This design comes from an exercise in tuning for small area and a short achievable clock period on the open sky130 flow, not from production work.
RTL that was checked went through simulation tests only; none was proved equivalent to the original.
The series may have gaps, and a smaller design here may also do less where the tests do not look.
No functional check of the RTL was part of runs 2 to 7 and 10.
No activity file was given, so power comes from the tool's default toggle rates.

[design/flow/design.v]
module alu(instruction,regA,regB,result,flags);
input[31:0] instruction,regA,regB;
output[31:0] result;
output[2:0] flags;
reg[2:0] flags;
reg[5:0] opcode,funct;
reg[31:0] rd,rs,rt;
reg[31:0] imm;
reg[5:0] shamt;
always @(*)
begin
    opcode=instruction[31:26];
    funct=instruction[5:0];
    flags=3'b000;
    rd=32'b0;
    imm=32'b0;
    if(instruction[25:21]=={5'b0})
    begin
        rs=regA;
        rt=regB;
    end
    else
    begin
        rs=regB;
        rt=regA;
    end
    shamt=instruction[10:6];
    case(opcode)
    6'b000000:
    begin
        case(funct)
        6'b100000: 
        begin
            rd=rs+rt;
            if(!rs[31]&&!rt[31]&&rd[31]||rs[31]&&rt[31]&&!rd[31])
                flags[0]=1;
            else
                flags[0]=0;
        end
        6'b100001: 
        begin
            rd=rs+rt;
        end
        6'b100010: 
        begin
            rd=rs-rt;
            if(!rs[31]&&rt[31]&&rd[31]||rs[31]&&!rt[31]&&!rd[31])
                flags[0]=1;
            else
                flags[0]=0;
        end
        6'b100011: 
        begin
            rd=rs-rt;
        end
        6'b100100: 
        begin
            rd=rs&rt;
        end
        6'b100111: 
        begin
            rd=~(rs|rt);
        end
        6'b100101: 
        begin
            rd=rs|rt;
        end
        6'b100110: 
        begin
            rd=rs^rt;
        end
        6'b101010: 
        begin
            rd=rs-rt;
            flags[1]=rd[31];
        end
        6'b101011: 
        begin
            rd=rs-rt;
            flags[1]=(rs<rt);
        end
        6'b000000: 
        begin
            rd=rt<<shamt;
        end
        6'b000100: 
        begin
            rd=rt<<rs;
        end
        6'b000010: 
        begin
            rd=rt>>shamt;
        end
        6'b000110: 
        begin
            rd=rt>>rs;
        end
        6'b000011: 
        begin
            rd=rt>>>shamt;
        end
        6'b000111: 
        begin
            rd=rt>>>rs;
        end
        endcase
    end
    6'b001000: 
    begin
        imm=$signed(instruction[15:0]);
        rd=rs+imm;
        if(!rs[31]&&rd[31]||rs[31]&&!rd[31])
            flags[0]=1;
        else
            flags[0]=0;
    end
    6'b001001: 
    begin
        imm=instruction[15:0];
        rd=rs+imm;
    end
    6'b001100: 
    begin
        imm=instruction[15:0];
        rd=rs&imm;
    end
    6'b000100: 
    begin
        rd=rs-rt;
        if(rd=={32'b0})
            flags[2]=1;
        else
            flags[2]=0;
    end
    6'b000101: 
    begin
        rd=rs-rt;
        if(rd=={32'b0})
            flags[2]=1;
        else
            flags[2]=0;
    end
    6'b001101: 
    begin
        imm=instruction[15:0];
        rd=rs|imm;
    end
    6'b001110: 
    begin
        imm=instruction[15:0];
        rd=rs^imm;
    end
    6'b001010: 
    begin
        imm=$signed(instruction[15:0]);
        rd=rs-imm;
        flags[1]=rd[31];
    end
    6'b001011: 
    begin
        imm=instruction[15:0];
        rd=rs-imm;
        flags[1]=(rs<imm);
    end
    6'b100011: 
    begin
        imm=$signed(instruction[15:0]);
        rd=rs+imm;
    end
    6'b101011: 
    begin
        imm=$signed(instruction[15:0]);
        rd=rs+imm;
    end
    endcase
end
assign result=rd[31:0];
endmodule
module alu_top(clk, instruction, regA, regB, result, flags);
input clk;
input [31:0] instruction, regA, regB;
output [31:0] result;
output [2:0] flags;
reg [31:0] instruction_q, regA_q, regB_q;
reg [31:0] result_q;
reg [2:0] flags_q;
wire [31:0] result_d;
wire [2:0] flags_d;
alu u_alu(.instruction(instruction_q), .regA(regA_q), .regB(regB_q),
          .result(result_d), .flags(flags_d));
always @(posedge clk) begin
    instruction_q <= instruction;
    regA_q <= regA;
    regB_q <= regB;
    result_q <= result_d;
    flags_q <= flags_d;
end
assign result = result_q;
assign flags = flags_q;
endmodule
[design/flow/run.sh]
#!/bin/bash
# synth_recipe.tcl (not shown) runs the flow's synth.tcl, then flattens the netlist and writes it again
# the make line also repeats each setting of config.mk as NAME=value (left out here)
make -C /OpenROAD-flow-scripts/flow DESIGN_CONFIG=/design/flow/config.mk WORK_HOME=/design/flow/orfs CLKGATE_MAP_FILE= SYNTH_SCRIPT=/design/flow/synth_recipe.tcl finish
[design/flow/config.mk]
export PLATFORM = sky130hd
export DESIGN_NAME = alu_top
export DESIGN_NICKNAME = alu_top
export VERILOG_FILES = /design/flow/design.v
export SDC_FILE = /design/flow/constraint.sdc
export NUM_CORES = 4
export LEC_CHECK = 0
export CAP_MARGIN = 20
export CORE_MARGIN = 2
export CORE_UTILIZATION = 40
export SLEW_MARGIN = 20
[design/flow/constraint.sdc]
create_clock -name core_clock -period 6.0 [get_ports {clk}]
set_input_delay 1.2000 -clock core_clock [delete_from_list [all_inputs] [get_ports {clk}]]
set_output_delay 1.2000 -clock core_clock [all_outputs]
set_load 0.01 [all_outputs]
==> run_1/port_trees.png <==
Scale: 2 px per um.
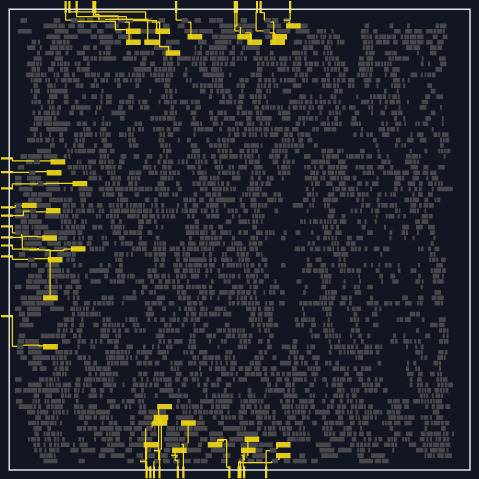
[`regB`] yellow | bits: 32 | direction: input | edge: 11 bottom, 11 top, 10 left | end cells: 32 | buffers: 32 | wire: 786 um

==> run_1/clock_wires.png <==
Scale: 3 px per um.
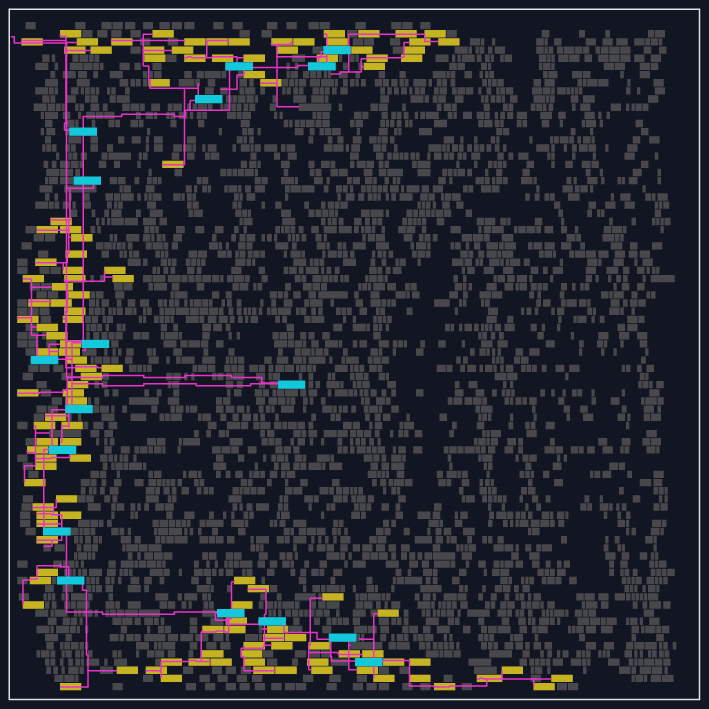
[flip-flops] yellow | count: 126
[clock wires] magenta | length: 1,920 um
[clock-net drivers] cyan | count: 17
routed clock nets: 18

==> run_1/congestion_map.png <==
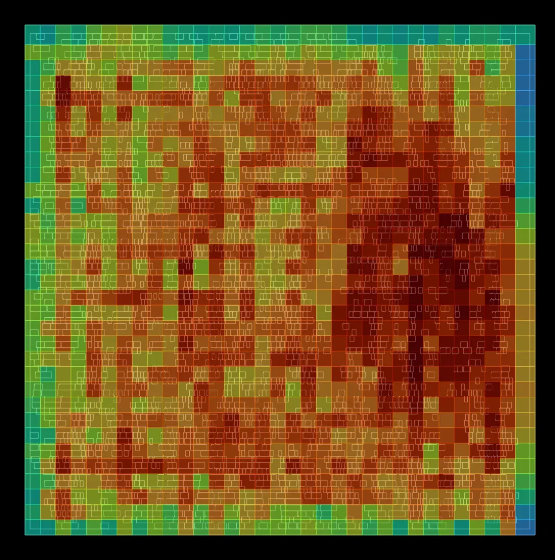
GR Layer Usage met1: 53.2%
met2 Track Usage GR: 61.7%

==> run_1/closeup.png <==
Window x 152 to 192, y 152 to 192 um. Cells in gray, sequential cells in the stronger gray; small squares are vias.
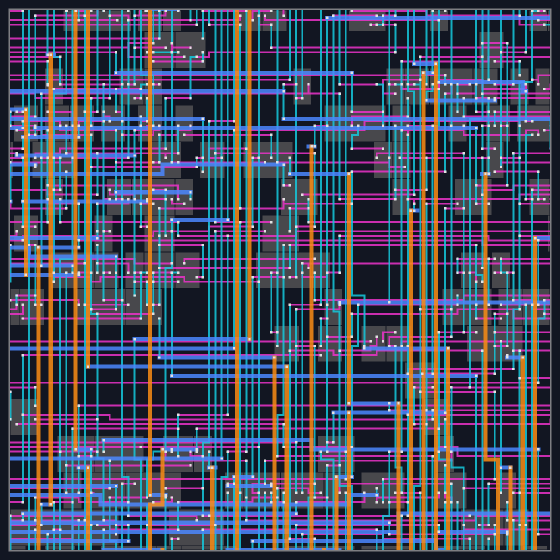
[M1] magenta
[M2] cyan
[M4] orange
[M3] blue
sequential cells in the window: 0
cells with their middle in the window: 97
most frequent: nor2_1 (17), a21oi_1 (15), nand2_1 (10)

==> summary.md, run 1 <==
| Metric | Value |
|---|---|
| Area grow syn2layout | 14.2% |
| Yosys warning count | 2 |
| Power Clock | 1.09 mW |
| Die Y | 230 um |
| Final non-filler cell total | 3,781 |
| CLK BUF | 22 |
| Leak | 9.20 nW |
| Multi-input combinational area share | 70.8% |
| Multi-input gate area | 16,500 um2 |
| Clock Sink Count | 126 |
| Leading post-synthesis cells by cell area | dfxtp_1 12%, ha_1 8.1%, a21oi_1 7.2%, mux2i_1 6.1%, nor2_1 6.1% |
| Fin util | 46.3% |
| Port Buffers | 126 |
| Cell Rows | 82 |
| Busiest layer in global routing | met2 |
| Leading cell kind | multi-input gates |
| Setup repair after global routing missed its margin | no |
| PD cells | 175 nW/um2 |
| Vias per cell | 6.89 |
| DRT Pass-1 Iters | 6 |
| Hold Crit Class | reg2reg |
| Antenna violations before repair | 5 |
| CP Class | reg2reg |
| Yosys reg bits | 126 |
| Post-CTS Hold Buffers | 0 |
| GP Congestion | 1.13 |
| Distinct cells, synth | 100 |
| Largest net degree at the start of global routing | 78 |
| Final setup fails | 0 |
| CP arrival | 5.89 ns |
| Met2 wire length | 47,200 um |
| Multi-input comb cells | 2,544 |
| Top Layer Used | met5 |
| Highest-count cells in the layout ignoring fill and taps | 329 x nor2_1, 288 x a21oi_1, 288 x nand2_1, 219 x o21ai_0, 150 x inv_1 |
| Multiplexer share of the synthesized area | 7.92% |
| Slew headroom | 18.8% |
| Post-CTS setup buffer count | 0 |
| MaxCap Viol Count | 0 |
| Final min period | 5.57 ns |
| CTS tree | built |
| Max power group | combinational cells |
| Comb pwr share | 49.1% |
| Setup crit start kind | register |
| Detailed placer's ending HPWL | 88,700 um |
| Nets@finish | 3,325 |
| Seq_cells | 126 |
| Hold_ws | 0.703 ns |
| Main combinational cell family by area after synthesis | compound AO/OA/AOI/OAI gates |
| Post-Synth Simple-Gate Area | 24.3% |
| Remaining DRCs | 0 |
| Post-Route WL | 113,000 um |
| DR WL met3 | 14,200 um |
| FF/Latch Area | 2530 um2 |
| Post-synth EDFFs | 0 |
| IO Count | 132 |
| Worst setup EP type | register |
| Clk buf depth | 2 |
| Synthesized cell area | 20,400 um2 |
| Antenna-violating nets left | 0 |
| Worst-Skew Late Latency | 0.45 ns |
| Yosys top cell by area | dfxtp_1 |
| Main synth FF type | dfxtp_1 |
| FILL cells | 5,173 |
| Clock Pin Slew Worst Setup and Hold Paths | 0.06 ns |
| Data buffer area share | 9.64% |
| CP required | 6.32 ns |
| Seq/Total Area, Yosys | 12.4% |
| Sw Ratio | 44.1% |
| Total core area | 50,200 um2 |
| Clock power share | 26.7% |
| CP Max Fanout | 11 |
| Pint | 2.28 mW |
| GR Overflow Total | 0 |
| Clock Skew | 0.0134 ns |
| PnR Total Power | 4.07 mW |
| Outcome | no timing/DRC/antenna violations |
| Asr flop ratio synth | 0% |
| First-pass GRT wire length | 163,000 um |
| Resized cells post-CTS | 0 |
| Commonest non-fill, non-tap cell in the layout | nor2_1 |
| Setup TNS | 0 ns |
| Layout clock area frac | 2.65% |
| Dpl ws | 0.601 ns |
| Well Taps | 672 |
| Synth Instances | 3,027 |
| Slew @ Worst Pin | 1.19 ns |
| Seq pwr share | 24.1% |
| Avg Cell Area, Syn | 6.73 um2 |
| R2R setup slack | 0.43 ns |
| Length of routed wiring on met1 | 44,600 um |
| Starting density of the core | 40.6% |
| Die ar. | 52,700 um2 |
| Root buf cell | clkbuf_16 |
| Non-Clock Buffer Count | 255 |
| Total CTS buffers | 17 |
| Complex-gate fraction of the synthesized area | 36.1% |
| Fraction of the mapped netlist area in adder cells | 8.35% |
| Vias in the first global route | 23,969 |
| Gr usage total | 41.4% |
| Top cell type's share of synthesized area | 12.4% |
| NetSw | 1.80 mW |
| Slew Limit Fails | 0 |
| Comb group | 2.00 mW |
| Period Utilization, post-route | 92.8% |
| Max Freq | 180 MHz |
| Dpl cell area | 22,600 um2 |
| Synth cell count leaders | 331 x nor2_1, 291 x a21oi_1, 289 x nand2_1 |
| Layout cells sized above 1 | 8.63% |
| Via count | 26,047 |
run 1: critical path: stages (launching register included):
cell       delay (ns)
dfxtp_1          0.33
nor3_4           0.47
nand3_1          0.39
nand2_1          0.29
ha_1             0.27
inv_1            0.08
fa_1             0.44
o21ba_2          0.23
or2_0            0.21
a21oi_1          0.29
o211ai_1         0.25
a2bb2oi_1        0.35
a211oi_1         0.20
o41ai_1          0.65
a2111oi_0        0.22
a41oi_1          0.27
nor2_1           0.10
a2111oi_2        0.23
o31ai_1          0.14
run 1: state kept, by name (all words and copies together) (netlist names):
name,count
instruction_q,27
regA_q,32
result_q,32
flags_q,3
regB_q,32
run 1: path summary, 6_finish.rpt:
check | end | start | cells after the start
setup / recovery | result_q[30]$_DFF_P_ | instruction_q[25]$_DFF_P_ | 18
hold reg to reg | flags_q[0]$_DFF_P_ | instruction_q[26]$_DFF_P_ | 2
setup reg to reg | result_q[30]$_DFF_P_ | instruction_q[25]$_DFF_P_ | 18
hold / removal | flags_q[0]$_DFF_P_ | instruction_q[26]$_DFF_P_ | 2
==> run_1/sizing.png <==
Scale: 2 px per um.
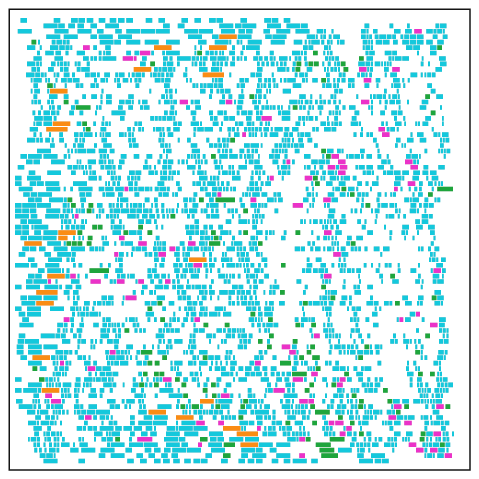

==> run 1 -> run 2 <==
==> design/flow/design.v (replaced) <==
module alu_pre(instruction, regA, regB, a, b, cin, sel, fctl, f2);
input  [31:0] instruction, regA, regB;
output [31:0] a, b;        
output        cin;         
output [6:0]  sel;         
output [3:0]  fctl;        
output        f2;          
wire [5:0] op = instruction[31:26];
wire [5:0] fn = instruction[5:0];
wire       rsz = (instruction[25:21] == 5'b0);
wire [31:0] rs = rsz ? regA : regB;
wire [31:0] rt = rsz ? regB : regA;
wire r = (op == 6'b000000);
wire r_add  = r & (fn == 6'b100000);
wire r_addu = r & (fn == 6'b100001);
wire r_sub  = r & (fn == 6'b100010);
wire r_subu = r & (fn == 6'b100011);
wire r_and  = r & (fn == 6'b100100);
wire r_or   = r & (fn == 6'b100101);
wire r_xor  = r & (fn == 6'b100110);
wire r_nor  = r & (fn == 6'b100111);
wire r_slt  = r & (fn == 6'b101010);
wire r_sltu = r & (fn == 6'b101011);
wire r_sll  = r & (fn == 6'b000000);
wire r_srl  = r & (fn == 6'b000010 || fn == 6'b000011);
wire r_sllv = r & (fn == 6'b000100);
wire r_srlv = r & (fn == 6'b000110 || fn == 6'b000111);
wire i_addi  = (op == 6'b001000);
wire i_addiu = (op == 6'b001001);
wire i_andi  = (op == 6'b001100);
wire i_ori   = (op == 6'b001101);
wire i_xori  = (op == 6'b001110);
wire i_beq   = (op == 6'b000100) | (op == 6'b000101);
wire i_slti  = (op == 6'b001010);
wire i_sltiu = (op == 6'b001011);
wire i_mem   = (op == 6'b100011) | (op == 6'b101011);
wire big = |rs[31:5];
wire shconst = r_sll | r_srl;
wire sub = r_sub | r_subu | r_slt | r_sltu | i_beq | i_slti | i_sltiu;
wire add = r_add | r_addu | i_addi | i_addiu | i_mem;
wire simm = i_addi | i_slti | i_mem;
wire zimm = i_addiu | i_andi | i_ori | i_xori | i_sltiu;
wire [31:0] imm = {{16{simm & instruction[15]}}, instruction[15:0]};
wire [31:0] bb = (simm | zimm) ? imm : rt;
assign a   = {rs[31:5], shconst ? instruction[10:6] : rs[4:0]};
assign b   = sub ? ~bb : bb;
assign cin = sub;
assign sel = {add | sub, r_and | i_andi, r_or | i_ori, r_xor | i_xori, r_nor,
              r_sll | (r_sllv & ~big), r_srl | (r_srlv & ~big)};
assign fctl = {r_add | r_sub, i_addi, r_slt | i_slti, r_sltu | i_sltiu};
assign f2 = i_beq & (regA == regB);
endmodule
module alu(a, b, cin, sel, fctl, f2, result, flags);
input  [31:0] a, b;
input         cin;
input  [6:0]  sel;
input  [3:0]  fctl;
input         f2;
output [31:0] result;
output [2:0]  flags;
wire [32:0] sum = {1'b0, a} + {1'b0, b} + {32'b0, cin};
wire [4:0]  amt = a[4:0];
wire [31:0] shl = b << amt;
wire [31:0] shr = b >> amt;
assign result = ({32{sel[6]}} & sum[31:0])
              | ({32{sel[5]}} & (a & b))
              | ({32{sel[4]}} & (a | b))
              | ({32{sel[3]}} & (a ^ b))
              | ({32{sel[2]}} & ~(a | b))
              | ({32{sel[1]}} & shl)
              | ({32{sel[0]}} & shr);
wire ovf = (sum[31] ^ a[31]) & (fctl[2] | (fctl[3] & ~(a[31] ^ b[31])));
assign flags = {f2, (fctl[1] & sum[31]) | (fctl[0] & ~sum[32]), ovf};
endmodule
module alu_top(clk, instruction, regA, regB, result, flags);
input clk;
input [31:0] instruction, regA, regB;
output [31:0] result;
output [2:0] flags;
wire [31:0] a_d, b_d;
wire        cin_d, f2_d;
wire [6:0]  sel_d;
wire [3:0]  fctl_d;
reg  [31:0] a_q, b_q;
reg         cin_q, f2_q;
reg  [6:0]  sel_q;
reg  [3:0]  fctl_q;
reg  [31:0] result_q;
reg  [2:0]  flags_q;
wire [31:0] result_d;
wire [2:0]  flags_d;
alu_pre u_pre(.instruction(instruction), .regA(regA), .regB(regB),
              .a(a_d), .b(b_d), .cin(cin_d), .sel(sel_d), .fctl(fctl_d),
              .f2(f2_d));
alu u_alu(.a(a_q), .b(b_q), .cin(cin_q), .sel(sel_q), .fctl(fctl_q),
          .f2(f2_q), .result(result_d), .flags(flags_d));
always @(posedge clk) begin
    a_q <= a_d;
    b_q <= b_d;
    cin_q <= cin_d;
    sel_q <= sel_d;
    fctl_q <= fctl_d;
    f2_q <= f2_d;
    result_q <= result_d;
    flags_q <= flags_d;
end
assign result = result_q;
assign flags = flags_q;
endmodule
==> run_2/sizing.png <==
Scale: 3 px per um.
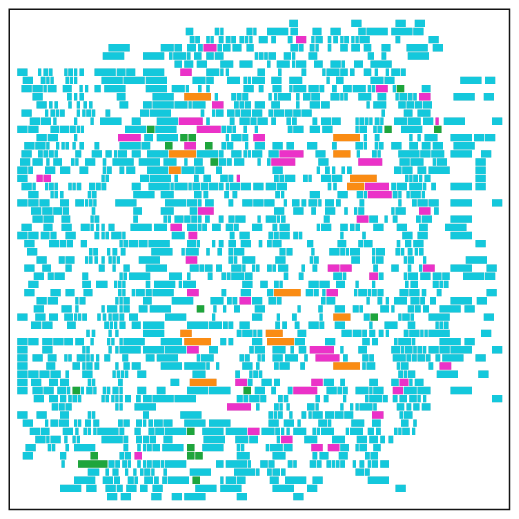
[x6 and larger] orange | cells: 15 | share: 1.0%
[x2] magenta | cells: 49 | share: 3.4%
[x1 and smaller] cyan | cells: 1,377 | share: 94%
[x3 and x4] green | cells: 20 | share: 1.4%

==> run_2/clock_wires.png <==
Scale: 4 px per um.
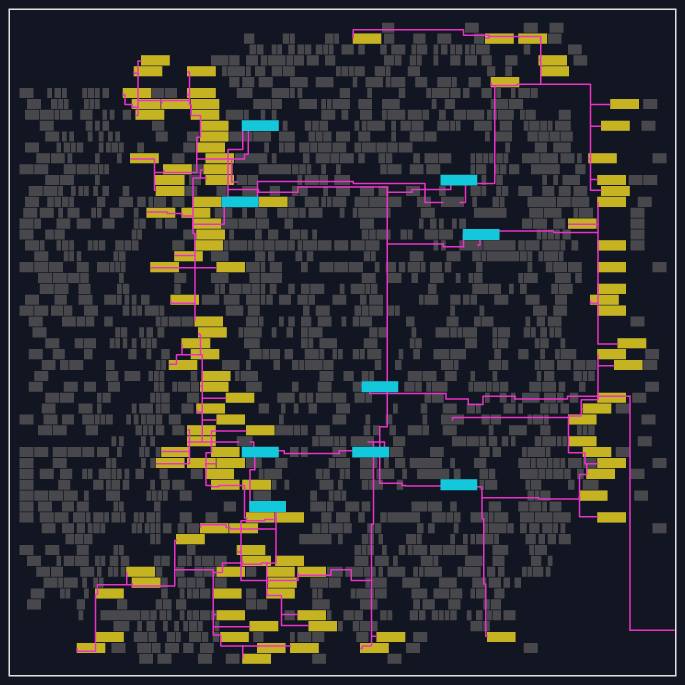
[clock wires] magenta | length: 1,570 um
[clock-net drivers] cyan | count: 9
[flip-flops] yellow | count: 112
routed clock nets: 10
flops lie: all over the die

==> summary.md, run 2 <==
| Metric | Value |
|---|---|
| Outcome | no timing/DRC/antenna violations |
| Antenna violations before repair | 1 (-4) |
| Hold worst-path end | flags_q[2]$_DFF_P_ |
| Crit-path max cell delay | 0.52 ns (-0.13 ns) |
| Nets@finish | 1,620 (-51%) |
| Detailed placer's ending HPWL | 32,100 um (-64%) |
| R2R setup slack | 2.13 ns (+1.70 ns) |
| Setup TNS | 0 ns (unchanged) |
| Total CTS buffers | 9 (-8) |
| Dpl ws | 1.86 ns (+1.26 ns) |
| Final min period | 3.87 ns (-1.70 ns) |
| Die ar. | 27,600 um2 (-48%) |
| Leak | 5.30 nW (-42%) |
| Avg Cell Area, Syn | 7.52 um2 (+12%) |
| GR Layer Usage met1 | 40.5% (-13 points) |
| Port Buffers | 126 (unchanged) |
| CP arrival | 4.12 ns (-1.77 ns) |
| Biggest regs | a_q: 32 flops, b_q: 32 flops, result_q: 32 flops |
| Top cell type's share of synthesized area | 21.3% (+8.9 points) |
| Top Layer Used | met4 |
| Crit path buf inv count | 2 (+1) |
| Clock Sink Count | 112 (-11%) |
| Vias in the first global route | 10,198 (-57%) |
| Layout cells sized above 1 | 5.75% (-2.9 points) |
| Distinct cells, synth | 65 (-35%) |
| Setup crit end | result_q[30]$_DFF_P_ |
| Met2 Track Usage GR | 44.0% (-18 points) |
| Cell Rows | 59 (-28%) |
| Via count | 10,862 (-58%) |
| Sw Ratio | 41.6% (-2.5 points) |
| Post-synth EDFFs | 0 (unchanged) |
| R2R depth | 12 (-6) |
| Power Clock | 0.649 mW (-40%) |
| Area grow syn2layout | 16.4% |
| Max power group | combinational cells |
| Clock power share | 24.0% (-2.7 points) |
| Design area | 12,300 um2 |
| Worst-Skew Late Latency | 0.38 ns (-0.07 ns) |
| IO Count | 132 (unchanged) |
| Worst setup EP type | register |
| Fin util | 47.2% (+0.83 points) |
| Worst path most repeated cell | a21oi_1 |
| Root buf cell | clkbuf_16 |
| CP required | 6.25 ns (-0.07 ns) |
| Critical Path, Cell by Cell | buf_4 -> inv_1 -> ha_1 -> a21o_1 -> a21oi_1 -> a211oi_1 -> o22ai_2 -> o21a_1 -> o211ai_1 -> a21oi_1 -> xnor2_1 -> a221o_1 |
| CP Class | reg2reg |
| DR WL met3 | 3640 um (-74%) |
| Period Utilization, post-route | 64.5% (-28 points) |
| Synthesized cell area | 10,500 um2 (-48%) |
| Vias per cell | 6.04 (-12%) |
| NetSw | 1.12 mW (-37%) |
| Asr flop ratio synth | 0% (unchanged) |
| Length of routed wiring on met1 | 17,900 um (-60%) |
| Critical-path top delay cell | ha_1 |
| Hold_ws | 0.334 ns (-0.369 ns) |
| Clock Skew | 0.0214 ns (+0.00797 ns) |
| PnR Total Power | 2.70 mW (-34%) |
| PD cells | 221 nW/um2 (+26%) |
| Hold Path Origin | f2_q$_DFF_P_ |
| Setup repair after global routing missed its margin | no |
| Antenna-violating nets left | 0 (unchanged) |
| Setup crit start kind | register |
| Seq pwr share | 32.7% (+8.6 points) |
| Max Freq | 259 MHz (+44%) |
| Synth cell count leaders | 233 x nand2_1, 112 x dfxtp_1, 110 x o21ai_0 |
| Yosys reg bits | 112 (-11%) |
| RR Endpoint | result_q[30]$_DFF_P_ |
| Busiest layer in global routing | met2 |
| Slew @ Worst Pin | 1.01 ns (-0.173 ns) |
| Stages on the worst setup path | 12 (-6) |
| CTS tree | built |
| Gr usage total | 28.9% (-12 points) |
| Post-CTS Hold Buffers | 0 (unchanged) |
| First-pass GRT wire length | 61,900 um (-62%) |
| GR Overflow Total | 0 (unchanged) |
| Synth Instances | 1,400 (-54%) |
| Leading post-synthesis cells by cell area | dfxtp_1 21%, mux2i_1 9.9%, nand2_1 8.3%, ha_1 7.7%, o21ai_0 5.2% |
| Post-CTS setup buffer count | 0 (unchanged) |
| CP Max Fanout | 17 (+6) |
| Seq/Total Area, Yosys | 21.3% (+8.9 points) |
| Total core area | 26,000 um2 (-48%) |
| Slew headroom | 32.4% (+14 points) |
| Hold path depth | 0 (-2) |
| GP Congestion | 1.02 (-10%) |
| Resized cells post-CTS | 0 (unchanged) |
| Remaining DRCs | 0 (unchanged) |
| Clk buf depth | 2 (unchanged) |
| Starting density of the core | 40.5% (-0.042 points) |
| Final non-filler cell total | 1,797 (-52%) |
| Main synth FF type | dfxtp_1 |
| Met2 wire length | 17,700 um (-63%) |
| Die Y | 166 um (-28%) |
| Yosys top cell by area | dfxtp_1 |
| Yosys warning count | 1 (-1) |
| Critical path launch point | a_q[4]$_DFF_P_ |
| Post-Route WL | 40,900 um (-64%) |
| Comb pwr share | 43.3% (-5.8 points) |
| Pint | 1.58 mW (-31%) |
| MaxCap Viol Count | 0 (unchanged) |
| Dpl cell area | 11,900 um2 (-47%) |
| Highest-count cells in the layout ignoring fill and taps | 232 x nand2_1, 126 x clkdlybuf4s50_1, 111 x dfxtp_1, 110 x o21ai_0, 104 x mux2i_1 |
| Clock Pin Slew Worst Setup and Hold Paths | 0.09 ns (+0.03 ns) |
| Comb group | 1.17 mW (-42%) |
| Top delay family on crit path | compound AO/OA/AOI/OAI gates |
| Hold Crit Class | reg2reg |
| Largest net degree at the start of global routing | 60 (-23%) |
-- run 2: changes by cell type in the layout (fill, tap and decap cells not counted), sizes merged, moves of 67 or more --
| cell | previous run | this run |
|---|---|---|
| nor3 | 134 | 8 |
| a21oi | 291 | 94 |
| buf | 129 | 18 |
| o21ai | 242 | 115 |
| inv | 150 | 83 |
| nor2 | 332 | 87 |
-- run 2: cell families (layout without fill, tap and decap cells) --
kind of cell               Yosys count  after routing  synth area share, %
xor gates and xnor gates            87             87                 7.23
buffers and inverters              179            240                 6.83
muxes                              139            139                 14.8
adders and majority gates           67             67                 8.10
and+or+nand+nor                    418            418                 17.1
DFF                                112            112                 21.3
other                                0              1                    0
AOI/OAI and AO/OA                  398            398                 24.7
-- run 2: layout make-up --
type | instances | area [um2]
diodes | 1 | 2.50
clock buffers | 9 | 225
clock inverters | 7 | 95.1
fillers | 2616 | 13700
inverters | 80 | 300
multi-input cells | 1109 | 7580
flip-flops and latches | 112 | 2240
well taps | 335 | 419
repair buffers | 144 | 1400
==> run_2/congestion_map.png <==
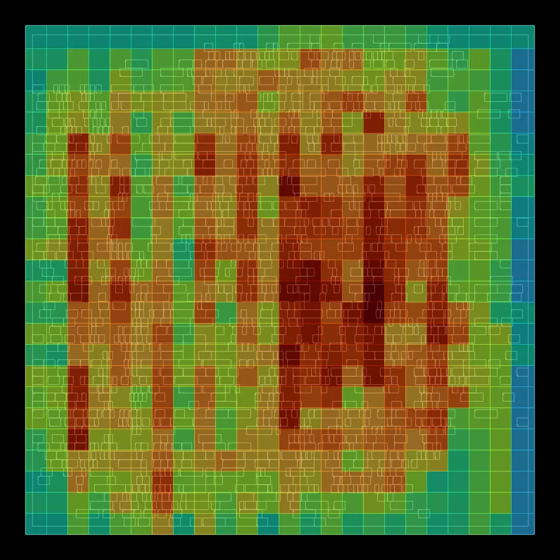

## Run 3: files that changed since run 2, shown whole
==> design/flow/design.v <==
module alu_pre(instruction, regA, regB, p, g, cin, sl, sr, amt, fctl, f2);
input  [31:0] instruction, regA, regB;
output [31:0] p;           
output [31:0] g;           
output        cin;         
output        sl, sr;      
output [2:0]  amt;         
output [3:0]  fctl;        
output        f2;          
wire [5:0] op = instruction[31:26];
wire [5:0] fn = instruction[5:0];
wire       rsz = (instruction[25:21] == 5'b0);
wire [31:0] rs = rsz ? regA : regB;
wire [31:0] rt = rsz ? regB : regA;
wire r = (op == 6'b000000);
wire r_add  = r & (fn == 6'b100000);
wire r_addu = r & (fn == 6'b100001);
wire r_sub  = r & (fn == 6'b100010);
wire r_subu = r & (fn == 6'b100011);
wire r_and  = r & (fn == 6'b100100);
wire r_or   = r & (fn == 6'b100101);
wire r_xor  = r & (fn == 6'b100110);
wire r_nor  = r & (fn == 6'b100111);
wire r_slt  = r & (fn == 6'b101010);
wire r_sltu = r & (fn == 6'b101011);
wire r_sll  = r & (fn == 6'b000000);
wire r_srl  = r & (fn == 6'b000010 || fn == 6'b000011);
wire r_sllv = r & (fn == 6'b000100);
wire r_srlv = r & (fn == 6'b000110 || fn == 6'b000111);
wire i_addi  = (op == 6'b001000);
wire i_addiu = (op == 6'b001001);
wire i_andi  = (op == 6'b001100);
wire i_ori   = (op == 6'b001101);
wire i_xori  = (op == 6'b001110);
wire i_beq   = (op == 6'b000100) | (op == 6'b000101);
wire i_slti  = (op == 6'b001010);
wire i_sltiu = (op == 6'b001011);
wire i_mem   = (op == 6'b100011) | (op == 6'b101011);
wire sub   = r_sub | r_subu | r_slt | r_sltu | i_beq | i_slti | i_sltiu;
wire add   = r_add | r_addu | i_addi | i_addiu | i_mem;
wire simm  = i_addi | i_slti | i_mem;
wire uimm  = i_addiu | i_andi | i_ori | i_xori | i_sltiu;
wire l_and = r_and | i_andi;
wire l_or  = r_or | i_ori;
wire l_xor = r_xor | i_xori;
wire shl   = r_sll | r_sllv;
wire shr   = r_srl | r_srlv;
wire shc   = r_sll | r_srl;
wire big   = (r_sllv | r_srlv) & (|rs[31:5]);
wire [31:0] imm = {{16{simm & instruction[15]}}, instruction[15:0]};
wire [31:0] b  = (simm | uimm) ? imm : rt;
wire [31:0] bs = sub ? ~b : b;
wire [31:0] rtr;
genvar i;
generate for (i = 0; i < 32; i = i + 1) begin : rev
    assign rtr[i] = rt[31-i];
end endgenerate
wire [4:0]  sa = shc ? instruction[10:6] : rs[4:0];
wire [31:0] x0 = shr ? rtr : rt;
wire [31:0] x1 = sa[4] ? {x0[15:0], 16'b0} : x0;
wire [31:0] x2 = sa[3] ? {x1[23:0], 8'b0} : x1;
wire [31:0] arith_p = rs ^ bs;
wire [31:0] arith_g = rs & bs;
wire [31:0] logic_r = ({32{l_and}} & (rs & b)) | ({32{l_or}} & (rs | b))
                    | ({32{l_xor}} & (rs ^ b)) | ({32{r_nor}} & ~(rs | b));
wire        sh = (shl | shr) & ~big;
assign p = ({32{add | sub}} & arith_p) | logic_r | ({32{sh}} & x2);
assign g = {32{add | sub}} & arith_g;
assign cin = sub;
assign sl = shl;
assign sr = shr;
assign amt = sa[2:0];
assign fctl = {((r_add | r_sub) & ~arith_p[31]) | i_addi,
               i_addi ? instruction[15] : rs[31],
               r_slt | i_slti, r_sltu | i_sltiu};
assign f2 = i_beq & (regA == regB);
endmodule
module alu(p, g, cin, sl, sr, amt, fctl, f2, result, flags);
input  [31:0] p, g;
input         cin, sl, sr;
input  [2:0]  amt;
input  [3:0]  fctl;
input         f2;
output [31:0] result;
output [2:0]  flags;
wire [31:0] gg [0:5];
wire [31:0] pp [0:5];
assign gg[0] = {g[31:1], g[0] | (p[0] & cin)};
assign pp[0] = p;
genvar i, l;
generate for (l = 0; l < 5; l = l + 1) begin : lvl
    for (i = 0; i < 32; i = i + 1) begin : bt
        if (i >= (1 << l)) begin : m
            assign gg[l+1][i] = gg[l][i] | (pp[l][i] & gg[l][i - (1 << l)]);
            assign pp[l+1][i] = pp[l][i] & pp[l][i - (1 << l)];
        end else begin : k
            assign gg[l+1][i] = gg[l][i];
            assign pp[l+1][i] = pp[l][i];
        end
    end
end endgenerate
wire [32:0] c = {gg[5], cin};            
wire [31:0] sum = p ^ c[31:0];
wire [31:0] y0 = amt[2] ? {p[27:0], 4'b0} : p;
wire [31:0] y1 = amt[1] ? {y0[29:0], 2'b0} : y0;
wire [31:0] y  = amt[0] ? {y1[30:0], 1'b0} : y1;
wire [31:0] yr;
generate for (i = 0; i < 32; i = i + 1) begin : rev
    assign yr[i] = y[31-i];
end endgenerate
assign result = sl ? y : sr ? yr : sum;
assign flags = {f2, (fctl[1] & sum[31]) | (fctl[0] & ~c[32]),
                fctl[3] & (c[31] ^ fctl[2])};
endmodule
module alu_top(clk, instruction, regA, regB, result, flags);
input clk;
input [31:0] instruction, regA, regB;
output [31:0] result;
output [2:0] flags;
wire [31:0] p_d, g_d;
wire        cin_d, sl_d, sr_d, f2_d;
wire [2:0]  amt_d;
wire [3:0]  fctl_d;
reg  [31:0] p_q, g_q;
reg         cin_q, sl_q, sr_q, f2_q;
reg  [2:0]  amt_q;
reg  [3:0]  fctl_q;
reg  [31:0] result_q;
reg  [2:0]  flags_q;
wire [31:0] result_d;
wire [2:0]  flags_d;
alu_pre u_pre(.instruction(instruction), .regA(regA), .regB(regB),
              .p(p_d), .g(g_d), .cin(cin_d), .sl(sl_d), .sr(sr_d),
              .amt(amt_d), .fctl(fctl_d), .f2(f2_d));
alu u_alu(.p(p_q), .g(g_q), .cin(cin_q), .sl(sl_q), .sr(sr_q), .amt(amt_q),
          .fctl(fctl_q), .f2(f2_q), .result(result_d), .flags(flags_d));
always @(posedge clk) begin
    p_q <= p_d;
    g_q <= g_d;
    cin_q <= cin_d;
    sl_q <= sl_d;
    sr_q <= sr_d;
    amt_q <= amt_d;
    fctl_q <= fctl_d;
    f2_q <= f2_d;
    result_q <= result_d;
    flags_q <= flags_d;
end
assign result = result_q;
assign flags = flags_q;
endmodule
==> design/flow/config.mk <==
export PLATFORM = sky130hd
export DESIGN_NAME = alu_top
export DESIGN_NICKNAME = alu_top
export VERILOG_FILES = /design/flow/design.v
export SDC_FILE = /design/flow/constraint.sdc
export NUM_CORES = 4
export LEC_CHECK = 0
export CAP_MARGIN = 20
export CORE_MARGIN = 2
export CORE_UTILIZATION = 40
export SETUP_SLACK_MARGIN = 2.8
export SLEW_MARGIN = 20
==> run_3/congestion_map.png <==
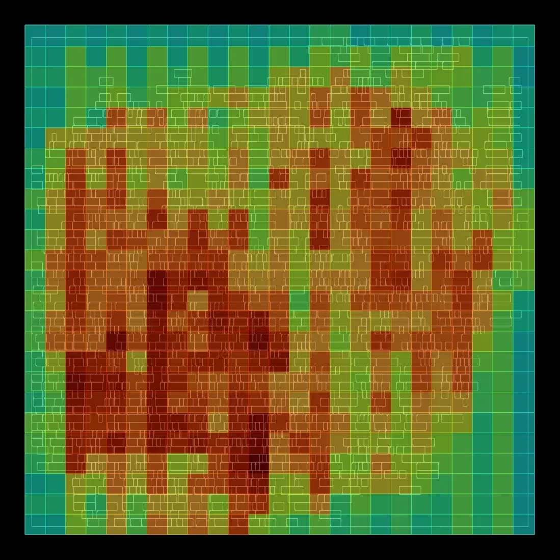
met3 Track Usage GR: 4.16%
GR Layer Usage met1: 37.5%
gr usage total: 29.1%

==> run_3/sizing.png <==
Scale: 3 px per um.
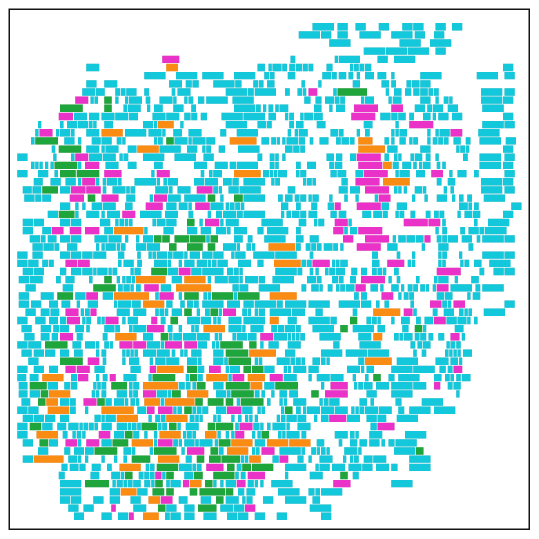
[x6 and larger] orange | cells: 57 | share: 3.5%
[x1 and smaller] cyan | cells: 1,353 | share: 83%
[x2] magenta | cells: 116 | share: 7.1%
[x3 and x4] green | cells: 105 | share: 6.4%

==> summary.md, run 3 <==
| Metric | Value |
|---|---|
| Slew @ Worst Pin | 1.00 ns (-0.0134 ns) |
| RR Endpoint | flags_q[1]$_DFF_P_ |
| MaxCap Viol Count | 0 (unchanged) |
| Setup repair after global routing missed its margin | yes |
| Slew headroom | 33.3% (+0.89 points) |
| DRT Pass-1 Iters | 7 |
| Seq/Total Area, Yosys | 19.3% (-2.0 points) |
| Leading post-synthesis cells by cell area | dfxtp_1 19%, ha_1 11%, mux2i_1 9.7%, nand2_1 8.2%, xor2_1 5.2% |
| CP Class | in2reg |
| IO Count | 132 (unchanged) |
| Layout cells sized above 1 | 17.0% (+11 points) |
| Clock Skew | 0.0120 ns (-0.00940 ns) |
| Critical path launch point | instruction[2] |
| R2R setup slack | 2.92 ns (+0.79 ns) |
| Design area | 15,100 um2 (+23%) |
| Vias per cell | 6.17 (+2.0%) |
| Synthesized cell area | 11,400 um2 (+8.3%) |
| Post-Synth Simple-Gate Area | 21.2% (+4.1 points) |
| Cell Rows | 61 (+3.4%) |
| Net Count, Synth | 1,706 |
| Total core area | 27,900 um2 (+7.5%) |
| Yosys reg bits | 110 (-1.8%) |
| Setup crit end | p_q[31]$_DFF_P_ |
| Nets@finish | 1,821 (+12%) |
| PnR Total Power | 2.46 mW (-9.1%) |
| CP arrival | 3.74 ns (-0.38 ns) |
| First-pass GRT wire length | 68,100 um (+10%) |
| Setup crit start kind | input pin |
| FILL cells | 2,620 (+0.15%) |
| Synth cell count leaders | 250 x nand2_1, 111 x mux2i_1, 110 x dfxtp_1 |
| Slew Limit Fails | 0 |
| Synth Instances | 1,511 (+7.9%) |
| Max IR drop VDD | 0.000131 V |
| Multiplexer share of the synthesized area | 16.0% (+1.2 points) |
| Port Buffers | 126 (unchanged) |
| FF/Latch Area | 2200 um2 (-1.8%) |
| Final non-filler cell total | 2,009 (+12%) |
| Final min period | 3.50 ns (-0.364 ns) |
| Worst setup EP type | register |
| Hold worst-path end | flags_q[2]$_DFF_P_ |
| Cell total after placement | 1,917 |
| Commonest non-fill, non-tap cell in the layout | nand2_1 |
| Hold path depth | 0 (unchanged) |
| Avg Cell Area, Syn | 7.55 um2 (+0.30%) |
| Root buf cell | clkbuf_16 |
| Remaining DRCs | 0 (unchanged) |
| Setup TNS | 0 ns (unchanged) |
| Distinct cells, synth | 64 (-1.5%) |
| Outcome | no timing/DRC/antenna violations |
| Yosys warning count | 2 (+1) |
| Total CTS buffers | 9 (unchanged) |
| Hold_ws | 0.336 ns (+0.00257 ns) |
| PD cells | 163 nW/um2 (-26%) |
| CP required | 6.23 ns (-0.02 ns) |
| Max Freq | 285 MHz (+10%) |
| Clock Pin Slew Worst Setup and Hold Paths | 0.08 ns (about the same) |
| Leak | 6.40 nW (+21%) |
| Hold Crit Class | reg2reg |
| Clk buf depth | 2 (unchanged) |
| Final setup fails | 0 |
| Synth Area in XOR/XNOR | 6.45% (-0.78 points) |
| Asr flop ratio synth | 0% (unchanged) |
| GP Congestion | 0.954 (-6.2%) |
| Iter 0 DRT Violations | 1,569 |
| Vias in the first global route | 11,618 (+14%) |
| Htree depth | 3 |
| Count leader, synth | nand2_1 |
| Post-synth EDFFs | 0 (unchanged) |
| Starting density of the core | 40.8% (+0.28 points) |
| Yosys top cell by area | dfxtp_1 |
| R2R depth | 8 (-4) |
| Worst setup margin | 2.50 ns |
| Biggest regs | g_q: 32 flops, p_q: 32 flops, result_q: 32 flops |
| Fin util | 54.0% (+6.8 points) |
| Die Y | 173 um (+3.9%) |
| Dpl cell area | 12,900 um2 (+8.0%) |
| Clock Sink Count | 110 (-1.8%) |
| Highest-count cells in the layout ignoring fill and taps | 245 x nand2_1, 109 x dfxtp_1, 107 x clkdlybuf4s50_1, 98 x ha_1, 97 x mux2i_1 |
| Area grow syn2layout | 32.2% |
| CTS tree | built |
| Main combinational cell family by area after synthesis | simple AND/OR/NAND/NOR gates |
| Period Utilization, post-route | 58.4% (-6.1 points) |
| Endpoints failing hold | 0 |
| Dpl ws | 1.29 ns (-0.570 ns) |
| Die ar. | 29,900 um2 (+8.1%) |
| Die Span X | 173 um |
| Worst-Skew Late Latency | 0.36 ns (-0.02 ns) |
| GR Overflow Total | 0 (unchanged) |
| Multi-input gate area | 9340 um2 (+23%) |
| Via count | 12,392 (+14%) |
| RR Startpoint | p_q[8]$_DFF_P_ |
| Routed WL per cell | 22.8 um |
| Antenna Cells | 0 (-1) |
| Post-Route WL | 45,800 um (+12%) |
| Largest net degree at the start of global routing | 65 (+8.3%) |
| Main synth FF type | dfxtp_1 |
| Antenna-violating nets left | 0 (unchanged) |
| Fraction of the mapped netlist area in adder cells | 10.8% (+2.7 points) |
| CP Max Fanout | 32 (+15) |
| Top cell type's share of synthesized area | 19.3% (-2.0 points) |
| Complex-gate fraction of the synthesized area | 19.4% (-5.3 points) |
| Post-CTS Hold Buffers | 0 (unchanged) |
| Hold Path Origin | f2_q$_DFF_P_ |
| Antenna violations before repair | 0 (-1) |
| Detailed placer's ending HPWL | 31,500 um (-2.1%) |
run 3: final cells by class:
cell class	count	share of cell area [%]
Inverter	85	2.29
Tap cell	378	3.14
Multi-Input combinational cell	1207	62.0
Clock buffer	11	1.61
Sequential cell	110	14.6
Timing Repair Buffer	213	16.0
Clock inverter	5	0.340
run 3: worst max-delay path, cell delays in order:
cell	delay, ns
dlygate4sd2_1	0.51
nor4b_4	0.11
a22o_4	0.30
buf_4	0.14
buf_6	0.12
a211o_4	0.36
buf_12	0.20
a222oi_1	0.34
nand2_1	0.16
a221o_1	0.29
run 3: power by group:
group | internal (mW) | total, mW | switching (mW) | leakage (nW)
logic | 0.441 | 0.943 | 0.502 | 5.35
registers | 0.802 | 0.910 | 0.108 | 0.907
clock network | 0.303 | 0.605 | 0.302 | 0.144
run 3: timing repair:
item,4_1_cts,5_1_grt
resized for setup,168,71
buffers inserted,37,26
pin swaps,30,49
setup endpoints to repair,81,69
gates cloned,11,2
run 3: metal layers:
metal	global-route usage, %	vias up	routed length [um]
li1	-	5643	-
met1	37.5	5886	18100
met2	48.1	702	21200
met3	4.16	161	4170
met4	13.4	0	2330
met5	0	-	0
==> run_3/clock_wires.png <==
Scale: 4 px per um.
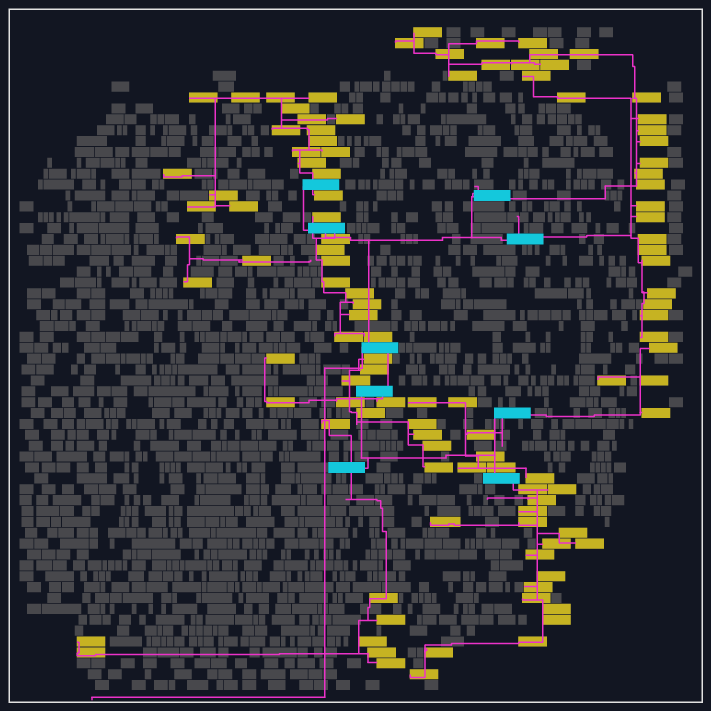

==> run 3 -> run 4 <==
--- a/design/flow/config.mk
+++ b/design/flow/config.mk
@@ -9,4 +9,4 @@
 export CORE_MARGIN = 2
 export CORE_UTILIZATION = 40
-export SETUP_SLACK_MARGIN = 2.8
+export SETUP_SLACK_MARGIN = 3.5
 export SLEW_MARGIN = 20
==> run_4/clock_wires.png <==
Scale: 4 px per um.
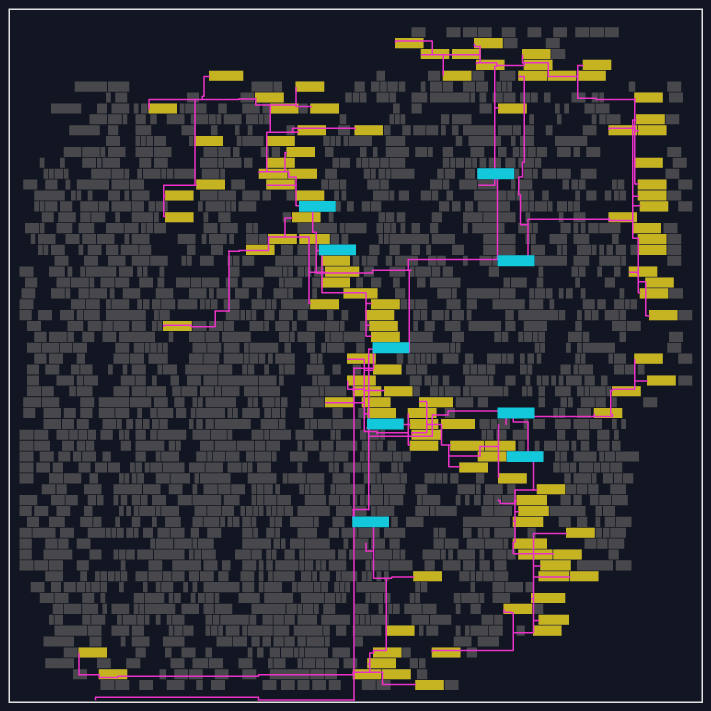
[flip-flops] yellow | count: 110
[clock wires] magenta | length: 1,480 um
[clock-net drivers] cyan | count: 9
routed clock nets: 10

==> run_4/port_trees.png <==
Scale: 3 px per um.
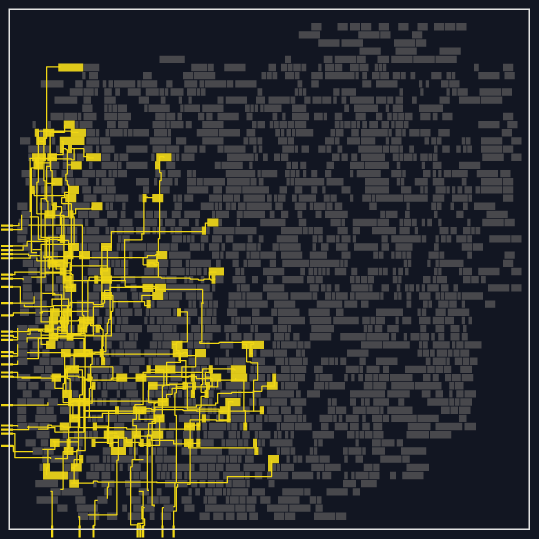
[`regB`] yellow | bits: 32 | direction: input | edge: 24 left, 8 bottom | end cells: 144 | buffers: 32 | wire: 3,260 um

==> summary.md, run 4 <==
| Metric | Value |
|---|---|
| PnR Total Power | 2.48 mW (+1.1%) |
| Fin util | 55.3% (+1.3 points) |
| Starting density of the core | 40.8% (unchanged) |
| Clock power share | 24.1% (-0.5 points) |
| Slew headroom | 49.2% (+16 points) |
| Comb pwr share | 39.1% (+0.7 points) |
| NetSw | 0.924 mW (+1.3%) |
| Total core area | 27,900 um2 (unchanged) |
| Leak | 6.59 nW (+2.9%) |
| GR Overflow Total | 0 (unchanged) |
| Asr flop ratio synth | 0% (unchanged) |
| Setup repair after global routing missed its margin | yes |
| Yosys reg bits | 110 (unchanged) |
| Critical path launch point | instruction[29] |
| Count leader, synth | nand2_1 |
| Clock Pin Slew Worst Setup and Hold Paths | 0.08 ns (about the same) |
| Post-CTS Hold Buffers | 0 (unchanged) |
| Max Freq | 286 MHz (+0.14%) |
| Cell Rows | 61 (unchanged) |
| Post-CTS setup buffer count | 59 (+59%) |
| Yosys warning count | 2 (unchanged) |
| Htree depth | 3 (unchanged) |
| Antenna Cells | 0 (unchanged) |
| Max power group | combinational cells |
| R2R setup slack | 3.31 ns (+0.39 ns) |
| Design area | 15,400 um2 (+2.5%) |
| Hold Path Origin | f2_q$_DFF_P_ |
| Via count | 12,427 (+0.28%) |
| Power Clock | 0.598 mW (-1%) |
| CTS tree | built |
| PD cells | 161 nW/um2 (-1.4%) |
| Largest net degree at the start of global routing | 49 (-25%) |
| Post-Route WL | 46,900 um (+2.4%) |
| First-pass GRT wire length | 69,900 um (+2.6%) |
| GP Congestion | 0.966 (+1.2%) |
| Period Utilization, post-route | 58.3% (-0.080 points) |
| Outcome | no timing/DRC/antenna violations |
| Leading post-synthesis cells by cell area | dfxtp_1 19%, ha_1 11%, mux2i_1 9.7%, nand2_1 8.2%, xor2_1 5.2% |
| Pint | 1.56 mW (+0.94%) |
| Hold Crit Class | reg2reg |
| Seq pwr | 0.916 mW (+0.7%) |
| Clock Sink Count | 110 (unchanged) |
| Area grow syn2layout | 35.4% |
| Clock Skew | 0.0140 ns (+0.00200 ns) |
| Biggest regs | g_q: 32 flops, p_q: 32 flops, result_q: 32 flops |
| Distinct cells, synth | 64 (unchanged) |
| Slew Limit Fails | 0 (unchanged) |
| Remaining DRCs | 0 (unchanged) |
| Endpoints failing hold | 0 (unchanged) |
| Hold path depth | 0 (unchanged) |
| Commonest non-fill, non-tap cell in the layout | nand2_1 |
| Vias per cell | 6.11 (-1.0%) |
| Net Count, Synth | 1,706 (unchanged) |
| Final min period | 3.50 ns (-0.00479 ns) |
| Synth cell count leaders | 250 x nand2_1, 111 x mux2i_1, 110 x dfxtp_1 |
| Avg Cell Area, Syn | 7.55 um2 (unchanged) |
| CP arrival | 3.76 ns (+0.02 ns) |
| Die ar. | 29,900 um2 (unchanged) |
| Highest-count cells in the layout ignoring fill and taps | 238 x nand2_1, 97 x mux2i_1, 92 x dfxtp_1, 92 x clkdlybuf4s50_1, 81 x inv_1 |
| Slew @ Worst Pin | 0.762 ns (-0.239 ns) |
| Clk buf depth | 2 (unchanged) |
| Worst setup EP type | register |
| R2R depth | 12 (+4) |
| DRT Pass-1 Iters | 6 (-1) |
| Routed WL per cell | 23.1 um (+1.1%) |
| Hold worst-path end | flags_q[2]$_DFF_P_ |
| Detailed placer's ending HPWL | 31,900 um (+1.3%) |
| Sw Ratio | 37.2% (+0.079 points) |
| Max IR drop VDD | 0.000135 V (+3.2%) |
| Seq pwr share | 36.9% (about the same) |
| Dpl ws | 1.29 ns (-0.0000700 ns) |
| Resized cells post-CTS | 213 (+27%) |
| Nets@finish | 1,847 (+1.4%) |
| Worst setup margin | 2.50 ns (+0.00479 ns) |
| Port Buffers | 126 (unchanged) |
| Setup crit end | p_q[29]$_DFF_P_ |
| Layout cells sized above 1 | 22.7% (+5.6 points) |
| Main synth FF type | dfxtp_1 |
| Worst-Skew Late Latency | 0.36 ns (about the same) |
| Antenna violations before repair | 0 (unchanged) |
| CP required | 6.26 ns (+0.03 ns) |
| Final setup fails | 0 (unchanged) |
| CP Max Fanout | 6 (-81%) |
| Yosys top cell by area | dfxtp_1 |
| Setup TNS | 0 ns (unchanged) |
| Synthesized cell area | 11,400 um2 (unchanged) |
| Cell total after placement | 1,920 (+0.16%) |
| RR Startpoint | p_q[0]$_DFF_P_ |
| Gr usage total | 29.8% (+0.75 points) |
| RR Endpoint | result_q[20]$_DFF_P_ |
| Antenna-violating nets left | 0 (unchanged) |
| Seq/Total Area, Yosys | 19.3% (unchanged) |
| Comb group | 0.971 mW (+3.0%) |
| Final non-filler cell total | 2,035 (+1.3%) |
| Total CTS buffers | 9 (unchanged) |
| Vias in the first global route | 11,740 (+1.1%) |
| Hold_ws | 0.332 ns (-0.00445 ns) |
| IO Count | 132 (unchanged) |
| Iter 0 DRT Violations | 1,610 (+2.6%) |
| Dpl cell area | 13,000 um2 (+0.61%) |
| Post-synth EDFFs | 0 (unchanged) |
| Root buf cell | clkbuf_16 |
| Top cell type's share of synthesized area | 19.3% (unchanged) |
| CP Class | in2reg |
| Die Span X | 173 um (unchanged) |
| Synth Instances | 1,511 (unchanged) |
| Die Y | 173 um (unchanged) |
| MaxCap Viol Count | 0 (unchanged) |
| Setup crit start kind | input pin |
## run 4: cell counts after synthesis
No cell type changed its count.
## run 4: routing by layer
layer	routed length, um	GRT usage [%]	share of wire, %	vias to the layer above
met5	0	0	0	-
met3	4210	4.20	9.0	146
met1	18800	38.7	40	5872
met4	2330	11.8	5.0	0
li1	-	-	-	5690
met2	21600	50.0	46	719
## run 4: kinds of logic (layout without fill, tap and decap cells)
group | after synthesis | in the layout | synth area share (%)
xor+xnor | 84 | 84 | 6.45
buf+inv | 199 | 340 | 6.97
mux | 158 | 158 | 16.0
compound gates | 333 | 334 | 19.4
fa+ha+maj | 98 | 98 | 10.8
simple gates | 529 | 533 | 21.2
flops | 110 | 110 | 19.3
## run 4: cell type report
cell class,instances,area [um2]
fill,2589,12500
sequential,110,2250
multi-input combinational,1207,9580
inverter,85,333
clock inverter,6,50.0
tap,378,473
clock buffer,10,239
timing repair buffer,238,2510
timing repair inverter,1,8.76
## run 4: worst max-delay path: stages
cell	delay (ns)
buf_8	0.09
or4_4	0.56
or3_4	0.35
or3_4	0.38
mux2i_4	0.36
buf_12	0.18
buf_12	0.12
mux2i_2	0.22
nand2_1	0.09
nand4_1	0.20
==> run_4/congestion_map.png <==
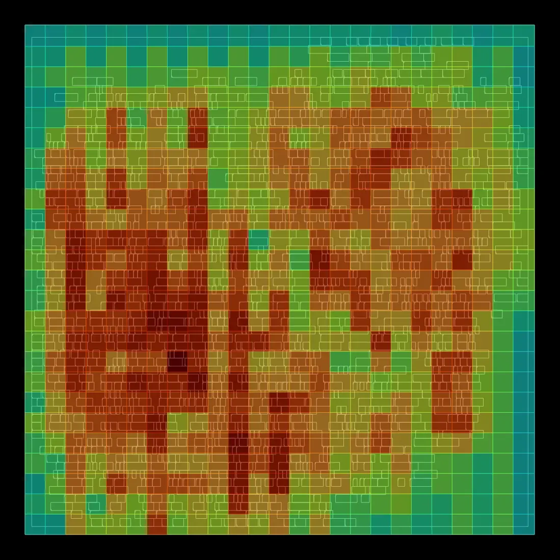

## Run 5: files that changed since run 4, shown whole
==> design/flow/design.v <==
module alu_pre(instruction, regA, regB, p, g, cin, sl, sr, fctl, beq);
input  [31:0] instruction, regA, regB;
output [31:0] p;           
output [31:0] g;           
output        cin;         
output        sl, sr;      
output [3:0]  fctl;        
output        beq;         
wire [5:0] op = instruction[31:26];
wire [5:0] fn = instruction[5:0];
wire       rsz = (instruction[25:21] == 5'b0);
wire r = (op == 6'b000000);
wire r_add  = r & (fn == 6'b100000);
wire r_addu = r & (fn == 6'b100001);
wire r_sub  = r & (fn == 6'b100010);
wire r_subu = r & (fn == 6'b100011);
wire r_and  = r & (fn == 6'b100100);
wire r_or   = r & (fn == 6'b100101);
wire r_xor  = r & (fn == 6'b100110);
wire r_nor  = r & (fn == 6'b100111);
wire r_slt  = r & (fn == 6'b101010);
wire r_sltu = r & (fn == 6'b101011);
wire r_sll  = r & (fn == 6'b000000);
wire r_srl  = r & (fn == 6'b000010 || fn == 6'b000011);
wire r_sllv = r & (fn == 6'b000100);
wire r_srlv = r & (fn == 6'b000110 || fn == 6'b000111);
wire i_addi  = (op == 6'b001000);
wire i_addiu = (op == 6'b001001);
wire i_andi  = (op == 6'b001100);
wire i_ori   = (op == 6'b001101);
wire i_xori  = (op == 6'b001110);
wire i_beq   = (op == 6'b000100) | (op == 6'b000101);
wire i_slti  = (op == 6'b001010);
wire i_sltiu = (op == 6'b001011);
wire i_mem   = (op == 6'b100011) | (op == 6'b101011);
wire sub   = r_sub | r_subu | r_slt | r_sltu | i_beq | i_slti | i_sltiu;
wire add   = r_add | r_addu | i_addi | i_addiu | i_mem;
wire simm  = i_addi | i_slti | i_mem;
wire l_and = r_and | i_andi;
wire l_or  = r_or | i_ori;
wire l_xor = r_xor | i_xori;
wire shl   = r_sll | r_sllv;
wire shr   = r_srl | r_srlv;
wire shc   = r_sll | r_srl;
wire [31:0] imm = {{16{simm & instruction[15]}}, instruction[15:0]};
wire        rr = r | i_beq;                     
wire [31:0] u = (rr | rsz) ? regA : regB;
wire [31:0] v = rr ? regB : imm;
wire [4:0] rs_lo = rsz ? regA[4:0] : regB[4:0];
wire       big   = rsz ? (|regA[31:5]) : (|regB[31:5]);
wire [4:0] sa    = shc ? instruction[10:6] : rs_lo;
wire       shz   = (r_sllv | r_srlv) & big;       
wire [3:0] fp = ({4{add}}   & 4'b0110) | ({4{sub}}   & 4'b1001)
              | ({4{l_and}} & 4'b1000) | ({4{l_or}}  & 4'b1110)
              | ({4{l_xor}} & 4'b0110) | ({4{r_nor}} & 4'b0001)
              | ({4{(shl | shr) & ~shz}} & 4'b1010);
wire [3:0] fg = ({4{add}} & 4'b1000) | ({4{sub}} & 4'b0100);
wire       sw = rr & ~rsz;
wire [3:0] tp = sw ? {fp[3], fp[1], fp[2], fp[0]} : fp;
wire [3:0] tg = sw ? {fg[3], fg[1], fg[2], fg[0]} : fg;
wire [4:0] ra = shl ? sa : (5'd0 - sa);           
genvar i;
generate for (i = 0; i < 32; i = i + 1) begin : bt
    assign p[i] = tp[{u[i], v[i]}];
    if (i < 5) begin : a
        assign g[i] = (shl | shr) ? ra[i] : tg[{u[i], v[i]}];
    end else begin : n
        assign g[i] = tg[{u[i], v[i]}];
    end
end endgenerate
assign cin = sub;
assign sl = shl;
assign sr = shr;
assign fctl = {((r_add | r_sub) & ~p[31]) | i_addi,
               i_addi ? instruction[15] : (rsz ? regA[31] : regB[31]),
               r_slt | i_slti, r_sltu | i_sltiu};
assign beq = i_beq;
endmodule
module alu(p, g, cin, sl, sr, fctl, beq, result, flags);
input  [31:0] p, g;
input         cin, sl, sr;
input  [3:0]  fctl;
input         beq;
output [31:0] result;
output [2:0]  flags;
wire [31:0] gg [0:5];
wire [31:0] pp [0:5];
assign gg[0] = {g[31:1], g[0] | (p[0] & cin)};
assign pp[0] = p;
genvar i, l;
generate for (l = 0; l < 5; l = l + 1) begin : lvl
    for (i = 0; i < 32; i = i + 1) begin : bt
        if (i >= (1 << l)) begin : m
            assign gg[l+1][i] = gg[l][i] | (pp[l][i] & gg[l][i - (1 << l)]);
            assign pp[l+1][i] = pp[l][i] & pp[l][i - (1 << l)];
        end else begin : k
            assign gg[l+1][i] = gg[l][i];
            assign pp[l+1][i] = pp[l][i];
        end
    end
end endgenerate
wire [32:0] c = {gg[5], cin};            
wire [31:0] sum = p ^ c[31:0];
wire [4:0]  ra = g[4:0];
wire [31:0] y0 = ra[4] ? {p[15:0], p[31:16]} : p;
wire [31:0] y1 = ra[3] ? {y0[23:0], y0[31:24]} : y0;
wire [31:0] y2 = ra[2] ? {y1[27:0], y1[31:28]} : y1;
wire [31:0] y3 = ra[1] ? {y2[29:0], y2[31:30]} : y2;
wire [31:0] y  = ra[0] ? {y3[30:0], y3[31]} : y3;
wire        rz = (ra == 5'd0);
wire [31:0] keep;
generate for (i = 0; i < 32; i = i + 1) begin : mk
    assign keep[i] = sl ? (i >= ra) : (sr & ((i < ra) | rz));
end endgenerate
assign result = (sl | sr) ? (y & keep) : sum;
assign flags = {beq & pp[5][31], (fctl[1] & sum[31]) | (fctl[0] & ~c[32]),
                fctl[3] & (c[31] ^ fctl[2])};
endmodule
module alu_top(clk, instruction, regA, regB, result, flags);
input clk;
input [31:0] instruction, regA, regB;
output [31:0] result;
output [2:0] flags;
wire [31:0] p_d, g_d;
wire        cin_d, sl_d, sr_d, beq_d;
wire [3:0]  fctl_d;
reg  [31:0] p_q, g_q;
reg         cin_q, sl_q, sr_q, beq_q;
reg  [3:0]  fctl_q;
reg  [31:0] result_q;
reg  [2:0]  flags_q;
wire [31:0] result_d;
wire [2:0]  flags_d;
alu_pre u_pre(.instruction(instruction), .regA(regA), .regB(regB),
              .p(p_d), .g(g_d), .cin(cin_d), .sl(sl_d), .sr(sr_d),
              .fctl(fctl_d), .beq(beq_d));
alu u_alu(.p(p_q), .g(g_q), .cin(cin_q), .sl(sl_q), .sr(sr_q),
          .fctl(fctl_q), .beq(beq_q), .result(result_d), .flags(flags_d));
always @(posedge clk) begin
    p_q <= p_d;
    g_q <= g_d;
    cin_q <= cin_d;
    sl_q <= sl_d;
    sr_q <= sr_d;
    fctl_q <= fctl_d;
    beq_q <= beq_d;
    result_q <= result_d;
    flags_q <= flags_d;
end
assign result = result_q;
assign flags = flags_q;
endmodule
==> design/flow/config.mk <==
export PLATFORM = sky130hd
export DESIGN_NAME = alu_top
export DESIGN_NICKNAME = alu_top
export VERILOG_FILES = /design/flow/design.v
export SDC_FILE = /design/flow/constraint.sdc
export NUM_CORES = 4
export LEC_CHECK = 0
export CAP_MARGIN = 20
export CORE_MARGIN = 2
export CORE_UTILIZATION = 40
export SLEW_MARGIN = 20
==> run_5/congestion_map.png <==
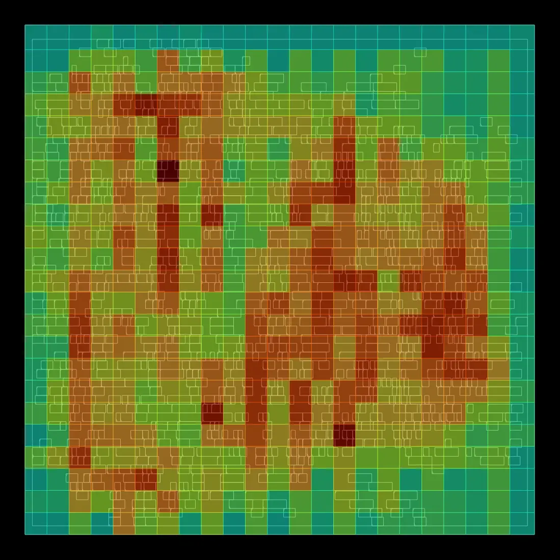
GR Layer Usage met1: 34.2%
fin util: 47.9%
busiest layer in global routing: met2
gr usage total: 24.4%
Routed WL per cell: 20.2 um

==> summary.md, run 5 <==
| Metric | Value |
|---|---|
| Critical path launch point | instruction[28] |
| Largest net degree at the start of global routing | 52 (+6.1%) |
| Slew @ Worst Pin | 1.21 ns (+0.449 ns) |
| FILL cells | 2,353 (-9.1%) |
| Critical Path, Cell by Cell | clkdlybuf4s50_1 -> nand2b_1 -> nand2_2 -> buf_4 -> nor2_1 -> o31ai_4 -> buf_4 -> mux2i_1 -> mux2i_1 |
| IO Count | 132 (unchanged) |
| Post-CTS Hold Buffers | 0 (unchanged) |
| Clock Pin Slew Worst Setup and Hold Paths | 0.07 ns (about the same) |
| Synth cell count leaders | 184 x mux2i_1, 134 x nand2_1, 107 x dfxtp_1 |
| Endpoints failing hold | 0 (unchanged) |
| Worst setup margin | 1.80 ns (-0.703 ns) |
| Multi-input combinational area share | 61.7% (-0.36 points) |
| Final setup fails | 0 (unchanged) |
| Post-Route WL | 32,100 um (-32%) |
| Die ar. | 25,400 um2 (-15%) |
| Total CTS buffers | 9 (unchanged) |
| DRT Pass-1 Iters | 5 (-1) |
| Non-Clock Buffer Count | 144 (-39%) |
| Multiplexer share of the synthesized area | 27.2% (+11 points) |
| Slew headroom | 19.0% (-30 points) |
| Multi-input comb cells | 968 (-20%) |
| Antenna violations before repair | 0 (unchanged) |
| Starting density of the core | 41.0% (+0.15 points) |
| Port Buffers | 126 (unchanged) |
| CP Class | in2reg |
| Clock Sink Count | 107 (-2.7%) |
| Outcome | no timing/DRC/antenna violations |
| Worst setup EP type | register |
| Synth Instances | 1,215 (-20%) |
| Crit path buf inv count | 3 (unchanged) |
| Leak | 4.40 nW (-33%) |
| Clock Skew | 0.0145 ns (+0.000494 ns) |
| Iter 0 DRT Violations | 721 (-55%) |
| Design area | 11,300 um2 (-27%) |
| Seq_cells | 107 (-2.7%) |
| Pint | 1.29 mW (-18%) |
| Post-CTS setup buffer count | 0 (-100%) |
| Highest-count cells in the layout ignoring fill and taps | 184 x mux2i_1, 132 x nand2_1, 126 x clkdlybuf4s50_1, 104 x dfxtp_1, 77 x nor2_1 |
| Yosys reg bits | 107 (-2.7%) |
| Slew Limit Fails | 0 (unchanged) |
| Comb pwr share | 27.5% (-12 points) |
| Crit-path max cell delay | 0.73 ns (+0.17 ns) |
| Fraction of area in registers | 19.0% (+4.4 points) |
| CTS tree | built |
| First-pass GRT wire length | 49,800 um (-29%) |
| GR Overflow Total | 0 (unchanged) |
| Yosys warning count | 2 (unchanged) |
| Critical-path top delay cell | o31ai_4 |
| Die Y | 160 um (-7.7%) |
| Hold Path Origin | fctl_q[3]$_DFF_P_ |
| Cell total after placement | 1,571 (-18%) |
| Htree depth | 3 (unchanged) |
| PD cells | 169 nW/um2 (+4.8%) |
| CP Max Fanout | 49 (+43) |
| Vias in the first global route | 8,793 (-25%) |
| Hold_ws | 0.519 ns (+0.187 ns) |
| Remaining DRCs | 0 (unchanged) |
| Dpl cell area | 11,000 um2 (-15%) |
| Nets@finish | 1,363 (-26%) |
| Period Utilization, post-route | 70.0% (+12 points) |
| Seq/Total Area, Yosys | 22.1% (+2.8 points) |
| Resized cells post-CTS | 0 (-100%) |
| Yosys top cell by area | dfxtp_1 |
| Dpl ws | 1.45 ns (+0.161 ns) |
| Max Freq | 238 MHz (-17%) |
| Cell Rows | 56 (-8.2%) |
==> run_5/port_trees.png <==
Scale: 3 px per um.
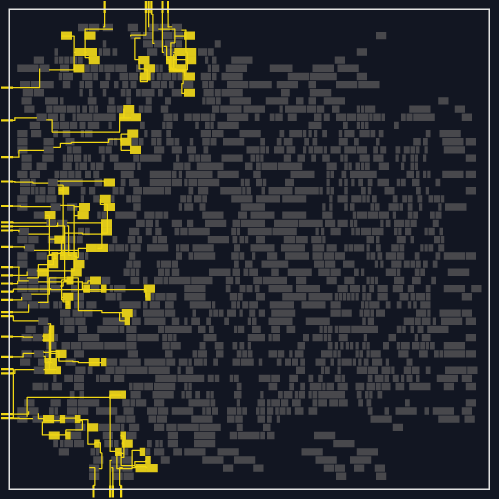
[`regB`] yellow | bits: 32 | direction: input | edge: 22 left, 6 top, 4 bottom | end cells: 78 | buffers: 32 | wire: 1,170 um

==> run 5: cell count changes after synthesis, moves of 23 or more <==
cell / delta
nor3_1: +23
inv_1: -50
o32ai_1: +26
o21ai_1: +42
mux2i_1: +73
nand2_1: -116
xor2_1: -49
and2_1: -29
ha_1: -95
a222oi_1: -31
==> run 5: per-layer routing <==
metal	share of wire (%)	wire length [um]	vias to the layer above	global-route usage, %
li1	-	-	4624	-
met1	46	14900	4497	34.2
met2	45	14400	344	38.3
met3	6.2	2000	49	4.22
met4	2.7	864	0	7.60
met5	0	0	-	0
==> run 5: power by group through the flow <==
stage	Clock [mW]	Combinational, mW	Sequential (mW)
6_report	0.565	0.523	0.818
3_5_place_dp	0	0.517	0.834
5_1_grt	0.601	0.567	0.825
2_1_floorplan	0	0.330	0.800
4_1_cts	0.574	0.519	0.817
3_3_place_gp	0	0.512	0.832
==> run 5: final timing paths <==
kind,end,slack (ns),cells after the start
hold / removal,flags_q[0]$_DFF_P_,0.52,1
setup reg to reg,result_q[24]$_DFF_P_,2.57,12
setup / recovery,p_q[19]$_DFF_P_,1.80,9
hold reg to reg,flags_q[0]$_DFF_P_,0.52,1
==> run_5/sizing.png <==
Scale: 3 px per um.
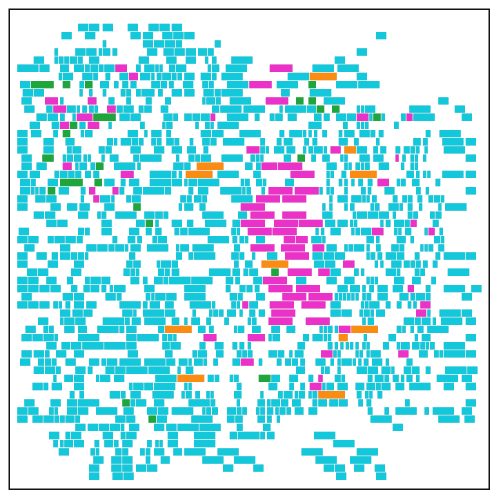

==> run 5 -> run 6 <==
--- a/design/flow/config.mk
+++ b/design/flow/config.mk
@@ -9,3 +9,4 @@
 export CORE_MARGIN = 2
 export CORE_UTILIZATION = 40
+export SETUP_SLACK_MARGIN = 3.6
 export SLEW_MARGIN = 20
==> run_6/sizing.png <==
Scale: 3 px per um.
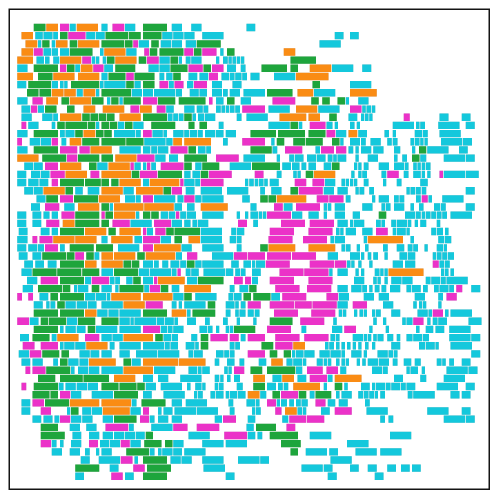
[x2] magenta | cells: 181 | share: 13%
[x1 and smaller] cyan | cells: 931 | share: 65%
[x3 and x4] green | cells: 216 | share: 15%
[x6 and larger] orange | cells: 101 | share: 7.1%

==> summary.md, run 6 <==
| Metric | Value |
|---|---|
| Top Layer Used | met4 |
| Worst setup margin | 2.75 ns (+0.954 ns) |
| Endpoints failing hold | 0 (unchanged) |
| Length of routed wiring on met1 | 16,700 um (+12%) |
| CTS tree | built |
| Outcome | no timing/DRC/antenna violations |
| Final non-filler cell total | 1,748 |
| Hold worst-path end | flags_q[0]$_DFF_P_ |
| Slew @ Worst Pin | 0.886 ns (-0.325 ns) |
| Met2 wire length | 19,700 um (+37%) |
| Period Utilization, post-route | 54.1% (-16 points) |
| Critical Path, Cell by Cell | dlygate4sd2_1 -> nor4_2 -> nand4_1 -> nor3_4 -> a211oi_4 -> o31ai_4 -> buf_12 -> buf_12 -> buf_12 -> buf_12 -> mux2i_1 -> mux2i_1 |
| Total core area | 23,600 um2 |
| PD cells | 147 nW/um2 (-13%) |
| Synth Instances | 1,215 (unchanged) |
| Post-CTS setup buffer count | 98 (+98) |
| CP Max Fanout | 7 (-86%) |
| Crit path buf inv count | 5 (+2) |
| Critical path launch point | regA[6] |
| Leak | 6.05 nW (+38%) |
| Gr usage total | 29.2% (+4.8 points) |
| Slew Limit Fails | 0 (unchanged) |
| Yosys top cell by area | dfxtp_1 |
| Yosys warning count | 2 (unchanged) |
| GR Overflow Total | 0 (unchanged) |
| Slew headroom | 40.9% (+22 points) |
| R2R depth | 12 (unchanged) |
| Crit-path max cell delay | 0.34 ns (-0.39 ns) |
| Die Y | 160 um (unchanged) |
| Synth cell count leaders | 184 x mux2i_1, 134 x nand2_1, 107 x dfxtp_1 |
| Clock Pin Slew Worst Setup and Hold Paths | 0.08 ns (about the same) |
| RR Endpoint | result_q[30]$_DFF_P_ |
| Post-Route WL | 41,900 um (+31%) |
| Hold Path Origin | fctl_q[3]$_DFF_P_ |
| Largest net degree at the start of global routing | 52 (unchanged) |
| R2R setup slack | 3.20 ns (+0.63 ns) |
| Resized cells post-CTS | 400 (+400) |
| IO Count | 132 (unchanged) |
| Critical-path top delay cell | nor3_4 |
| Worst setup EP type | register |
| Iter 0 DRT Violations | 1,257 (+74%) |
| Yosys reg bits | 107 (unchanged) |
| GR Layer Usage met1 | 39.2% (+5.1 points) |
| Dpl ws | 1.43 ns (-0.0150 ns) |
| Multiplexer share of the synthesized area | 27.2% (unchanged) |
| FILL cells | 1,862 (-21%) |
| Routed WL per cell | 24.0 um (+19%) |
| Remaining DRCs | 0 (unchanged) |
| Nets@finish | 1,524 (+12%) |
| Clock Skew | 0.0136 ns (-0.000892 ns) |
| Post-CTS Hold Buffers | 0 (unchanged) |
| Highest-count cells in the layout ignoring fill and taps | 135 x mux2i_1, 128 x nand2_1, 100 x buf_4, 90 x dfxtp_1, 74 x dlygate4sd2_1 |
| Busiest layer in global routing | met2 |
| Clock Sink Count | 107 (unchanged) |
| Antenna violations before repair | 0 (unchanged) |
| Cell Rows | 56 (unchanged) |
| Design area | 15,100 um2 (+33%) |
| Max Freq | 308 MHz (+29%) |
| DRT Pass-1 Iters | 7 (+2) |
| Vias in the first global route | 10,173 (+16%) |
| Final setup fails | 0 (unchanged) |
| First-pass GRT wire length | 58,800 um (+18%) |
==> run_6/congestion_map.png <==
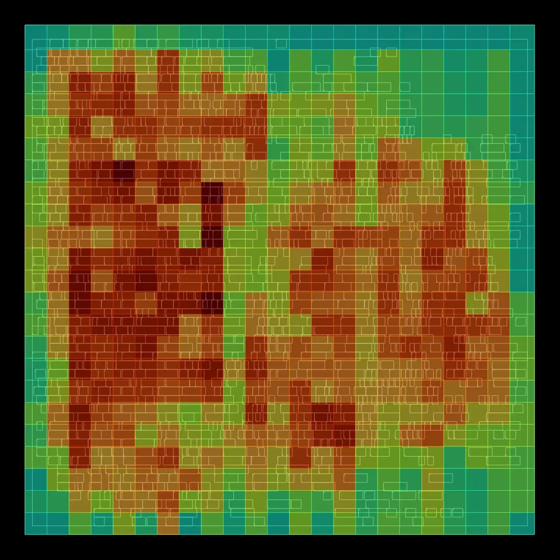
met2 Track Usage GR: 47.6%
met3 Track Usage GR: 2.87%

-- run 6: area by class of cell --
| type | count | area share [%] |
|---|---|---|
| multi-input cells | 971 | 57.4 |
| repair buffers | 301 | 22.4 |
| flip-flops and latches | 107 | 14.5 |
| well taps | 319 | 2.65 |
| clock buffers | 10 | 1.59 |
| inverters | 33 | 0.864 |
| clock inverters | 6 | 0.515 |
| repair inverters | 1 | 0.0498 |
-- run 6: how the worst max path moves through the flow --
stage | endpoint | slack (ns) | depth (start not counted)
final | p_q[27]$_DFF_P_ | 2.75 | 12
after global routing | p_q[9]$_DFF_P_ | 2.71 | 11
after CTS | fctl_q[3]$_DFF_P_ | 3.05 | 11
after detailed placement | g_q[19]$_DFF_P_ | 1.43 | 9
after global placement | g_q[26]$_DFF_P_ | 1.47 | 9
after floorplan | g_q[2]$_DFF_P_ | 2.69 | 9
-- run 6: report_power, final --
group          internal (mW)  leakage (nW)  switching, mW
Sequential             0.755         0.884         0.0644
Combinational          0.356          5.02          0.388
Clock                  0.345         0.154          0.308
-- run 6: stage by stage --
step                util [%]  hold slack [ns]
floorplan                  -            0.406
global placement        48.5            0.455
detailed placement      48.5            0.472
CTS                     59.5            0.490
global route            63.8            0.504
finish                  63.8            0.488
==> run_6/port_trees.png <==
Scale: 3 px per um.
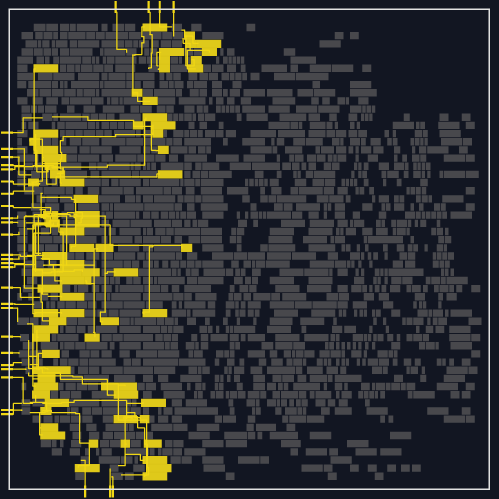

==> run 6 -> run 7 <==
==> design/flow/flow/run.sh (new file) <==
#!/bin/bash
# Standard ORFS layout, with plain buffers on the ports instead of the
# delay-cell buffers buffer_ports picks by default.
set -euo pipefail
bash standard.sh 'BUFFER_PORTS_ARGS=-buffer_cell sky130_fd_sc_hd__buf_2' finish > standard.log 2>&1
==> design/flow/standard.sh (new file) <==
#!/bin/bash
# synth_recipe.tcl (not shown) runs the flow's synth.tcl, then flattens the netlist and writes it again
# the make line also repeats each setting of config.mk as NAME=value (left out here)
make -C /OpenROAD-flow-scripts/flow DESIGN_CONFIG=/design/flow/config.mk WORK_HOME=/design/flow/orfs CLKGATE_MAP_FILE= SYNTH_SCRIPT=/design/flow/synth_recipe.tcl "${@:-finish}"
--- a/design/flow/config.mk
+++ b/design/flow/config.mk
@@ -9,4 +9,3 @@
 export CORE_MARGIN = 2
 export CORE_UTILIZATION = 40
-export SETUP_SLACK_MARGIN = 3.6
 export SLEW_MARGIN = 20
removed: design/flow/run.sh
==> run_7/port_trees.png <==
Scale: 3 px per um.
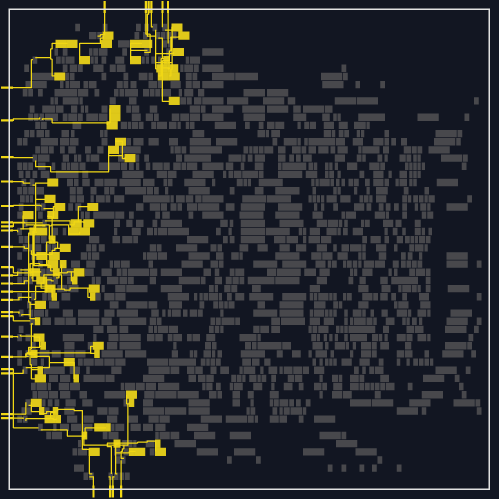
[`regB`] yellow | bits: 32 | direction: input | edge: 22 left, 6 top, 4 bottom | end cells: 78 | buffers: 32 | wire: 1,070 um

==> run_7/congestion_map.png <==
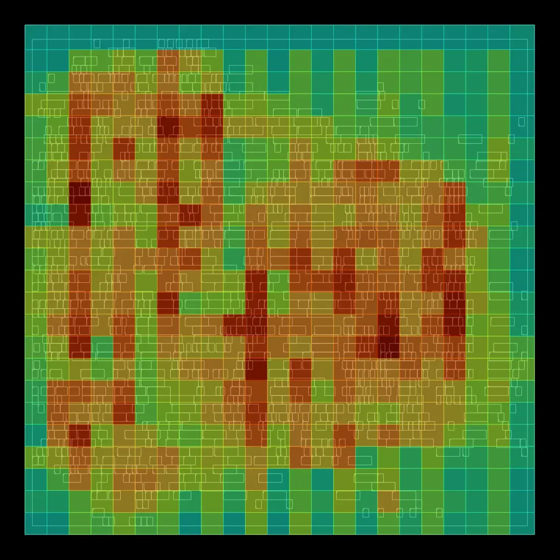
fin util: 45.4%
Routed WL per cell: 20.0 um
gr usage total: 24.3%
met3 Track Usage GR: 2.94%

==> summary.md, run 7 <==
| Metric | Value |
|---|---|
| GR Overflow Total | 0 (unchanged) |
| Yosys top cell by area | dfxtp_1 |
| Yosys warning count | 2 (unchanged) |
| Met2 wire length | 14,100 um (-29%) |
| Largest net degree at the start of global routing | 52 (unchanged) |
| Pint | 1.29 mW (-11%) |
| Critical path launch point | instruction[28] |
| Met2 Track Usage GR | 37.6% (-10 points) |
| GR Layer Usage met1 | 34.8% (-4.4 points) |
| Length of routed wiring on met1 | 14,600 um (-12%) |
| CTS tree | built |
| Antenna violations before repair | 0 (unchanged) |
| DRT Pass-1 Iters | 5 (-2) |
| Slew headroom | 25.8% (-15 points) |
| Design area | 10,700 um2 (-29%) |
| First-pass GRT wire length | 49,500 um (-16%) |
| Yosys reg bits | 107 (unchanged) |
| Power Clock | 0.658 mW (+0.9%) |
| Antenna Cells | 0 |
| Sw Ratio | 33.6% (-0.69 points) |
| Period Utilization, post-route | 65.2% (+11 points) |
| Max Freq | 256 MHz (-17%) |
| Remaining DRCs | 0 (unchanged) |
| Top Layer Used | met4 |
| Synth Instances | 1,215 (unchanged) |
| Commonest non-fill, non-tap cell in the layout | mux2i_1 |
| Vias in the first global route | 8,737 (-14%) |
| Die Span X | 160 um |
| Leak | 4.48 nW (-26%) |
| PD cells | 181 nW/um2 (+23%) |
| Nets@finish | 1,361 (-11%) |
| Cell Rows | 56 (unchanged) |
| Comb group | 0.471 mW (-37%) |
| Endpoints failing hold | 0 (unchanged) |
| Count leader, synth | mux2i_1 |
| FILL cells | 2,394 (+29%) |
| Highest-count cells in the layout ignoring fill and taps | 184 x mux2i_1, 132 x nand2_1, 126 x buf_2, 104 x dfxtp_1, 76 x nor2_1 |
| RR Startpoint | g_q[0]$_DFF_P_ |
| Comb pwr share | 24.2% (-9.4 points) |
| Clock Pin Slew Worst Setup and Hold Paths | 0.08 ns (about the same) |
| NetSw | 0.654 mW (-14%) |
| Slew @ Worst Pin | 1.11 ns (+0.223 ns) |
| Clock power share | 33.8% (+4.4 points) |
| Worst setup EP type | register |
| Total core area | 23,600 um2 (unchanged) |
| IO Count | 132 (unchanged) |
| Die Y | 160 um (unchanged) |
| Multiplexer share of the synthesized area | 27.2% (unchanged) |
| Seq pwr share | 42.0% (+5.0 points) |
| Seq pwr | 0.816 mW (-0.5%) |
| Post-Route WL | 31,700 um (-24%) |
| Iter 0 DRT Violations | 833 (-34%) |
| Hold Crit Class | reg2reg |
| Busiest layer in global routing | met2 |
| Max power group | sequential cells |
| Clock Sink Count | 107 (unchanged) |
| Synth cell count leaders | 184 x mux2i_1, 134 x nand2_1, 107 x dfxtp_1 |
| Post-CTS Hold Buffers | 0 (unchanged) |
| Hold Path Origin | fctl_q[3]$_DFF_P_ |
| CP Max Fanout | 39 (+32) |
| Final setup fails | 0 (unchanged) |
| Slew Limit Fails | 0 (unchanged) |
| Resized cells post-CTS | 0 (-100%) |
| Hold_ws | 0.511 ns (+0.0228 ns) |
| Outcome | no timing/DRC/antenna violations |
| Post-CTS setup buffer count | 0 (-100%) |
-- run 7: cell counts after synthesis --
No cell type changed its count.
-- run 7: through the flow --
stage                     setup slack, ns  utilization (%)  std cells
after floorplan                      2.63                -       1215
after global placement               1.75             44.0       1569
after detailed placement             1.72             44.0       1569
after CTS                            2.12             45.4       1585
after global routing                 1.86             45.4       1585
final                                2.09             45.4       1585
-- run 7: worst max-delay path, cell delays in order --
cell and delay, ns:
buf_2 0.15, or3_1 0.45, nor3b_2 0.38, a21oi_1 0.13
o21a_1 0.18, buf_4 0.27, nand2_1 0.80, mux2i_1 0.19
a211oi_2 0.30, o41ai_1 0.11
-- run 7: final timing paths --
check	end	slack (ns)	cells after the start
worst min register to register	flags_q[0]$_DFF_P_	0.51	1
worst max register to register	result_q[24]$_DFF_P_	2.54	12
worst max-delay path	fctl_q[3]$_DFF_P_	2.09	10
worst min-delay path	flags_q[0]$_DFF_P_	0.51	1
-- run 7: final cells by class --
type                            count  share of cell area [%]
Tap cell                          319                    3.72
Multi-Input combinational cell    968                    65.1
Sequential cell                   107                    20.0
Inverter                           33                    1.15
Clock buffer                        9                    2.10
Timing Repair Buffer              142                    7.00
Clock inverter                      7                   0.956
==> run_7/sizing.png <==
Scale: 3 px per um.
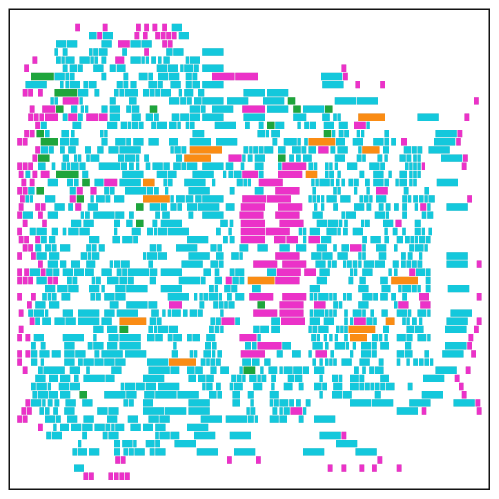

==> run 7 -> run 8 <==
--- a/design/flow/design.v
+++ b/design/flow/design.v
@@ -1,7 +1,8 @@
-module alu_pre(instruction, regA, regB, p, g, cin, sl, sr, fctl, beq);
+module alu_pre(instruction, regA, regB, p, g, cin, sh, sl, sr, fctl, beq);
 input  [31:0] instruction, regA, regB;
 output [31:0] p;           
 output [31:0] g;           
 output        cin;         
+output        sh;          
 output        sl, sr;      
 output [3:0]  fctl;        
@@ -54,5 +55,5 @@
               | ({4{l_and}} & 4'b1000) | ({4{l_or}}  & 4'b1110)
               | ({4{l_xor}} & 4'b0110) | ({4{r_nor}} & 4'b0001)
-              | ({4{(shl | shr) & ~shz}} & 4'b1010);
+              | ({4{shl | shr}} & 4'b1010);
 wire [3:0] fg = ({4{add}} & 4'b1000) | ({4{sub}} & 4'b0100);
 wire       sw = rr & ~rsz;
@@ -63,6 +64,6 @@
 generate for (i = 0; i < 32; i = i + 1) begin : bt
     assign p[i] = tp[{u[i], v[i]}];
-    if (i < 5) begin : a
-        assign g[i] = (shl | shr) ? ra[i] : tg[{u[i], v[i]}];
+    if (i >= 27) begin : a
+        assign g[i] = (shl | shr) ? ra[i-27] : tg[{u[i], v[i]}];
     end else begin : n
         assign g[i] = tg[{u[i], v[i]}];
@@ -70,6 +71,7 @@
 end endgenerate
 assign cin = sub;
-assign sl = shl;
-assign sr = shr;
+assign sh = shl | shr;
+assign sl = shl & ~shz;
+assign sr = shr & ~shz;
 assign fctl = {((r_add | r_sub) & ~p[31]) | i_addi,
                i_addi ? instruction[15] : (rsz ? regA[31] : regB[31]),
@@ -77,7 +79,7 @@
 assign beq = i_beq;
 endmodule
-module alu(p, g, cin, sl, sr, fctl, beq, result, flags);
+module alu(p, g, cin, sh, sl, sr, fctl, beq, result, flags);
 input  [31:0] p, g;
-input         cin, sl, sr;
+input         cin, sh, sl, sr;
 input  [3:0]  fctl;
 input         beq;
@@ -102,5 +104,5 @@
 wire [32:0] c = {gg[5], cin};            
 wire [31:0] sum = p ^ c[31:0];
-wire [4:0]  ra = g[4:0];
+wire [4:0]  ra = g[31:27];
 wire [31:0] y0 = ra[4] ? {p[15:0], p[31:16]} : p;
 wire [31:0] y1 = ra[3] ? {y0[23:0], y0[31:24]} : y0;
@@ -113,5 +115,5 @@
     assign keep[i] = sl ? (i >= ra) : (sr & ((i < ra) | rz));
 end endgenerate
-assign result = (sl | sr) ? (y & keep) : sum;
+assign result = sh ? (y & keep) : sum;
 assign flags = {beq & pp[5][31], (fctl[1] & sum[31]) | (fctl[0] & ~c[32]),
                 fctl[3] & (c[31] ^ fctl[2])};
@@ -123,8 +125,8 @@
 output [2:0] flags;
 wire [31:0] p_d, g_d;
-wire        cin_d, sl_d, sr_d, beq_d;
+wire        cin_d, sh_d, sl_d, sr_d, beq_d;
 wire [3:0]  fctl_d;
 reg  [31:0] p_q, g_q;
-reg         cin_q, sl_q, sr_q, beq_q;
+reg         cin_q, sh_q, sl_q, sr_q, beq_q;
 reg  [3:0]  fctl_q;
 reg  [31:0] result_q;
@@ -133,7 +135,7 @@
 wire [2:0]  flags_d;
 alu_pre u_pre(.instruction(instruction), .regA(regA), .regB(regB),
-              .p(p_d), .g(g_d), .cin(cin_d), .sl(sl_d), .sr(sr_d),
+              .p(p_d), .g(g_d), .cin(cin_d), .sh(sh_d), .sl(sl_d), .sr(sr_d),
               .fctl(fctl_d), .beq(beq_d));
-alu u_alu(.p(p_q), .g(g_q), .cin(cin_q), .sl(sl_q), .sr(sr_q),
+alu u_alu(.p(p_q), .g(g_q), .cin(cin_q), .sh(sh_q), .sl(sl_q), .sr(sr_q),
           .fctl(fctl_q), .beq(beq_q), .result(result_d), .flags(flags_d));
 always @(posedge clk) begin
@@ -141,4 +143,5 @@
     g_q <= g_d;
     cin_q <= cin_d;
+    sh_q <= sh_d;
     sl_q <= sl_d;
     sr_q <= sr_d;
==> run_8/sizing.png <==
Scale: 3 px per um.
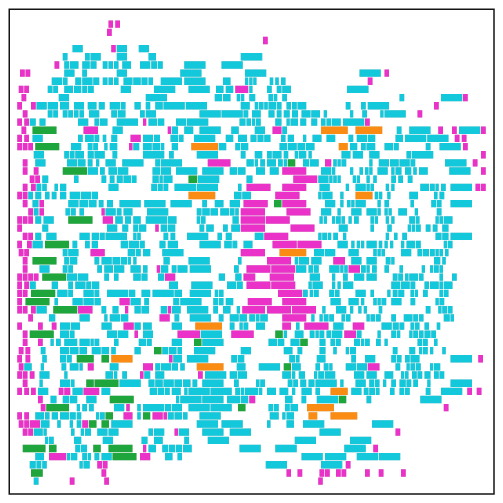
[x1 and smaller] cyan | cells: 1,027 | share: 80%
[x6 and larger] orange | cells: 14 | share: 1.1%
[x2] magenta | cells: 206 | share: 16%
[x3 and x4] green | cells: 37 | share: 2.9%

==> run_8/closeup.png <==
Window x 101 to 141, y 101 to 141 um. Cells in gray, sequential cells in the stronger gray; small squares are vias.
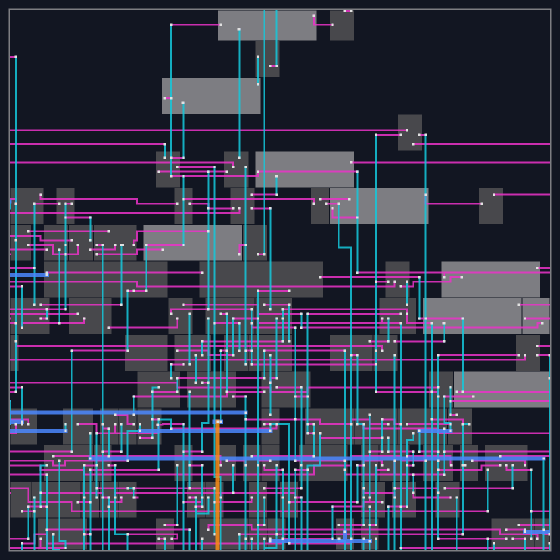
[M2] cyan
[M4] orange
[M3] blue
[M1] magenta
netlist names of flops here include: `result_q` (8)
sequential cells in the window: 8
most frequent: nand2_1 (20), mux2i_1 (10)
cells with their middle in the window: 86

==> summary.md, run 8 <==
| Metric | Value |
|---|---|
| CP required | 6.24 ns |
| Yosys reg bits | 108 (+0.93%) |
| Dpl ws | 1.58 ns (-0.146 ns) |
| Htree depth | 3 |
| Total core area | 24,200 um2 (+2.7%) |
| Data buffer area share | 6.91% (-0.092 points) |
| Slew Limit Fails | 0 (unchanged) |
| PD cells | 181 nW/um2 (about the same) |
| Asr flop ratio synth | 0% |
| Cell Rows | 57 (+1.8%) |
| Cell total after placement | 1,592 (+1.5%) |
| IO Count | 132 (unchanged) |
| CP Max Fanout | 41 (+5.1%) |
| Antenna Cells | 0 (unchanged) |
| Non-Clock Buffer Count | 142 (unchanged) |
| Comb group | 0.537 mW (+14%) |
| Area grow syn2layout | 10.1% |
| Vias in the first global route | 8,924 (+2.1%) |
| FF/Latch Area | 2170 um2 |
| Gr usage total | 24.7% (+0.41 points) |
| Fraction of area in registers | 19.9% (-0.067 points) |
| Post-CTS Hold Buffers | 0 (unchanged) |
| Crit path buf inv count | 3 (+1) |
| Highest-count cells in the layout ignoring fill and taps | 126 x mux2i_1, 126 x buf_2, 124 x nand2_1, 116 x o21ai_0, 104 x dfxtp_1 |
| Post-CTS setup buffer count | 0 (unchanged) |
| Post-synth EDFFs | 0 |
| CP arrival | 4.29 ns |
| CLK BUF | 9 (unchanged) |
| Routed WL per cell | 20.4 um (+2.0%) |
| Layout cells sized above 1 | 20.0% |
| Largest net degree at the start of global routing | 55 (+5.8%) |
| Clk buf depth | 2 |
| MaxCap Viol Count | 0 |
| Setup TNS | 0 ns |
| PnR Total Power | 1.97 mW |
| Crit-path max cell delay | 0.61 ns (-0.19 ns) |
| Die ar. | 26,000 um2 |
| Synth Instances | 1,237 (+1.8%) |
| Synthesized cell area | 9870 um2 |
| Seq_cells | 108 (+0.93%) |
| Worst setup margin | 1.95 ns (-0.135 ns) |
| Pint | 1.28 mW (-0.68%) |
| Well Taps | 324 (+1.6%) |
| Max IR drop VDD | 0.000144 V |
| GP Congestion | 0.905 |
| Clock Skew | 0.0111 ns |
| Via count | 9,818 |
| Slew headroom | 19.1% (-6.7 points) |
| Worst setup EP type | register |
| CP Class | in2reg |
| Power Clock | 0.595 mW (-9.6%) |
| Yosys top cell by area | dfxtp_1 |
| Final non-filler cell total | 1,608 (+1.5%) |
| Hold_ws | 0.466 ns (-0.0457 ns) |
| FILL cells | 2,480 (+3.6%) |
| Hold Crit Class | reg2reg |
| Max Freq | 247 MHz (-3.3%) |
| Critical-path top delay cell | or2_1 |
| Inverters | 38 (+15%) |
| Leak | 4.28 nW (-4.4%) |
| Seq pwr | 0.841 mW (+3.1%) |
| Sw Ratio | 35.0% (+1.4 points) |
| First-pass GRT wire length | 50,700 um (+2.5%) |
| Worst-Skew Late Latency | 0.36 ns |
| GR Layer Usage met1 | 36.2% (+1.3 points) |
| Top cell type's share of synthesized area | 21.9% |
| Synth cell count leaders | 126 x mux2i_1, 124 x nand2_1, 117 x o21ai_0 |
| Distinct cells, synth | 80 |
| Root buf cell | clkbuf_16 |
| Count leader, synth | mux2i_1 |
| Port Buffers | 126 |
| Biggest regs | g_q: 32 flops, p_q: 32 flops, result_q: 32 flops |
| Multi-input comb cells | 980 (+1.2%) |
| Clock Sink Count | 108 (+0.93%) |
| Top delay family on crit path | simple AND/OR/NAND/NOR gates |
| Met2 Track Usage GR | 37.9% (+0.34 points) |
| Die Span X | 161 um (+1.0%) |
| Resized cells post-CTS | 0 (unchanged) |
| DRT Pass-1 Iters | 6 (+1) |
| Busiest layer in global routing | met2 |
| Setup repair after global routing missed its margin | no |
| Leading post-synthesis cells by cell area | dfxtp_1 22%, mux2i_1 13%, mux4_2 6.8%, o21ai_0 5.9%, nand2_1 4.7% |
| Leading cell kind | multi-input gates |
| Dpl cell area | 10,600 um2 |
| Post-Route WL | 32,800 um (+3.5%) |
| Remaining DRCs | 0 (unchanged) |
| Met3 Track Usage GR | 2.54% (-0.40 points) |
| Antenna violations before repair | 0 (unchanged) |
| Detailed placer's ending HPWL | 24,900 um |
| Outcome | no timing/DRC/antenna violations |
| Critical Path, Cell by Cell | buf_2 -> or3_4 -> nor4_4 -> or2_1 -> o21ai_4 -> buf_4 -> o21ai_2 -> buf_4 -> mux2i_1 -> mux2i_1 -> o21ai_1 |
| Net Count, Synth | 1,337 |
| Final setup fails | 0 (unchanged) |
| Endpoints failing hold | 0 (unchanged) |
| Max power group | sequential cells |
| Seq pwr share | 42.6% (+0.6 points) |
| Total CTS buffers | 9 |
| Antenna-violating nets left | 0 |
| Slew @ Worst Pin | 1.18 ns (+0.0737 ns) |
| Clock Pin Slew Worst Setup and Hold Paths | 0.08 ns (about the same) |
| Period Utilization, post-route | 67.5% (+2.3 points) |
| Iter 0 DRT Violations | 1,121 (+35%) |
| Layout clock area frac | 2.73% (-0.33 points) |
| Multi-input combinational area share | 65.4% (+0.32 points) |
| Seq/Total Area, Yosys | 21.9% |
| Setup crit start kind | input pin |
| Multi-input gate area | 7110 um2 |
| Avg Cell Area, Syn | 7.98 um2 |
| Nets@finish | 1,379 (+1.3%) |
| GR Overflow Total | 0 (unchanged) |
| CTS tree | built |
| Design area | 10,900 um2 (+1.3%) |
| Final min period | 4.05 ns |
| Starting density of the core | 40.7% |
| Clock power share | 30.1% (-3.7 points) |
| Fin util | 44.8% (-0.60 points) |
| Die Y | 161 um (+1.0%) |
| NetSw | 0.690 mW (+5.6%) |
| Main synth FF type | dfxtp_1 |
| Yosys warning count | 2 (unchanged) |
| Comb pwr share | 27.2% (+3.0 points) |
| Vias per cell | 6.11 |
[run 8: worst paths after layout]
| kind | from | slack (ns) | to | cells past startpoint |
|---|---|---|---|---|
| worst min-delay path | fctl_q[1]$_DFF_P_ | 0.47 | flags_q[1]$_DFF_P_ | 2 |
| worst max-delay path | instruction[27] | 1.95 | fctl_q[3]$_DFF_P_ | 11 |
| worst min register to register | fctl_q[1]$_DFF_P_ | 0.47 | flags_q[1]$_DFF_P_ | 2 |
| worst max register to register | p_q[0]$_DFF_P_ | 2.56 | flags_q[1]$_DFF_P_ | 12 |
[run 8: cell families (layout without fill, tap and decap cells)]
group | count (synthesis) | count (layout) | synth area share (%)
xor gates and xnor gates | 33 | 33 | 2.93
adders and majority gates | 3 | 3 | 0.380
buffers and inverters | 149 | 196 | 6.40
DFF | 108 | 108 | 21.9
AOI/OAI and AO/OA | 415 | 415 | 26.4
muxes | 180 | 180 | 24.1
and+or+nand+nor | 349 | 349 | 17.9
[run 8: layer usage]
metal  vias to the layer above  wire length [um]
met4                         0               822
met1                      4577             15200
met3                        41              2340
li1                       4730                 -
met2                       470             14400
met5                         -                 0
==> run_8/clock_wires.png <==
Scale: 4 px per um.
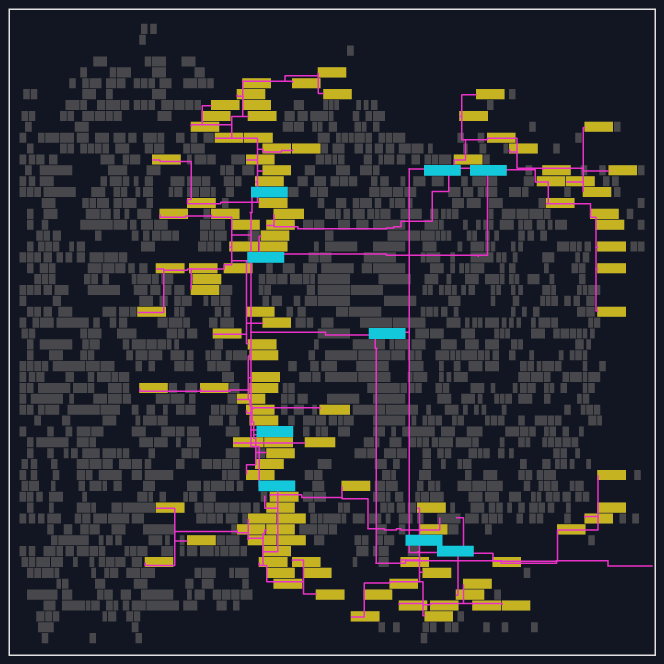

==> run 8 -> run 9 <==
--- a/design/flow/config.mk
+++ b/design/flow/config.mk
@@ -9,3 +9,4 @@
 export CORE_MARGIN = 2
 export CORE_UTILIZATION = 40
+export SETUP_SLACK_MARGIN = 2.7
 export SLEW_MARGIN = 20
==> run_9/clock_wires.png <==
Scale: 4 px per um.
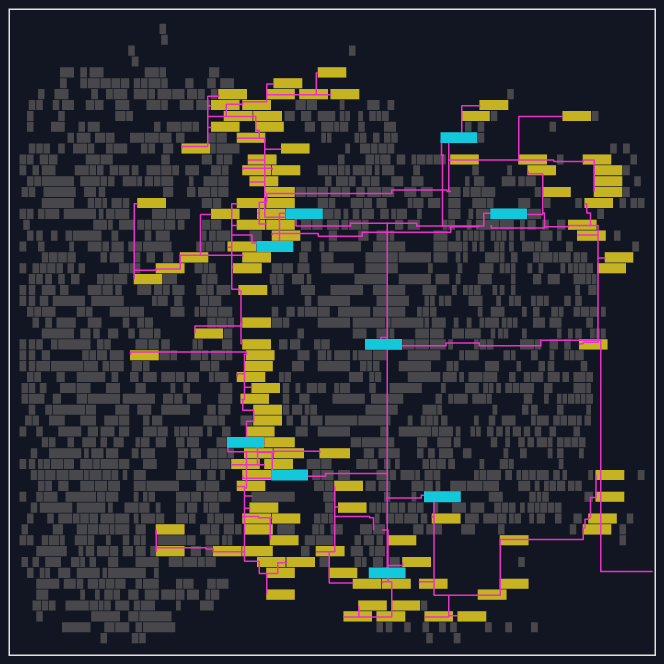
[flip-flops] yellow | count: 108
[clock-net drivers] cyan | count: 9
[clock wires] magenta | length: 1,400 um
routed clock nets: 10

==> run_9/closeup.png <==
Window x 101 to 141, y 101 to 141 um. Cells in gray, sequential cells in the stronger gray; small squares are vias.
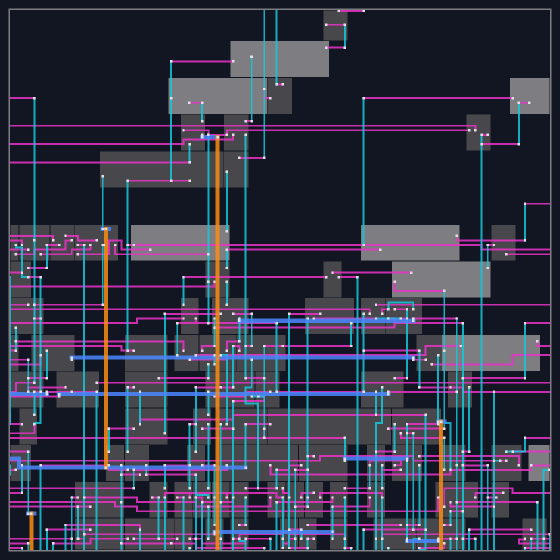
[M1] magenta
[M3] blue
[M2] cyan
[M4] orange
cells with their middle in the window: 79
sequential cells in the window: 6
most frequent: nand2_1 (20), mux2i_1 (9), o21ai_0 (7)
netlist names of flops here include: `result_q` (6)

==> summary.md, run 9 <==
| Metric | Value |
|---|---|
| Worst-Skew Late Latency | 0.37 ns (about the same) |
| Seq/Total Area, Yosys | 21.9% (unchanged) |
| CP arrival | 3.50 ns (-0.79 ns) |
| MaxCap Viol Count | 0 (unchanged) |
| Slew @ Worst Pin | 0.904 ns (-0.279 ns) |
| Met3 Track Usage GR | 2.75% (+0.21 points) |
| Leading post-synthesis cells by cell area | dfxtp_1 22%, mux2i_1 13%, mux4_2 6.8%, o21ai_0 5.9%, nand2_1 4.7% |
| Hold Crit Class | reg2reg |
| Iter 0 DRT Violations | 1,390 (+24%) |
| Nets@finish | 1,419 (+2.9%) |
| Antenna Cells | 0 (unchanged) |
| Main synth FF type | dfxtp_1 |
| Complex-gate fraction of the synthesized area | 26.4% (unchanged) |
| Critical path launch point | instruction[27] |
| Met2 wire length | 14,800 um (+2.6%) |
| Synth cell count leaders | 126 x mux2i_1, 124 x nand2_1, 117 x o21ai_0 |
| Largest net degree at the start of global routing | 56 (+1.8%) |
| Final setup fails | 0 (unchanged) |
| Setup crit start kind | input pin |
| Leak | 4.53 nW (+5.8%) |
| Total core area | 24,200 um2 (unchanged) |
| Highest-count cells in the layout ignoring fill and taps | 126 x buf_2, 124 x mux2i_1, 123 x nand2_1, 112 x o21ai_0, 103 x dfxtp_1 |
| Sw Ratio | 34.1% (-0.84 points) |
| Die Y | 161 um (unchanged) |
| Final min period | 3.29 ns (-0.758 ns) |
| Synth Area in XOR/XNOR | 2.93% (unchanged) |
| Biggest regs | g_q: 32 flops, p_q: 32 flops, result_q: 32 flops |
| Yosys reg bits | 108 (unchanged) |
| Hold worst-path end | flags_q[1]$_DFF_P_ |
| Outcome | no timing/DRC/antenna violations |
| Die ar. | 26,000 um2 (unchanged) |
| Worst setup EP type | register |
| Critical-path top delay cell | or3_4 |
| Top cell type's share of synthesized area | 21.9% (unchanged) |
| Htree depth | 3 (unchanged) |
| Via count | 10,129 (+3.2%) |
| Hold path depth | 2 (unchanged) |
| Clock Pin Slew Worst Setup and Hold Paths | 0.08 ns (about the same) |
| Port Buffers | 126 (unchanged) |
| Yosys warning count | 2 (unchanged) |
| Clock Sink Count | 108 (unchanged) |
| Distinct cells, synth | 80 (unchanged) |
| Endpoints failing hold | 0 (unchanged) |
| Max IR drop VDD | 0.000128 V (-12%) |
| First-pass GRT wire length | 51,400 um (+1.2%) |
| Commonest non-fill, non-tap cell in the layout | buf_2 |
| Worst path most repeated cell | buf_4 |
| Pint | 1.35 mW (+4.9%) |
| Total CTS buffers | 9 (unchanged) |
| Seq pwr share | 41.2% (-1.4 points) |
| Setup TNS | 0 ns (unchanged) |
| CP required | 6.21 ns (-0.03 ns) |
| Yosys top cell by area | dfxtp_1 |
| Root buf cell | clkbuf_16 |
| Top Layer Used | met4 |
| Length of routed wiring on met1 | 15,000 um (-1.1%) |
| Avg Cell Area, Syn | 7.98 um2 (unchanged) |
| PD cells | 179 nW/um2 (-1.4%) |
| Antenna-violating nets left | 0 (unchanged) |
| Period Utilization, post-route | 54.8% (-13 points) |
| RR Startpoint | p_q[0]$_DFF_P_ |
| Post-Route WL | 33,500 um (+2.3%) |
| IO Count | 132 (unchanged) |
| Crit-path max cell delay | 0.40 ns (-0.21 ns) |
| Setup crit end | p_q[17]$_DFF_P_ |
| Detailed placer's ending HPWL | 25,000 um (+0.22%) |
| Layout cells sized above 1 | 23.7% (+3.7 points) |
| GR Overflow Total | 0 (unchanged) |
| Count leader, synth | mux2i_1 |
| Synthesized cell area | 9870 um2 (unchanged) |
| RR Endpoint | result_q[26]$_DFF_P_ |
| Hold Path Origin | fctl_q[1]$_DFF_P_ |
| Asr flop ratio synth | 0% (unchanged) |
| Net Count, Synth | 1,337 (unchanged) |
| Top delay family on crit path | buffers and inverters |
| Die Span X | 161 um (unchanged) |
| Stages on the worst setup path | 13 (+2) |
| Vias in the first global route | 8,916 (-0.090%) |
| NetSw | 0.698 mW (+1.1%) |
| DR WL met3 | 2680 um (+15%) |
| Comb pwr share | 27.8% (+0.6 points) |
| CP Class | in2reg |
| GR Layer Usage met1 | 36.4% (+0.18 points) |
| R2R depth | 12 (unchanged) |
| Post-synth EDFFs | 0 (unchanged) |
| Routed WL per cell | 20.4 um (-0.19%) |
| R2R setup slack | 2.85 ns (+0.29 ns) |
| Remaining DRCs | 0 (unchanged) |
| Crit path buf inv count | 6 (+3) |
| Resized cells post-CTS | 15 (+15) |
| Met2 Track Usage GR | 39.3% (+1.4 points) |
| Slew headroom | 39.6% (+21 points) |
| DRT Pass-1 Iters | 6 (unchanged) |
| Antenna violations before repair | 1 (+1) |
| CTS tree | built |
| Clock Skew | 0.0127 ns (+0.00153 ns) |
| CP Max Fanout | 9 (-78%) |
| Slew Limit Fails | 0 (unchanged) |
| Busiest layer in global routing | met2 |
| Critical Path, Cell by Cell | buf_2 -> or3_4 -> nor4_4 -> buf_4 -> or2_4 -> buf_4 -> nor2_8 -> buf_12 -> buf_12 -> mux2i_4 -> buf_4 -> mux2i_1 -> o21ai_0 |
| Synth Instances | 1,237 (unchanged) |
| PnR Total Power | 2.04 mW (+3.6%) |
| Starting density of the core | 40.7% (unchanged) |
| Setup repair after global routing missed its margin | yes |
| Gr usage total | 25.1% (+0.43 points) |
| Post-CTS setup buffer count | 17 (+17) |
| Vias per cell | 6.15 (+0.66%) |
| Main combinational cell family by area after synthesis | compound AO/OA/AOI/OAI gates |
| Post-Synth Simple-Gate Area | 17.9% (unchanged) |
| Fraction of the mapped netlist area in adder cells | 0.380% (unchanged) |
| Clock power share | 31.1% (+1.0 points) |
| Max Freq | 304 MHz (+23%) |
| Clk buf depth | 2 (unchanged) |
| Multiplexer share of the synthesized area | 24.1% (unchanged) |
| GP Congestion | 0.893 (-1.3%) |
| Cell Rows | 57 (unchanged) |
| Post-CTS Hold Buffers | 0 (unchanged) |
| Area grow syn2layout | 15.6% |
[run 9: final cells by class]
cell class                 count  area [um2]
fill                        2441       12800
multi-input combinational    981        7240
sequential                   108        2170
timing repair buffer         181        1140
tap                          324         405
clock buffer                   9         225
inverter                      38         146
clock inverter                 7        92.6
[run 9: stage by stage]
| step | std cells | instance area (um2) | setup WS (ns) | hold slack [ns] | utilization, % |
|---|---|---|---|---|---|
| 2_1_floorplan | 1237 | 9880 | 2.71 | 0.425 | - |
| 3_3_place_gp | 1594 | 10600 | 1.67 | 0.450 | 43.7 |
| 3_5_place_dp | 1594 | 10600 | 1.66 | 0.444 | 43.7 |
| 4_1_cts | 1628 | 11100 | 2.61 | 0.454 | 45.9 |
| 5_1_grt | 1648 | 11400 | 2.66 | 0.483 | 47.1 |
| 6_report | 1648 | 11400 | 2.71 | 0.450 | 47.1 |
[run 9: power by group through the flow]
stage          Combinational (mW)  Clock, mW  Sequential [mW]
2_1_floorplan               0.372          0            0.819
3_3_place_gp                0.525          0            0.855
3_5_place_dp                0.530          0            0.856
4_1_cts                     0.542      0.648            0.839
5_1_grt                     0.612      0.673            0.848
6_report                    0.567      0.635            0.841
==> run_9/port_trees.png <==
Scale: 3 px per um.
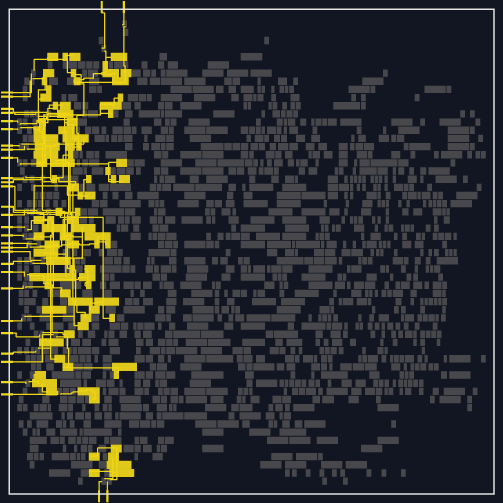

==> run 9 -> run 10 <==
--- a/design/flow/design.v
+++ b/design/flow/design.v
@@ -1,11 +1,14 @@
-module alu_pre(instruction, regA, regB, p, g, cin, sh, sl, sr, fctl, beq);
+module alu_pre(instruction, regA, regB, p, g, sh, sl, sr, fctl, beq);
 input  [31:0] instruction, regA, regB;
 output [31:0] p;           
 output [31:0] g;           
-output        cin;         
 output        sh;          
 output        sl, sr;      
 output [3:0]  fctl;        
 output        beq;         
+function [4:0] neg5(input [4:0] x);   
+    neg5 = {x[4] ^ (|x[3:0]), x[3] ^ (|x[2:0]), x[2] ^ (|x[1:0]),
+            x[1] ^ x[0], x[0]};
+endfunction
 wire [5:0] op = instruction[31:26];
 wire [5:0] fn = instruction[5:0];
@@ -57,18 +60,27 @@
               | ({4{shl | shr}} & 4'b1010);
 wire [3:0] fg = ({4{add}} & 4'b1000) | ({4{sub}} & 4'b0100);
+wire [3:0] fp0 = sub ? 4'b0110 : fp;
+wire [3:0] fg0 = sub ? 4'b1101 : fg;
 wire       sw = rr & ~rsz;
 wire [3:0] tp = sw ? {fp[3], fp[1], fp[2], fp[0]} : fp;
 wire [3:0] tg = sw ? {fg[3], fg[1], fg[2], fg[0]} : fg;
-wire [4:0] ra = shl ? sa : (5'd0 - sa);           
+wire [3:0] tp0 = sw ? {fp0[3], fp0[1], fp0[2], fp0[0]} : fp0;
+wire [3:0] tg0 = sw ? {fg0[3], fg0[1], fg0[2], fg0[0]} : fg0;
+wire [4:0] nsa = shc ? neg5(instruction[10:6])
+               : rsz ? neg5(regA[4:0]) : neg5(regB[4:0]);
+wire [4:0] ra  = shl ? sa : nsa;
 genvar i;
 generate for (i = 0; i < 32; i = i + 1) begin : bt
-    assign p[i] = tp[{u[i], v[i]}];
-    if (i >= 27) begin : a
+    if (i == 0) begin : z
+        assign p[i] = tp0[{u[i], v[i]}];
+        assign g[i] = tg0[{u[i], v[i]}];
+    end else if (i >= 27) begin : a
+        assign p[i] = tp[{u[i], v[i]}];
         assign g[i] = (shl | shr) ? ra[i-27] : tg[{u[i], v[i]}];
     end else begin : n
+        assign p[i] = tp[{u[i], v[i]}];
         assign g[i] = tg[{u[i], v[i]}];
     end
 end endgenerate
-assign cin = sub;
 assign sh = shl | shr;
 assign sl = shl & ~shz;
@@ -79,7 +91,7 @@
 assign beq = i_beq;
 endmodule
-module alu(p, g, cin, sh, sl, sr, fctl, beq, result, flags);
+module alu(p, g, sh, sl, sr, fctl, beq, result, flags);
 input  [31:0] p, g;
-input         cin, sh, sl, sr;
+input         sh, sl, sr;
 input  [3:0]  fctl;
 input         beq;
@@ -88,5 +100,5 @@
 wire [31:0] gg [0:5];
 wire [31:0] pp [0:5];
-assign gg[0] = {g[31:1], g[0] | (p[0] & cin)};
+assign gg[0] = g;
 assign pp[0] = p;
 genvar i, l;
@@ -102,5 +114,5 @@
     end
 end endgenerate
-wire [32:0] c = {gg[5], cin};            
+wire [32:0] c = {gg[5], 1'b0};           
 wire [31:0] sum = p ^ c[31:0];
 wire [4:0]  ra = g[31:27];
@@ -116,5 +128,5 @@
 end endgenerate
 assign result = sh ? (y & keep) : sum;
-assign flags = {beq & pp[5][31], (fctl[1] & sum[31]) | (fctl[0] & ~c[32]),
+assign flags = {beq & (&p[31:1]) & ~p[0], (fctl[1] & sum[31]) | (fctl[0] & ~c[32]),
                 fctl[3] & (c[31] ^ fctl[2])};
 endmodule
@@ -125,8 +137,8 @@
 output [2:0] flags;
 wire [31:0] p_d, g_d;
-wire        cin_d, sh_d, sl_d, sr_d, beq_d;
+wire        sh_d, sl_d, sr_d, beq_d;
 wire [3:0]  fctl_d;
 reg  [31:0] p_q, g_q;
-reg         cin_q, sh_q, sl_q, sr_q, beq_q;
+reg         sh_q, sl_q, sr_q, beq_q;
 reg  [3:0]  fctl_q;
 reg  [31:0] result_q;
@@ -135,12 +147,11 @@
 wire [2:0]  flags_d;
 alu_pre u_pre(.instruction(instruction), .regA(regA), .regB(regB),
-              .p(p_d), .g(g_d), .cin(cin_d), .sh(sh_d), .sl(sl_d), .sr(sr_d),
+              .p(p_d), .g(g_d), .sh(sh_d), .sl(sl_d), .sr(sr_d),
               .fctl(fctl_d), .beq(beq_d));
-alu u_alu(.p(p_q), .g(g_q), .cin(cin_q), .sh(sh_q), .sl(sl_q), .sr(sr_q),
+alu u_alu(.p(p_q), .g(g_q), .sh(sh_q), .sl(sl_q), .sr(sr_q),
           .fctl(fctl_q), .beq(beq_q), .result(result_d), .flags(flags_d));
 always @(posedge clk) begin
     p_q <= p_d;
     g_q <= g_d;
-    cin_q <= cin_d;
     sh_q <= sh_d;
     sl_q <= sl_d;
--- a/design/flow/config.mk
+++ b/design/flow/config.mk
@@ -9,4 +9,4 @@
 export CORE_MARGIN = 2
 export CORE_UTILIZATION = 40
-export SETUP_SLACK_MARGIN = 2.7
+export SETUP_SLACK_MARGIN = 3.0
 export SLEW_MARGIN = 20
==> run_10/port_trees.png <==
Scale: 3 px per um.
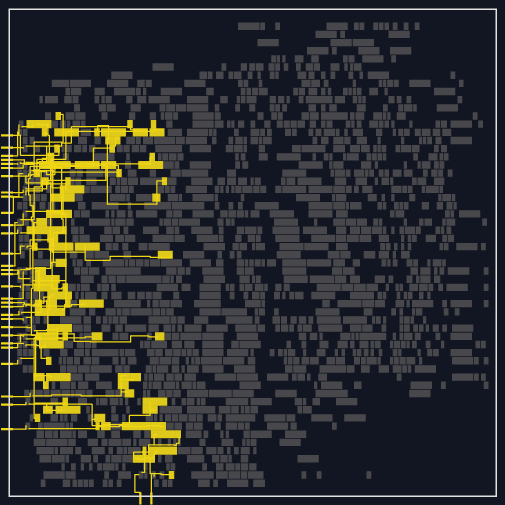
[`regB`] yellow | bits: 32 | direction: input | edge: 30 left, 2 bottom | end cells: 85 | buffers: 32 | wire: 1,570 um

==> summary.md, run 10 <==
| Metric | Value |
|---|---|
| Setup repair after global routing missed its margin | yes |
| Detailed placer's ending HPWL | 26,000 um (+4.2%) |
| Leak | 4.88 nW (+7.7%) |
| Asr flop ratio synth | 0% (unchanged) |
| Period Utilization, post-route | 51.3% (-3.6 points) |
| RR Endpoint | result_q[16]$_DFF_P_ |
| Slew @ Worst Pin | 1.11 ns (+0.207 ns) |
| Stages on the worst setup path | 10 (-3) |
| Max power group | sequential cells |
| Top delay family on crit path | simple AND/OR/NAND/NOR gates |
| Antenna Cells | 0 (unchanged) |
| Worst-Skew Late Latency | 0.36 ns (about the same) |
| Post-Route WL | 37,200 um (+11%) |
| Yosys reg bits | 107 (-0.93%) |
| Max IR drop VDD | 0.000132 V (+3.5%) |
| Hold Path Origin | fctl_q[3]$_DFF_P_ |
| Worst setup EP type | register |
| Dpl cell area | 10,900 um2 (+2.9%) |
| Setup TNS | 0 ns (unchanged) |
| Design area | 12,300 um2 (+7.5%) |
| Highest-count cells in the layout ignoring fill and taps | 121 x buf_2, 104 x dfxtp_1, 97 x nand2_1, 91 x a21oi_1, 88 x nor2_1 |
| Gr usage total | 27.0% (+1.9 points) |
| Total CTS buffers | 9 (unchanged) |
| Comb pwr share | 28.3% (+0.5 points) |
| Clock Sink Count | 107 (-0.93%) |
| Comb group | 0.600 mW (+5.8%) |
| CP Max Fanout | 6 (-3) |
| CP arrival | 3.32 ns (-0.18 ns) |
| Largest net degree at the start of global routing | 45 (-20%) |
| Crit-path max cell delay | 0.58 ns (+0.18 ns) |
| FILL cells | 2,358 (-3.4%) |
| Pint | 1.43 mW (+6.3%) |
| Clock Pin Slew Worst Setup and Hold Paths | 0.07 ns (about the same) |
| Synthesized cell area | 9960 um2 (+0.89%) |
| Total core area | 24,400 um2 (+0.59%) |
| Yosys warning count | 3 (+1) |
| Seq/Total Area, Yosys | 21.5% (-0.39 points) |
| Main synth FF type | dfxtp_1 |
| NetSw | 0.688 mW (-1.4%) |
| Max Freq | 325 MHz (+6.9%) |
| GP Congestion | 0.949 (+6.2%) |
| Power Clock | 0.677 mW (+6.6%) |
| Via count | 10,850 (+7.1%) |
| Crit path buf inv count | 4 (-2) |
| Post-CTS Hold Buffers | 0 (unchanged) |
| Outcome | no timing/DRC/antenna violations |
| Die Y | 162 um (+0.43%) |
| Cell Rows | 57 (unchanged) |
| Die Span X | 162 um (+0.43%) |
| Clock power share | 32.0% (+0.9 points) |
| Setup crit end | g_q[28]$_DFF_P_ |
| Final setup fails | 0 (unchanged) |
| Distinct cells, synth | 71 (-11%) |
| Met3 Track Usage GR | 3.73% (+0.98 points) |
| Slew headroom | 25.8% (-14 points) |
| Routed WL per cell | 21.9 um (+7.4%) |
| Fin util | 50.3% (+3.2 points) |
| GR Overflow Total | 0 (unchanged) |
| Avg Cell Area, Syn | 7.77 um2 (-2.7%) |
| Hold_ws | 0.441 ns (-0.00878 ns) |
| Sw Ratio | 32.5% (-1.7 points) |
| Top cell type's share of synthesized area | 21.5% (-0.39 points) |
| GR Layer Usage met1 | 39.3% (+3.0 points) |
| PnR Total Power | 2.12 mW (+3.7%) |
| Busiest layer in global routing | met2 |
| Starting density of the core | 40.8% (+0.12 points) |
| Critical-path top delay cell | or4_4 |
| Antenna-violating nets left | 0 (unchanged) |
| Hold worst-path end | flags_q[0]$_DFF_P_ |
| Count leader, synth | mux2i_1 |
| DRT Pass-1 Iters | 5 (-1) |
| Port Buffers | 126 (unchanged) |
| Hold path depth | 1 (-1) |
| Iter 0 DRT Violations | 1,246 (-10%) |
| RR Startpoint | g_q[31]$_DFF_P_ |
| R2R depth | 7 (-5) |
| Area grow syn2layout | 23.1% |
| Htree depth | 3 (unchanged) |
| Clock Skew | 0.0121 ns (-0.000613 ns) |
| Die ar. | 26,200 um2 (+0.86%) |
==> run_10/clock_wires.png <==
Scale: 4 px per um.
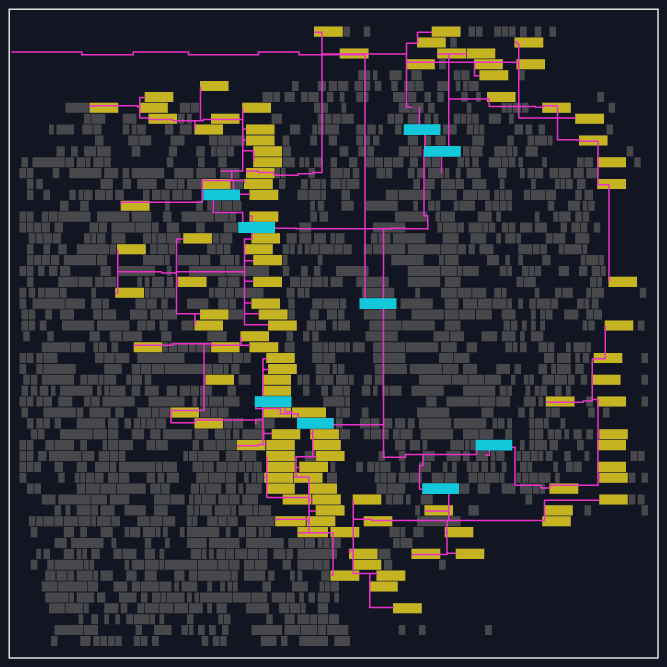
[flip-flops] yellow | count: 107
[clock-net drivers] cyan | count: 9
[clock wires] magenta | length: 1,410 um
routed clock nets: 10
flops lie: all over the die

## run 10: cell type report
| cell class | instances | area, um2 | area share, % |
|---|---|---|---|
| Sequential cell | 107 | 2150 | 17.5 |
| Tap cell | 324 | 405 | 3.30 |
| Inverter | 53 | 203 | 1.65 |
| Multi-Input combinational cell | 1005 | 7660 | 62.5 |
| Clock buffer | 11 | 253 | 2.06 |
| Timing Repair Buffer | 197 | 1510 | 12.3 |
| Clock inverter | 5 | 88.8 | 0.724 |
## run 10: kinds of logic after synthesis
kind of cell    synth area share, %
simple gates                   19.5
buf+inv                        6.66
fa+ha+maj                     0.879
xor+xnor                       3.17
flops                          21.5
compound gates                 25.1
mux                            23.2
## run 10: layer usage
metal | vias up | share of wire [%]
li1 | 5007 | -
met5 | - | 0
met1 | 5168 | 44
met2 | 595 | 44
met3 | 80 | 8.6
met4 | 0 | 3.7
## run 10: per-stage QoR
stage | instances | setup slack [ns]
after floorplan | 1282 | 2.87
after global placement | 1634 | 1.88
after detailed placement | 1634 | 1.88
after CTS | 1680 | 2.98
after global routing | 1702 | 2.89
final | 1702 | 2.92

==> layout pictures side by side <==
Cell sizes after repair.
Scale: 3 px per um.
picture 1
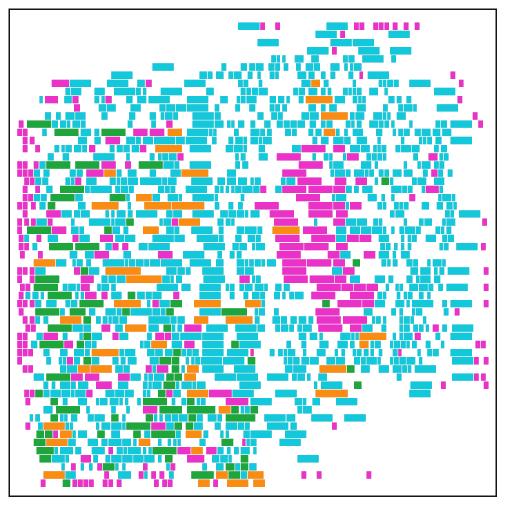
picture 2
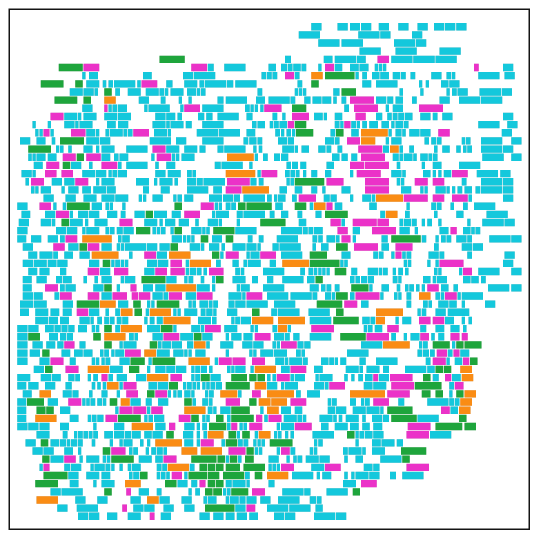
picture 3
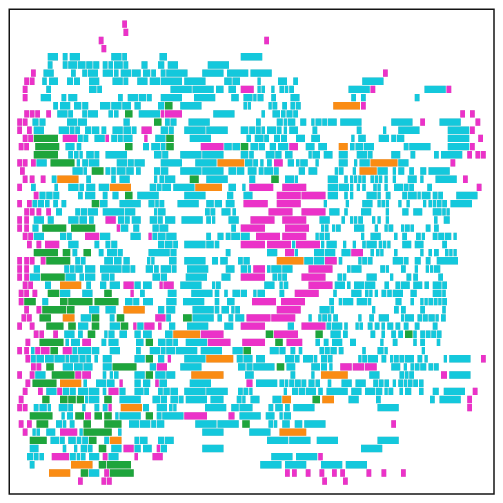
run 10: picture 1
run 4: picture 2
run 9: picture 3
- most cells: picture 2

Key to picture 2:
[x3 and x4] green | cells: 142 | share: 8.6%
[x1 and smaller] cyan | cells: 1,281 | share: 77%
[x2] magenta | cells: 170 | share: 10%
[x6 and larger] orange | cells: 64 | share: 3.9%

port drivers added, routing unchanged:
In the flow no input, the clock included, has a driving cell. The finished layouts below were timed again as built, in two steps.
Step 1: set_driving_cell puts a clkbuf_16 on clk and a buf_2 on each other input, an assumption about the parent block.
Step 2 adds t to the input delays and takes it off the output delays; t is the mean of the earliest and latest rising clock arrival at the registers after step 1. Input paths then give back, and output paths get back, about the clock's delay inside the block.
a / b / c = no drivers / after step 1 / after step 2; a / b = the first two.
run	t, ns	setup slack, ns	worst data-port slew with drivers (ns)
run 1	0.507	0.434 / 0.434 / 0.434	0.07
run 2	0.416	2.132 / 2.132 / 1.765	0.04
run 3	0.399	2.496 / 2.521 / 2.122	0.06
run 4	0.402	2.501 / 2.504 / 2.102	0.06
run 5	0.409	1.797 / 1.827 / 1.418	0.04
run 6	0.412	2.751 / 2.775 / 2.362	0.05
run 7	0.419	2.087 / 2.120 / 1.701	0.04
run 8	0.401	1.951 / 1.977 / 1.575	0.03
run 9	0.405	2.709 / 2.734 / 2.329	0.04
run 10	0.401	2.923 / 2.944 / 2.543	0.06
After both steps every run listed still meets setup and hold. For run 4, which loses most, drivers alone change the setup slack by +0.003 ns; drivers and shift together by -0.399 ns.
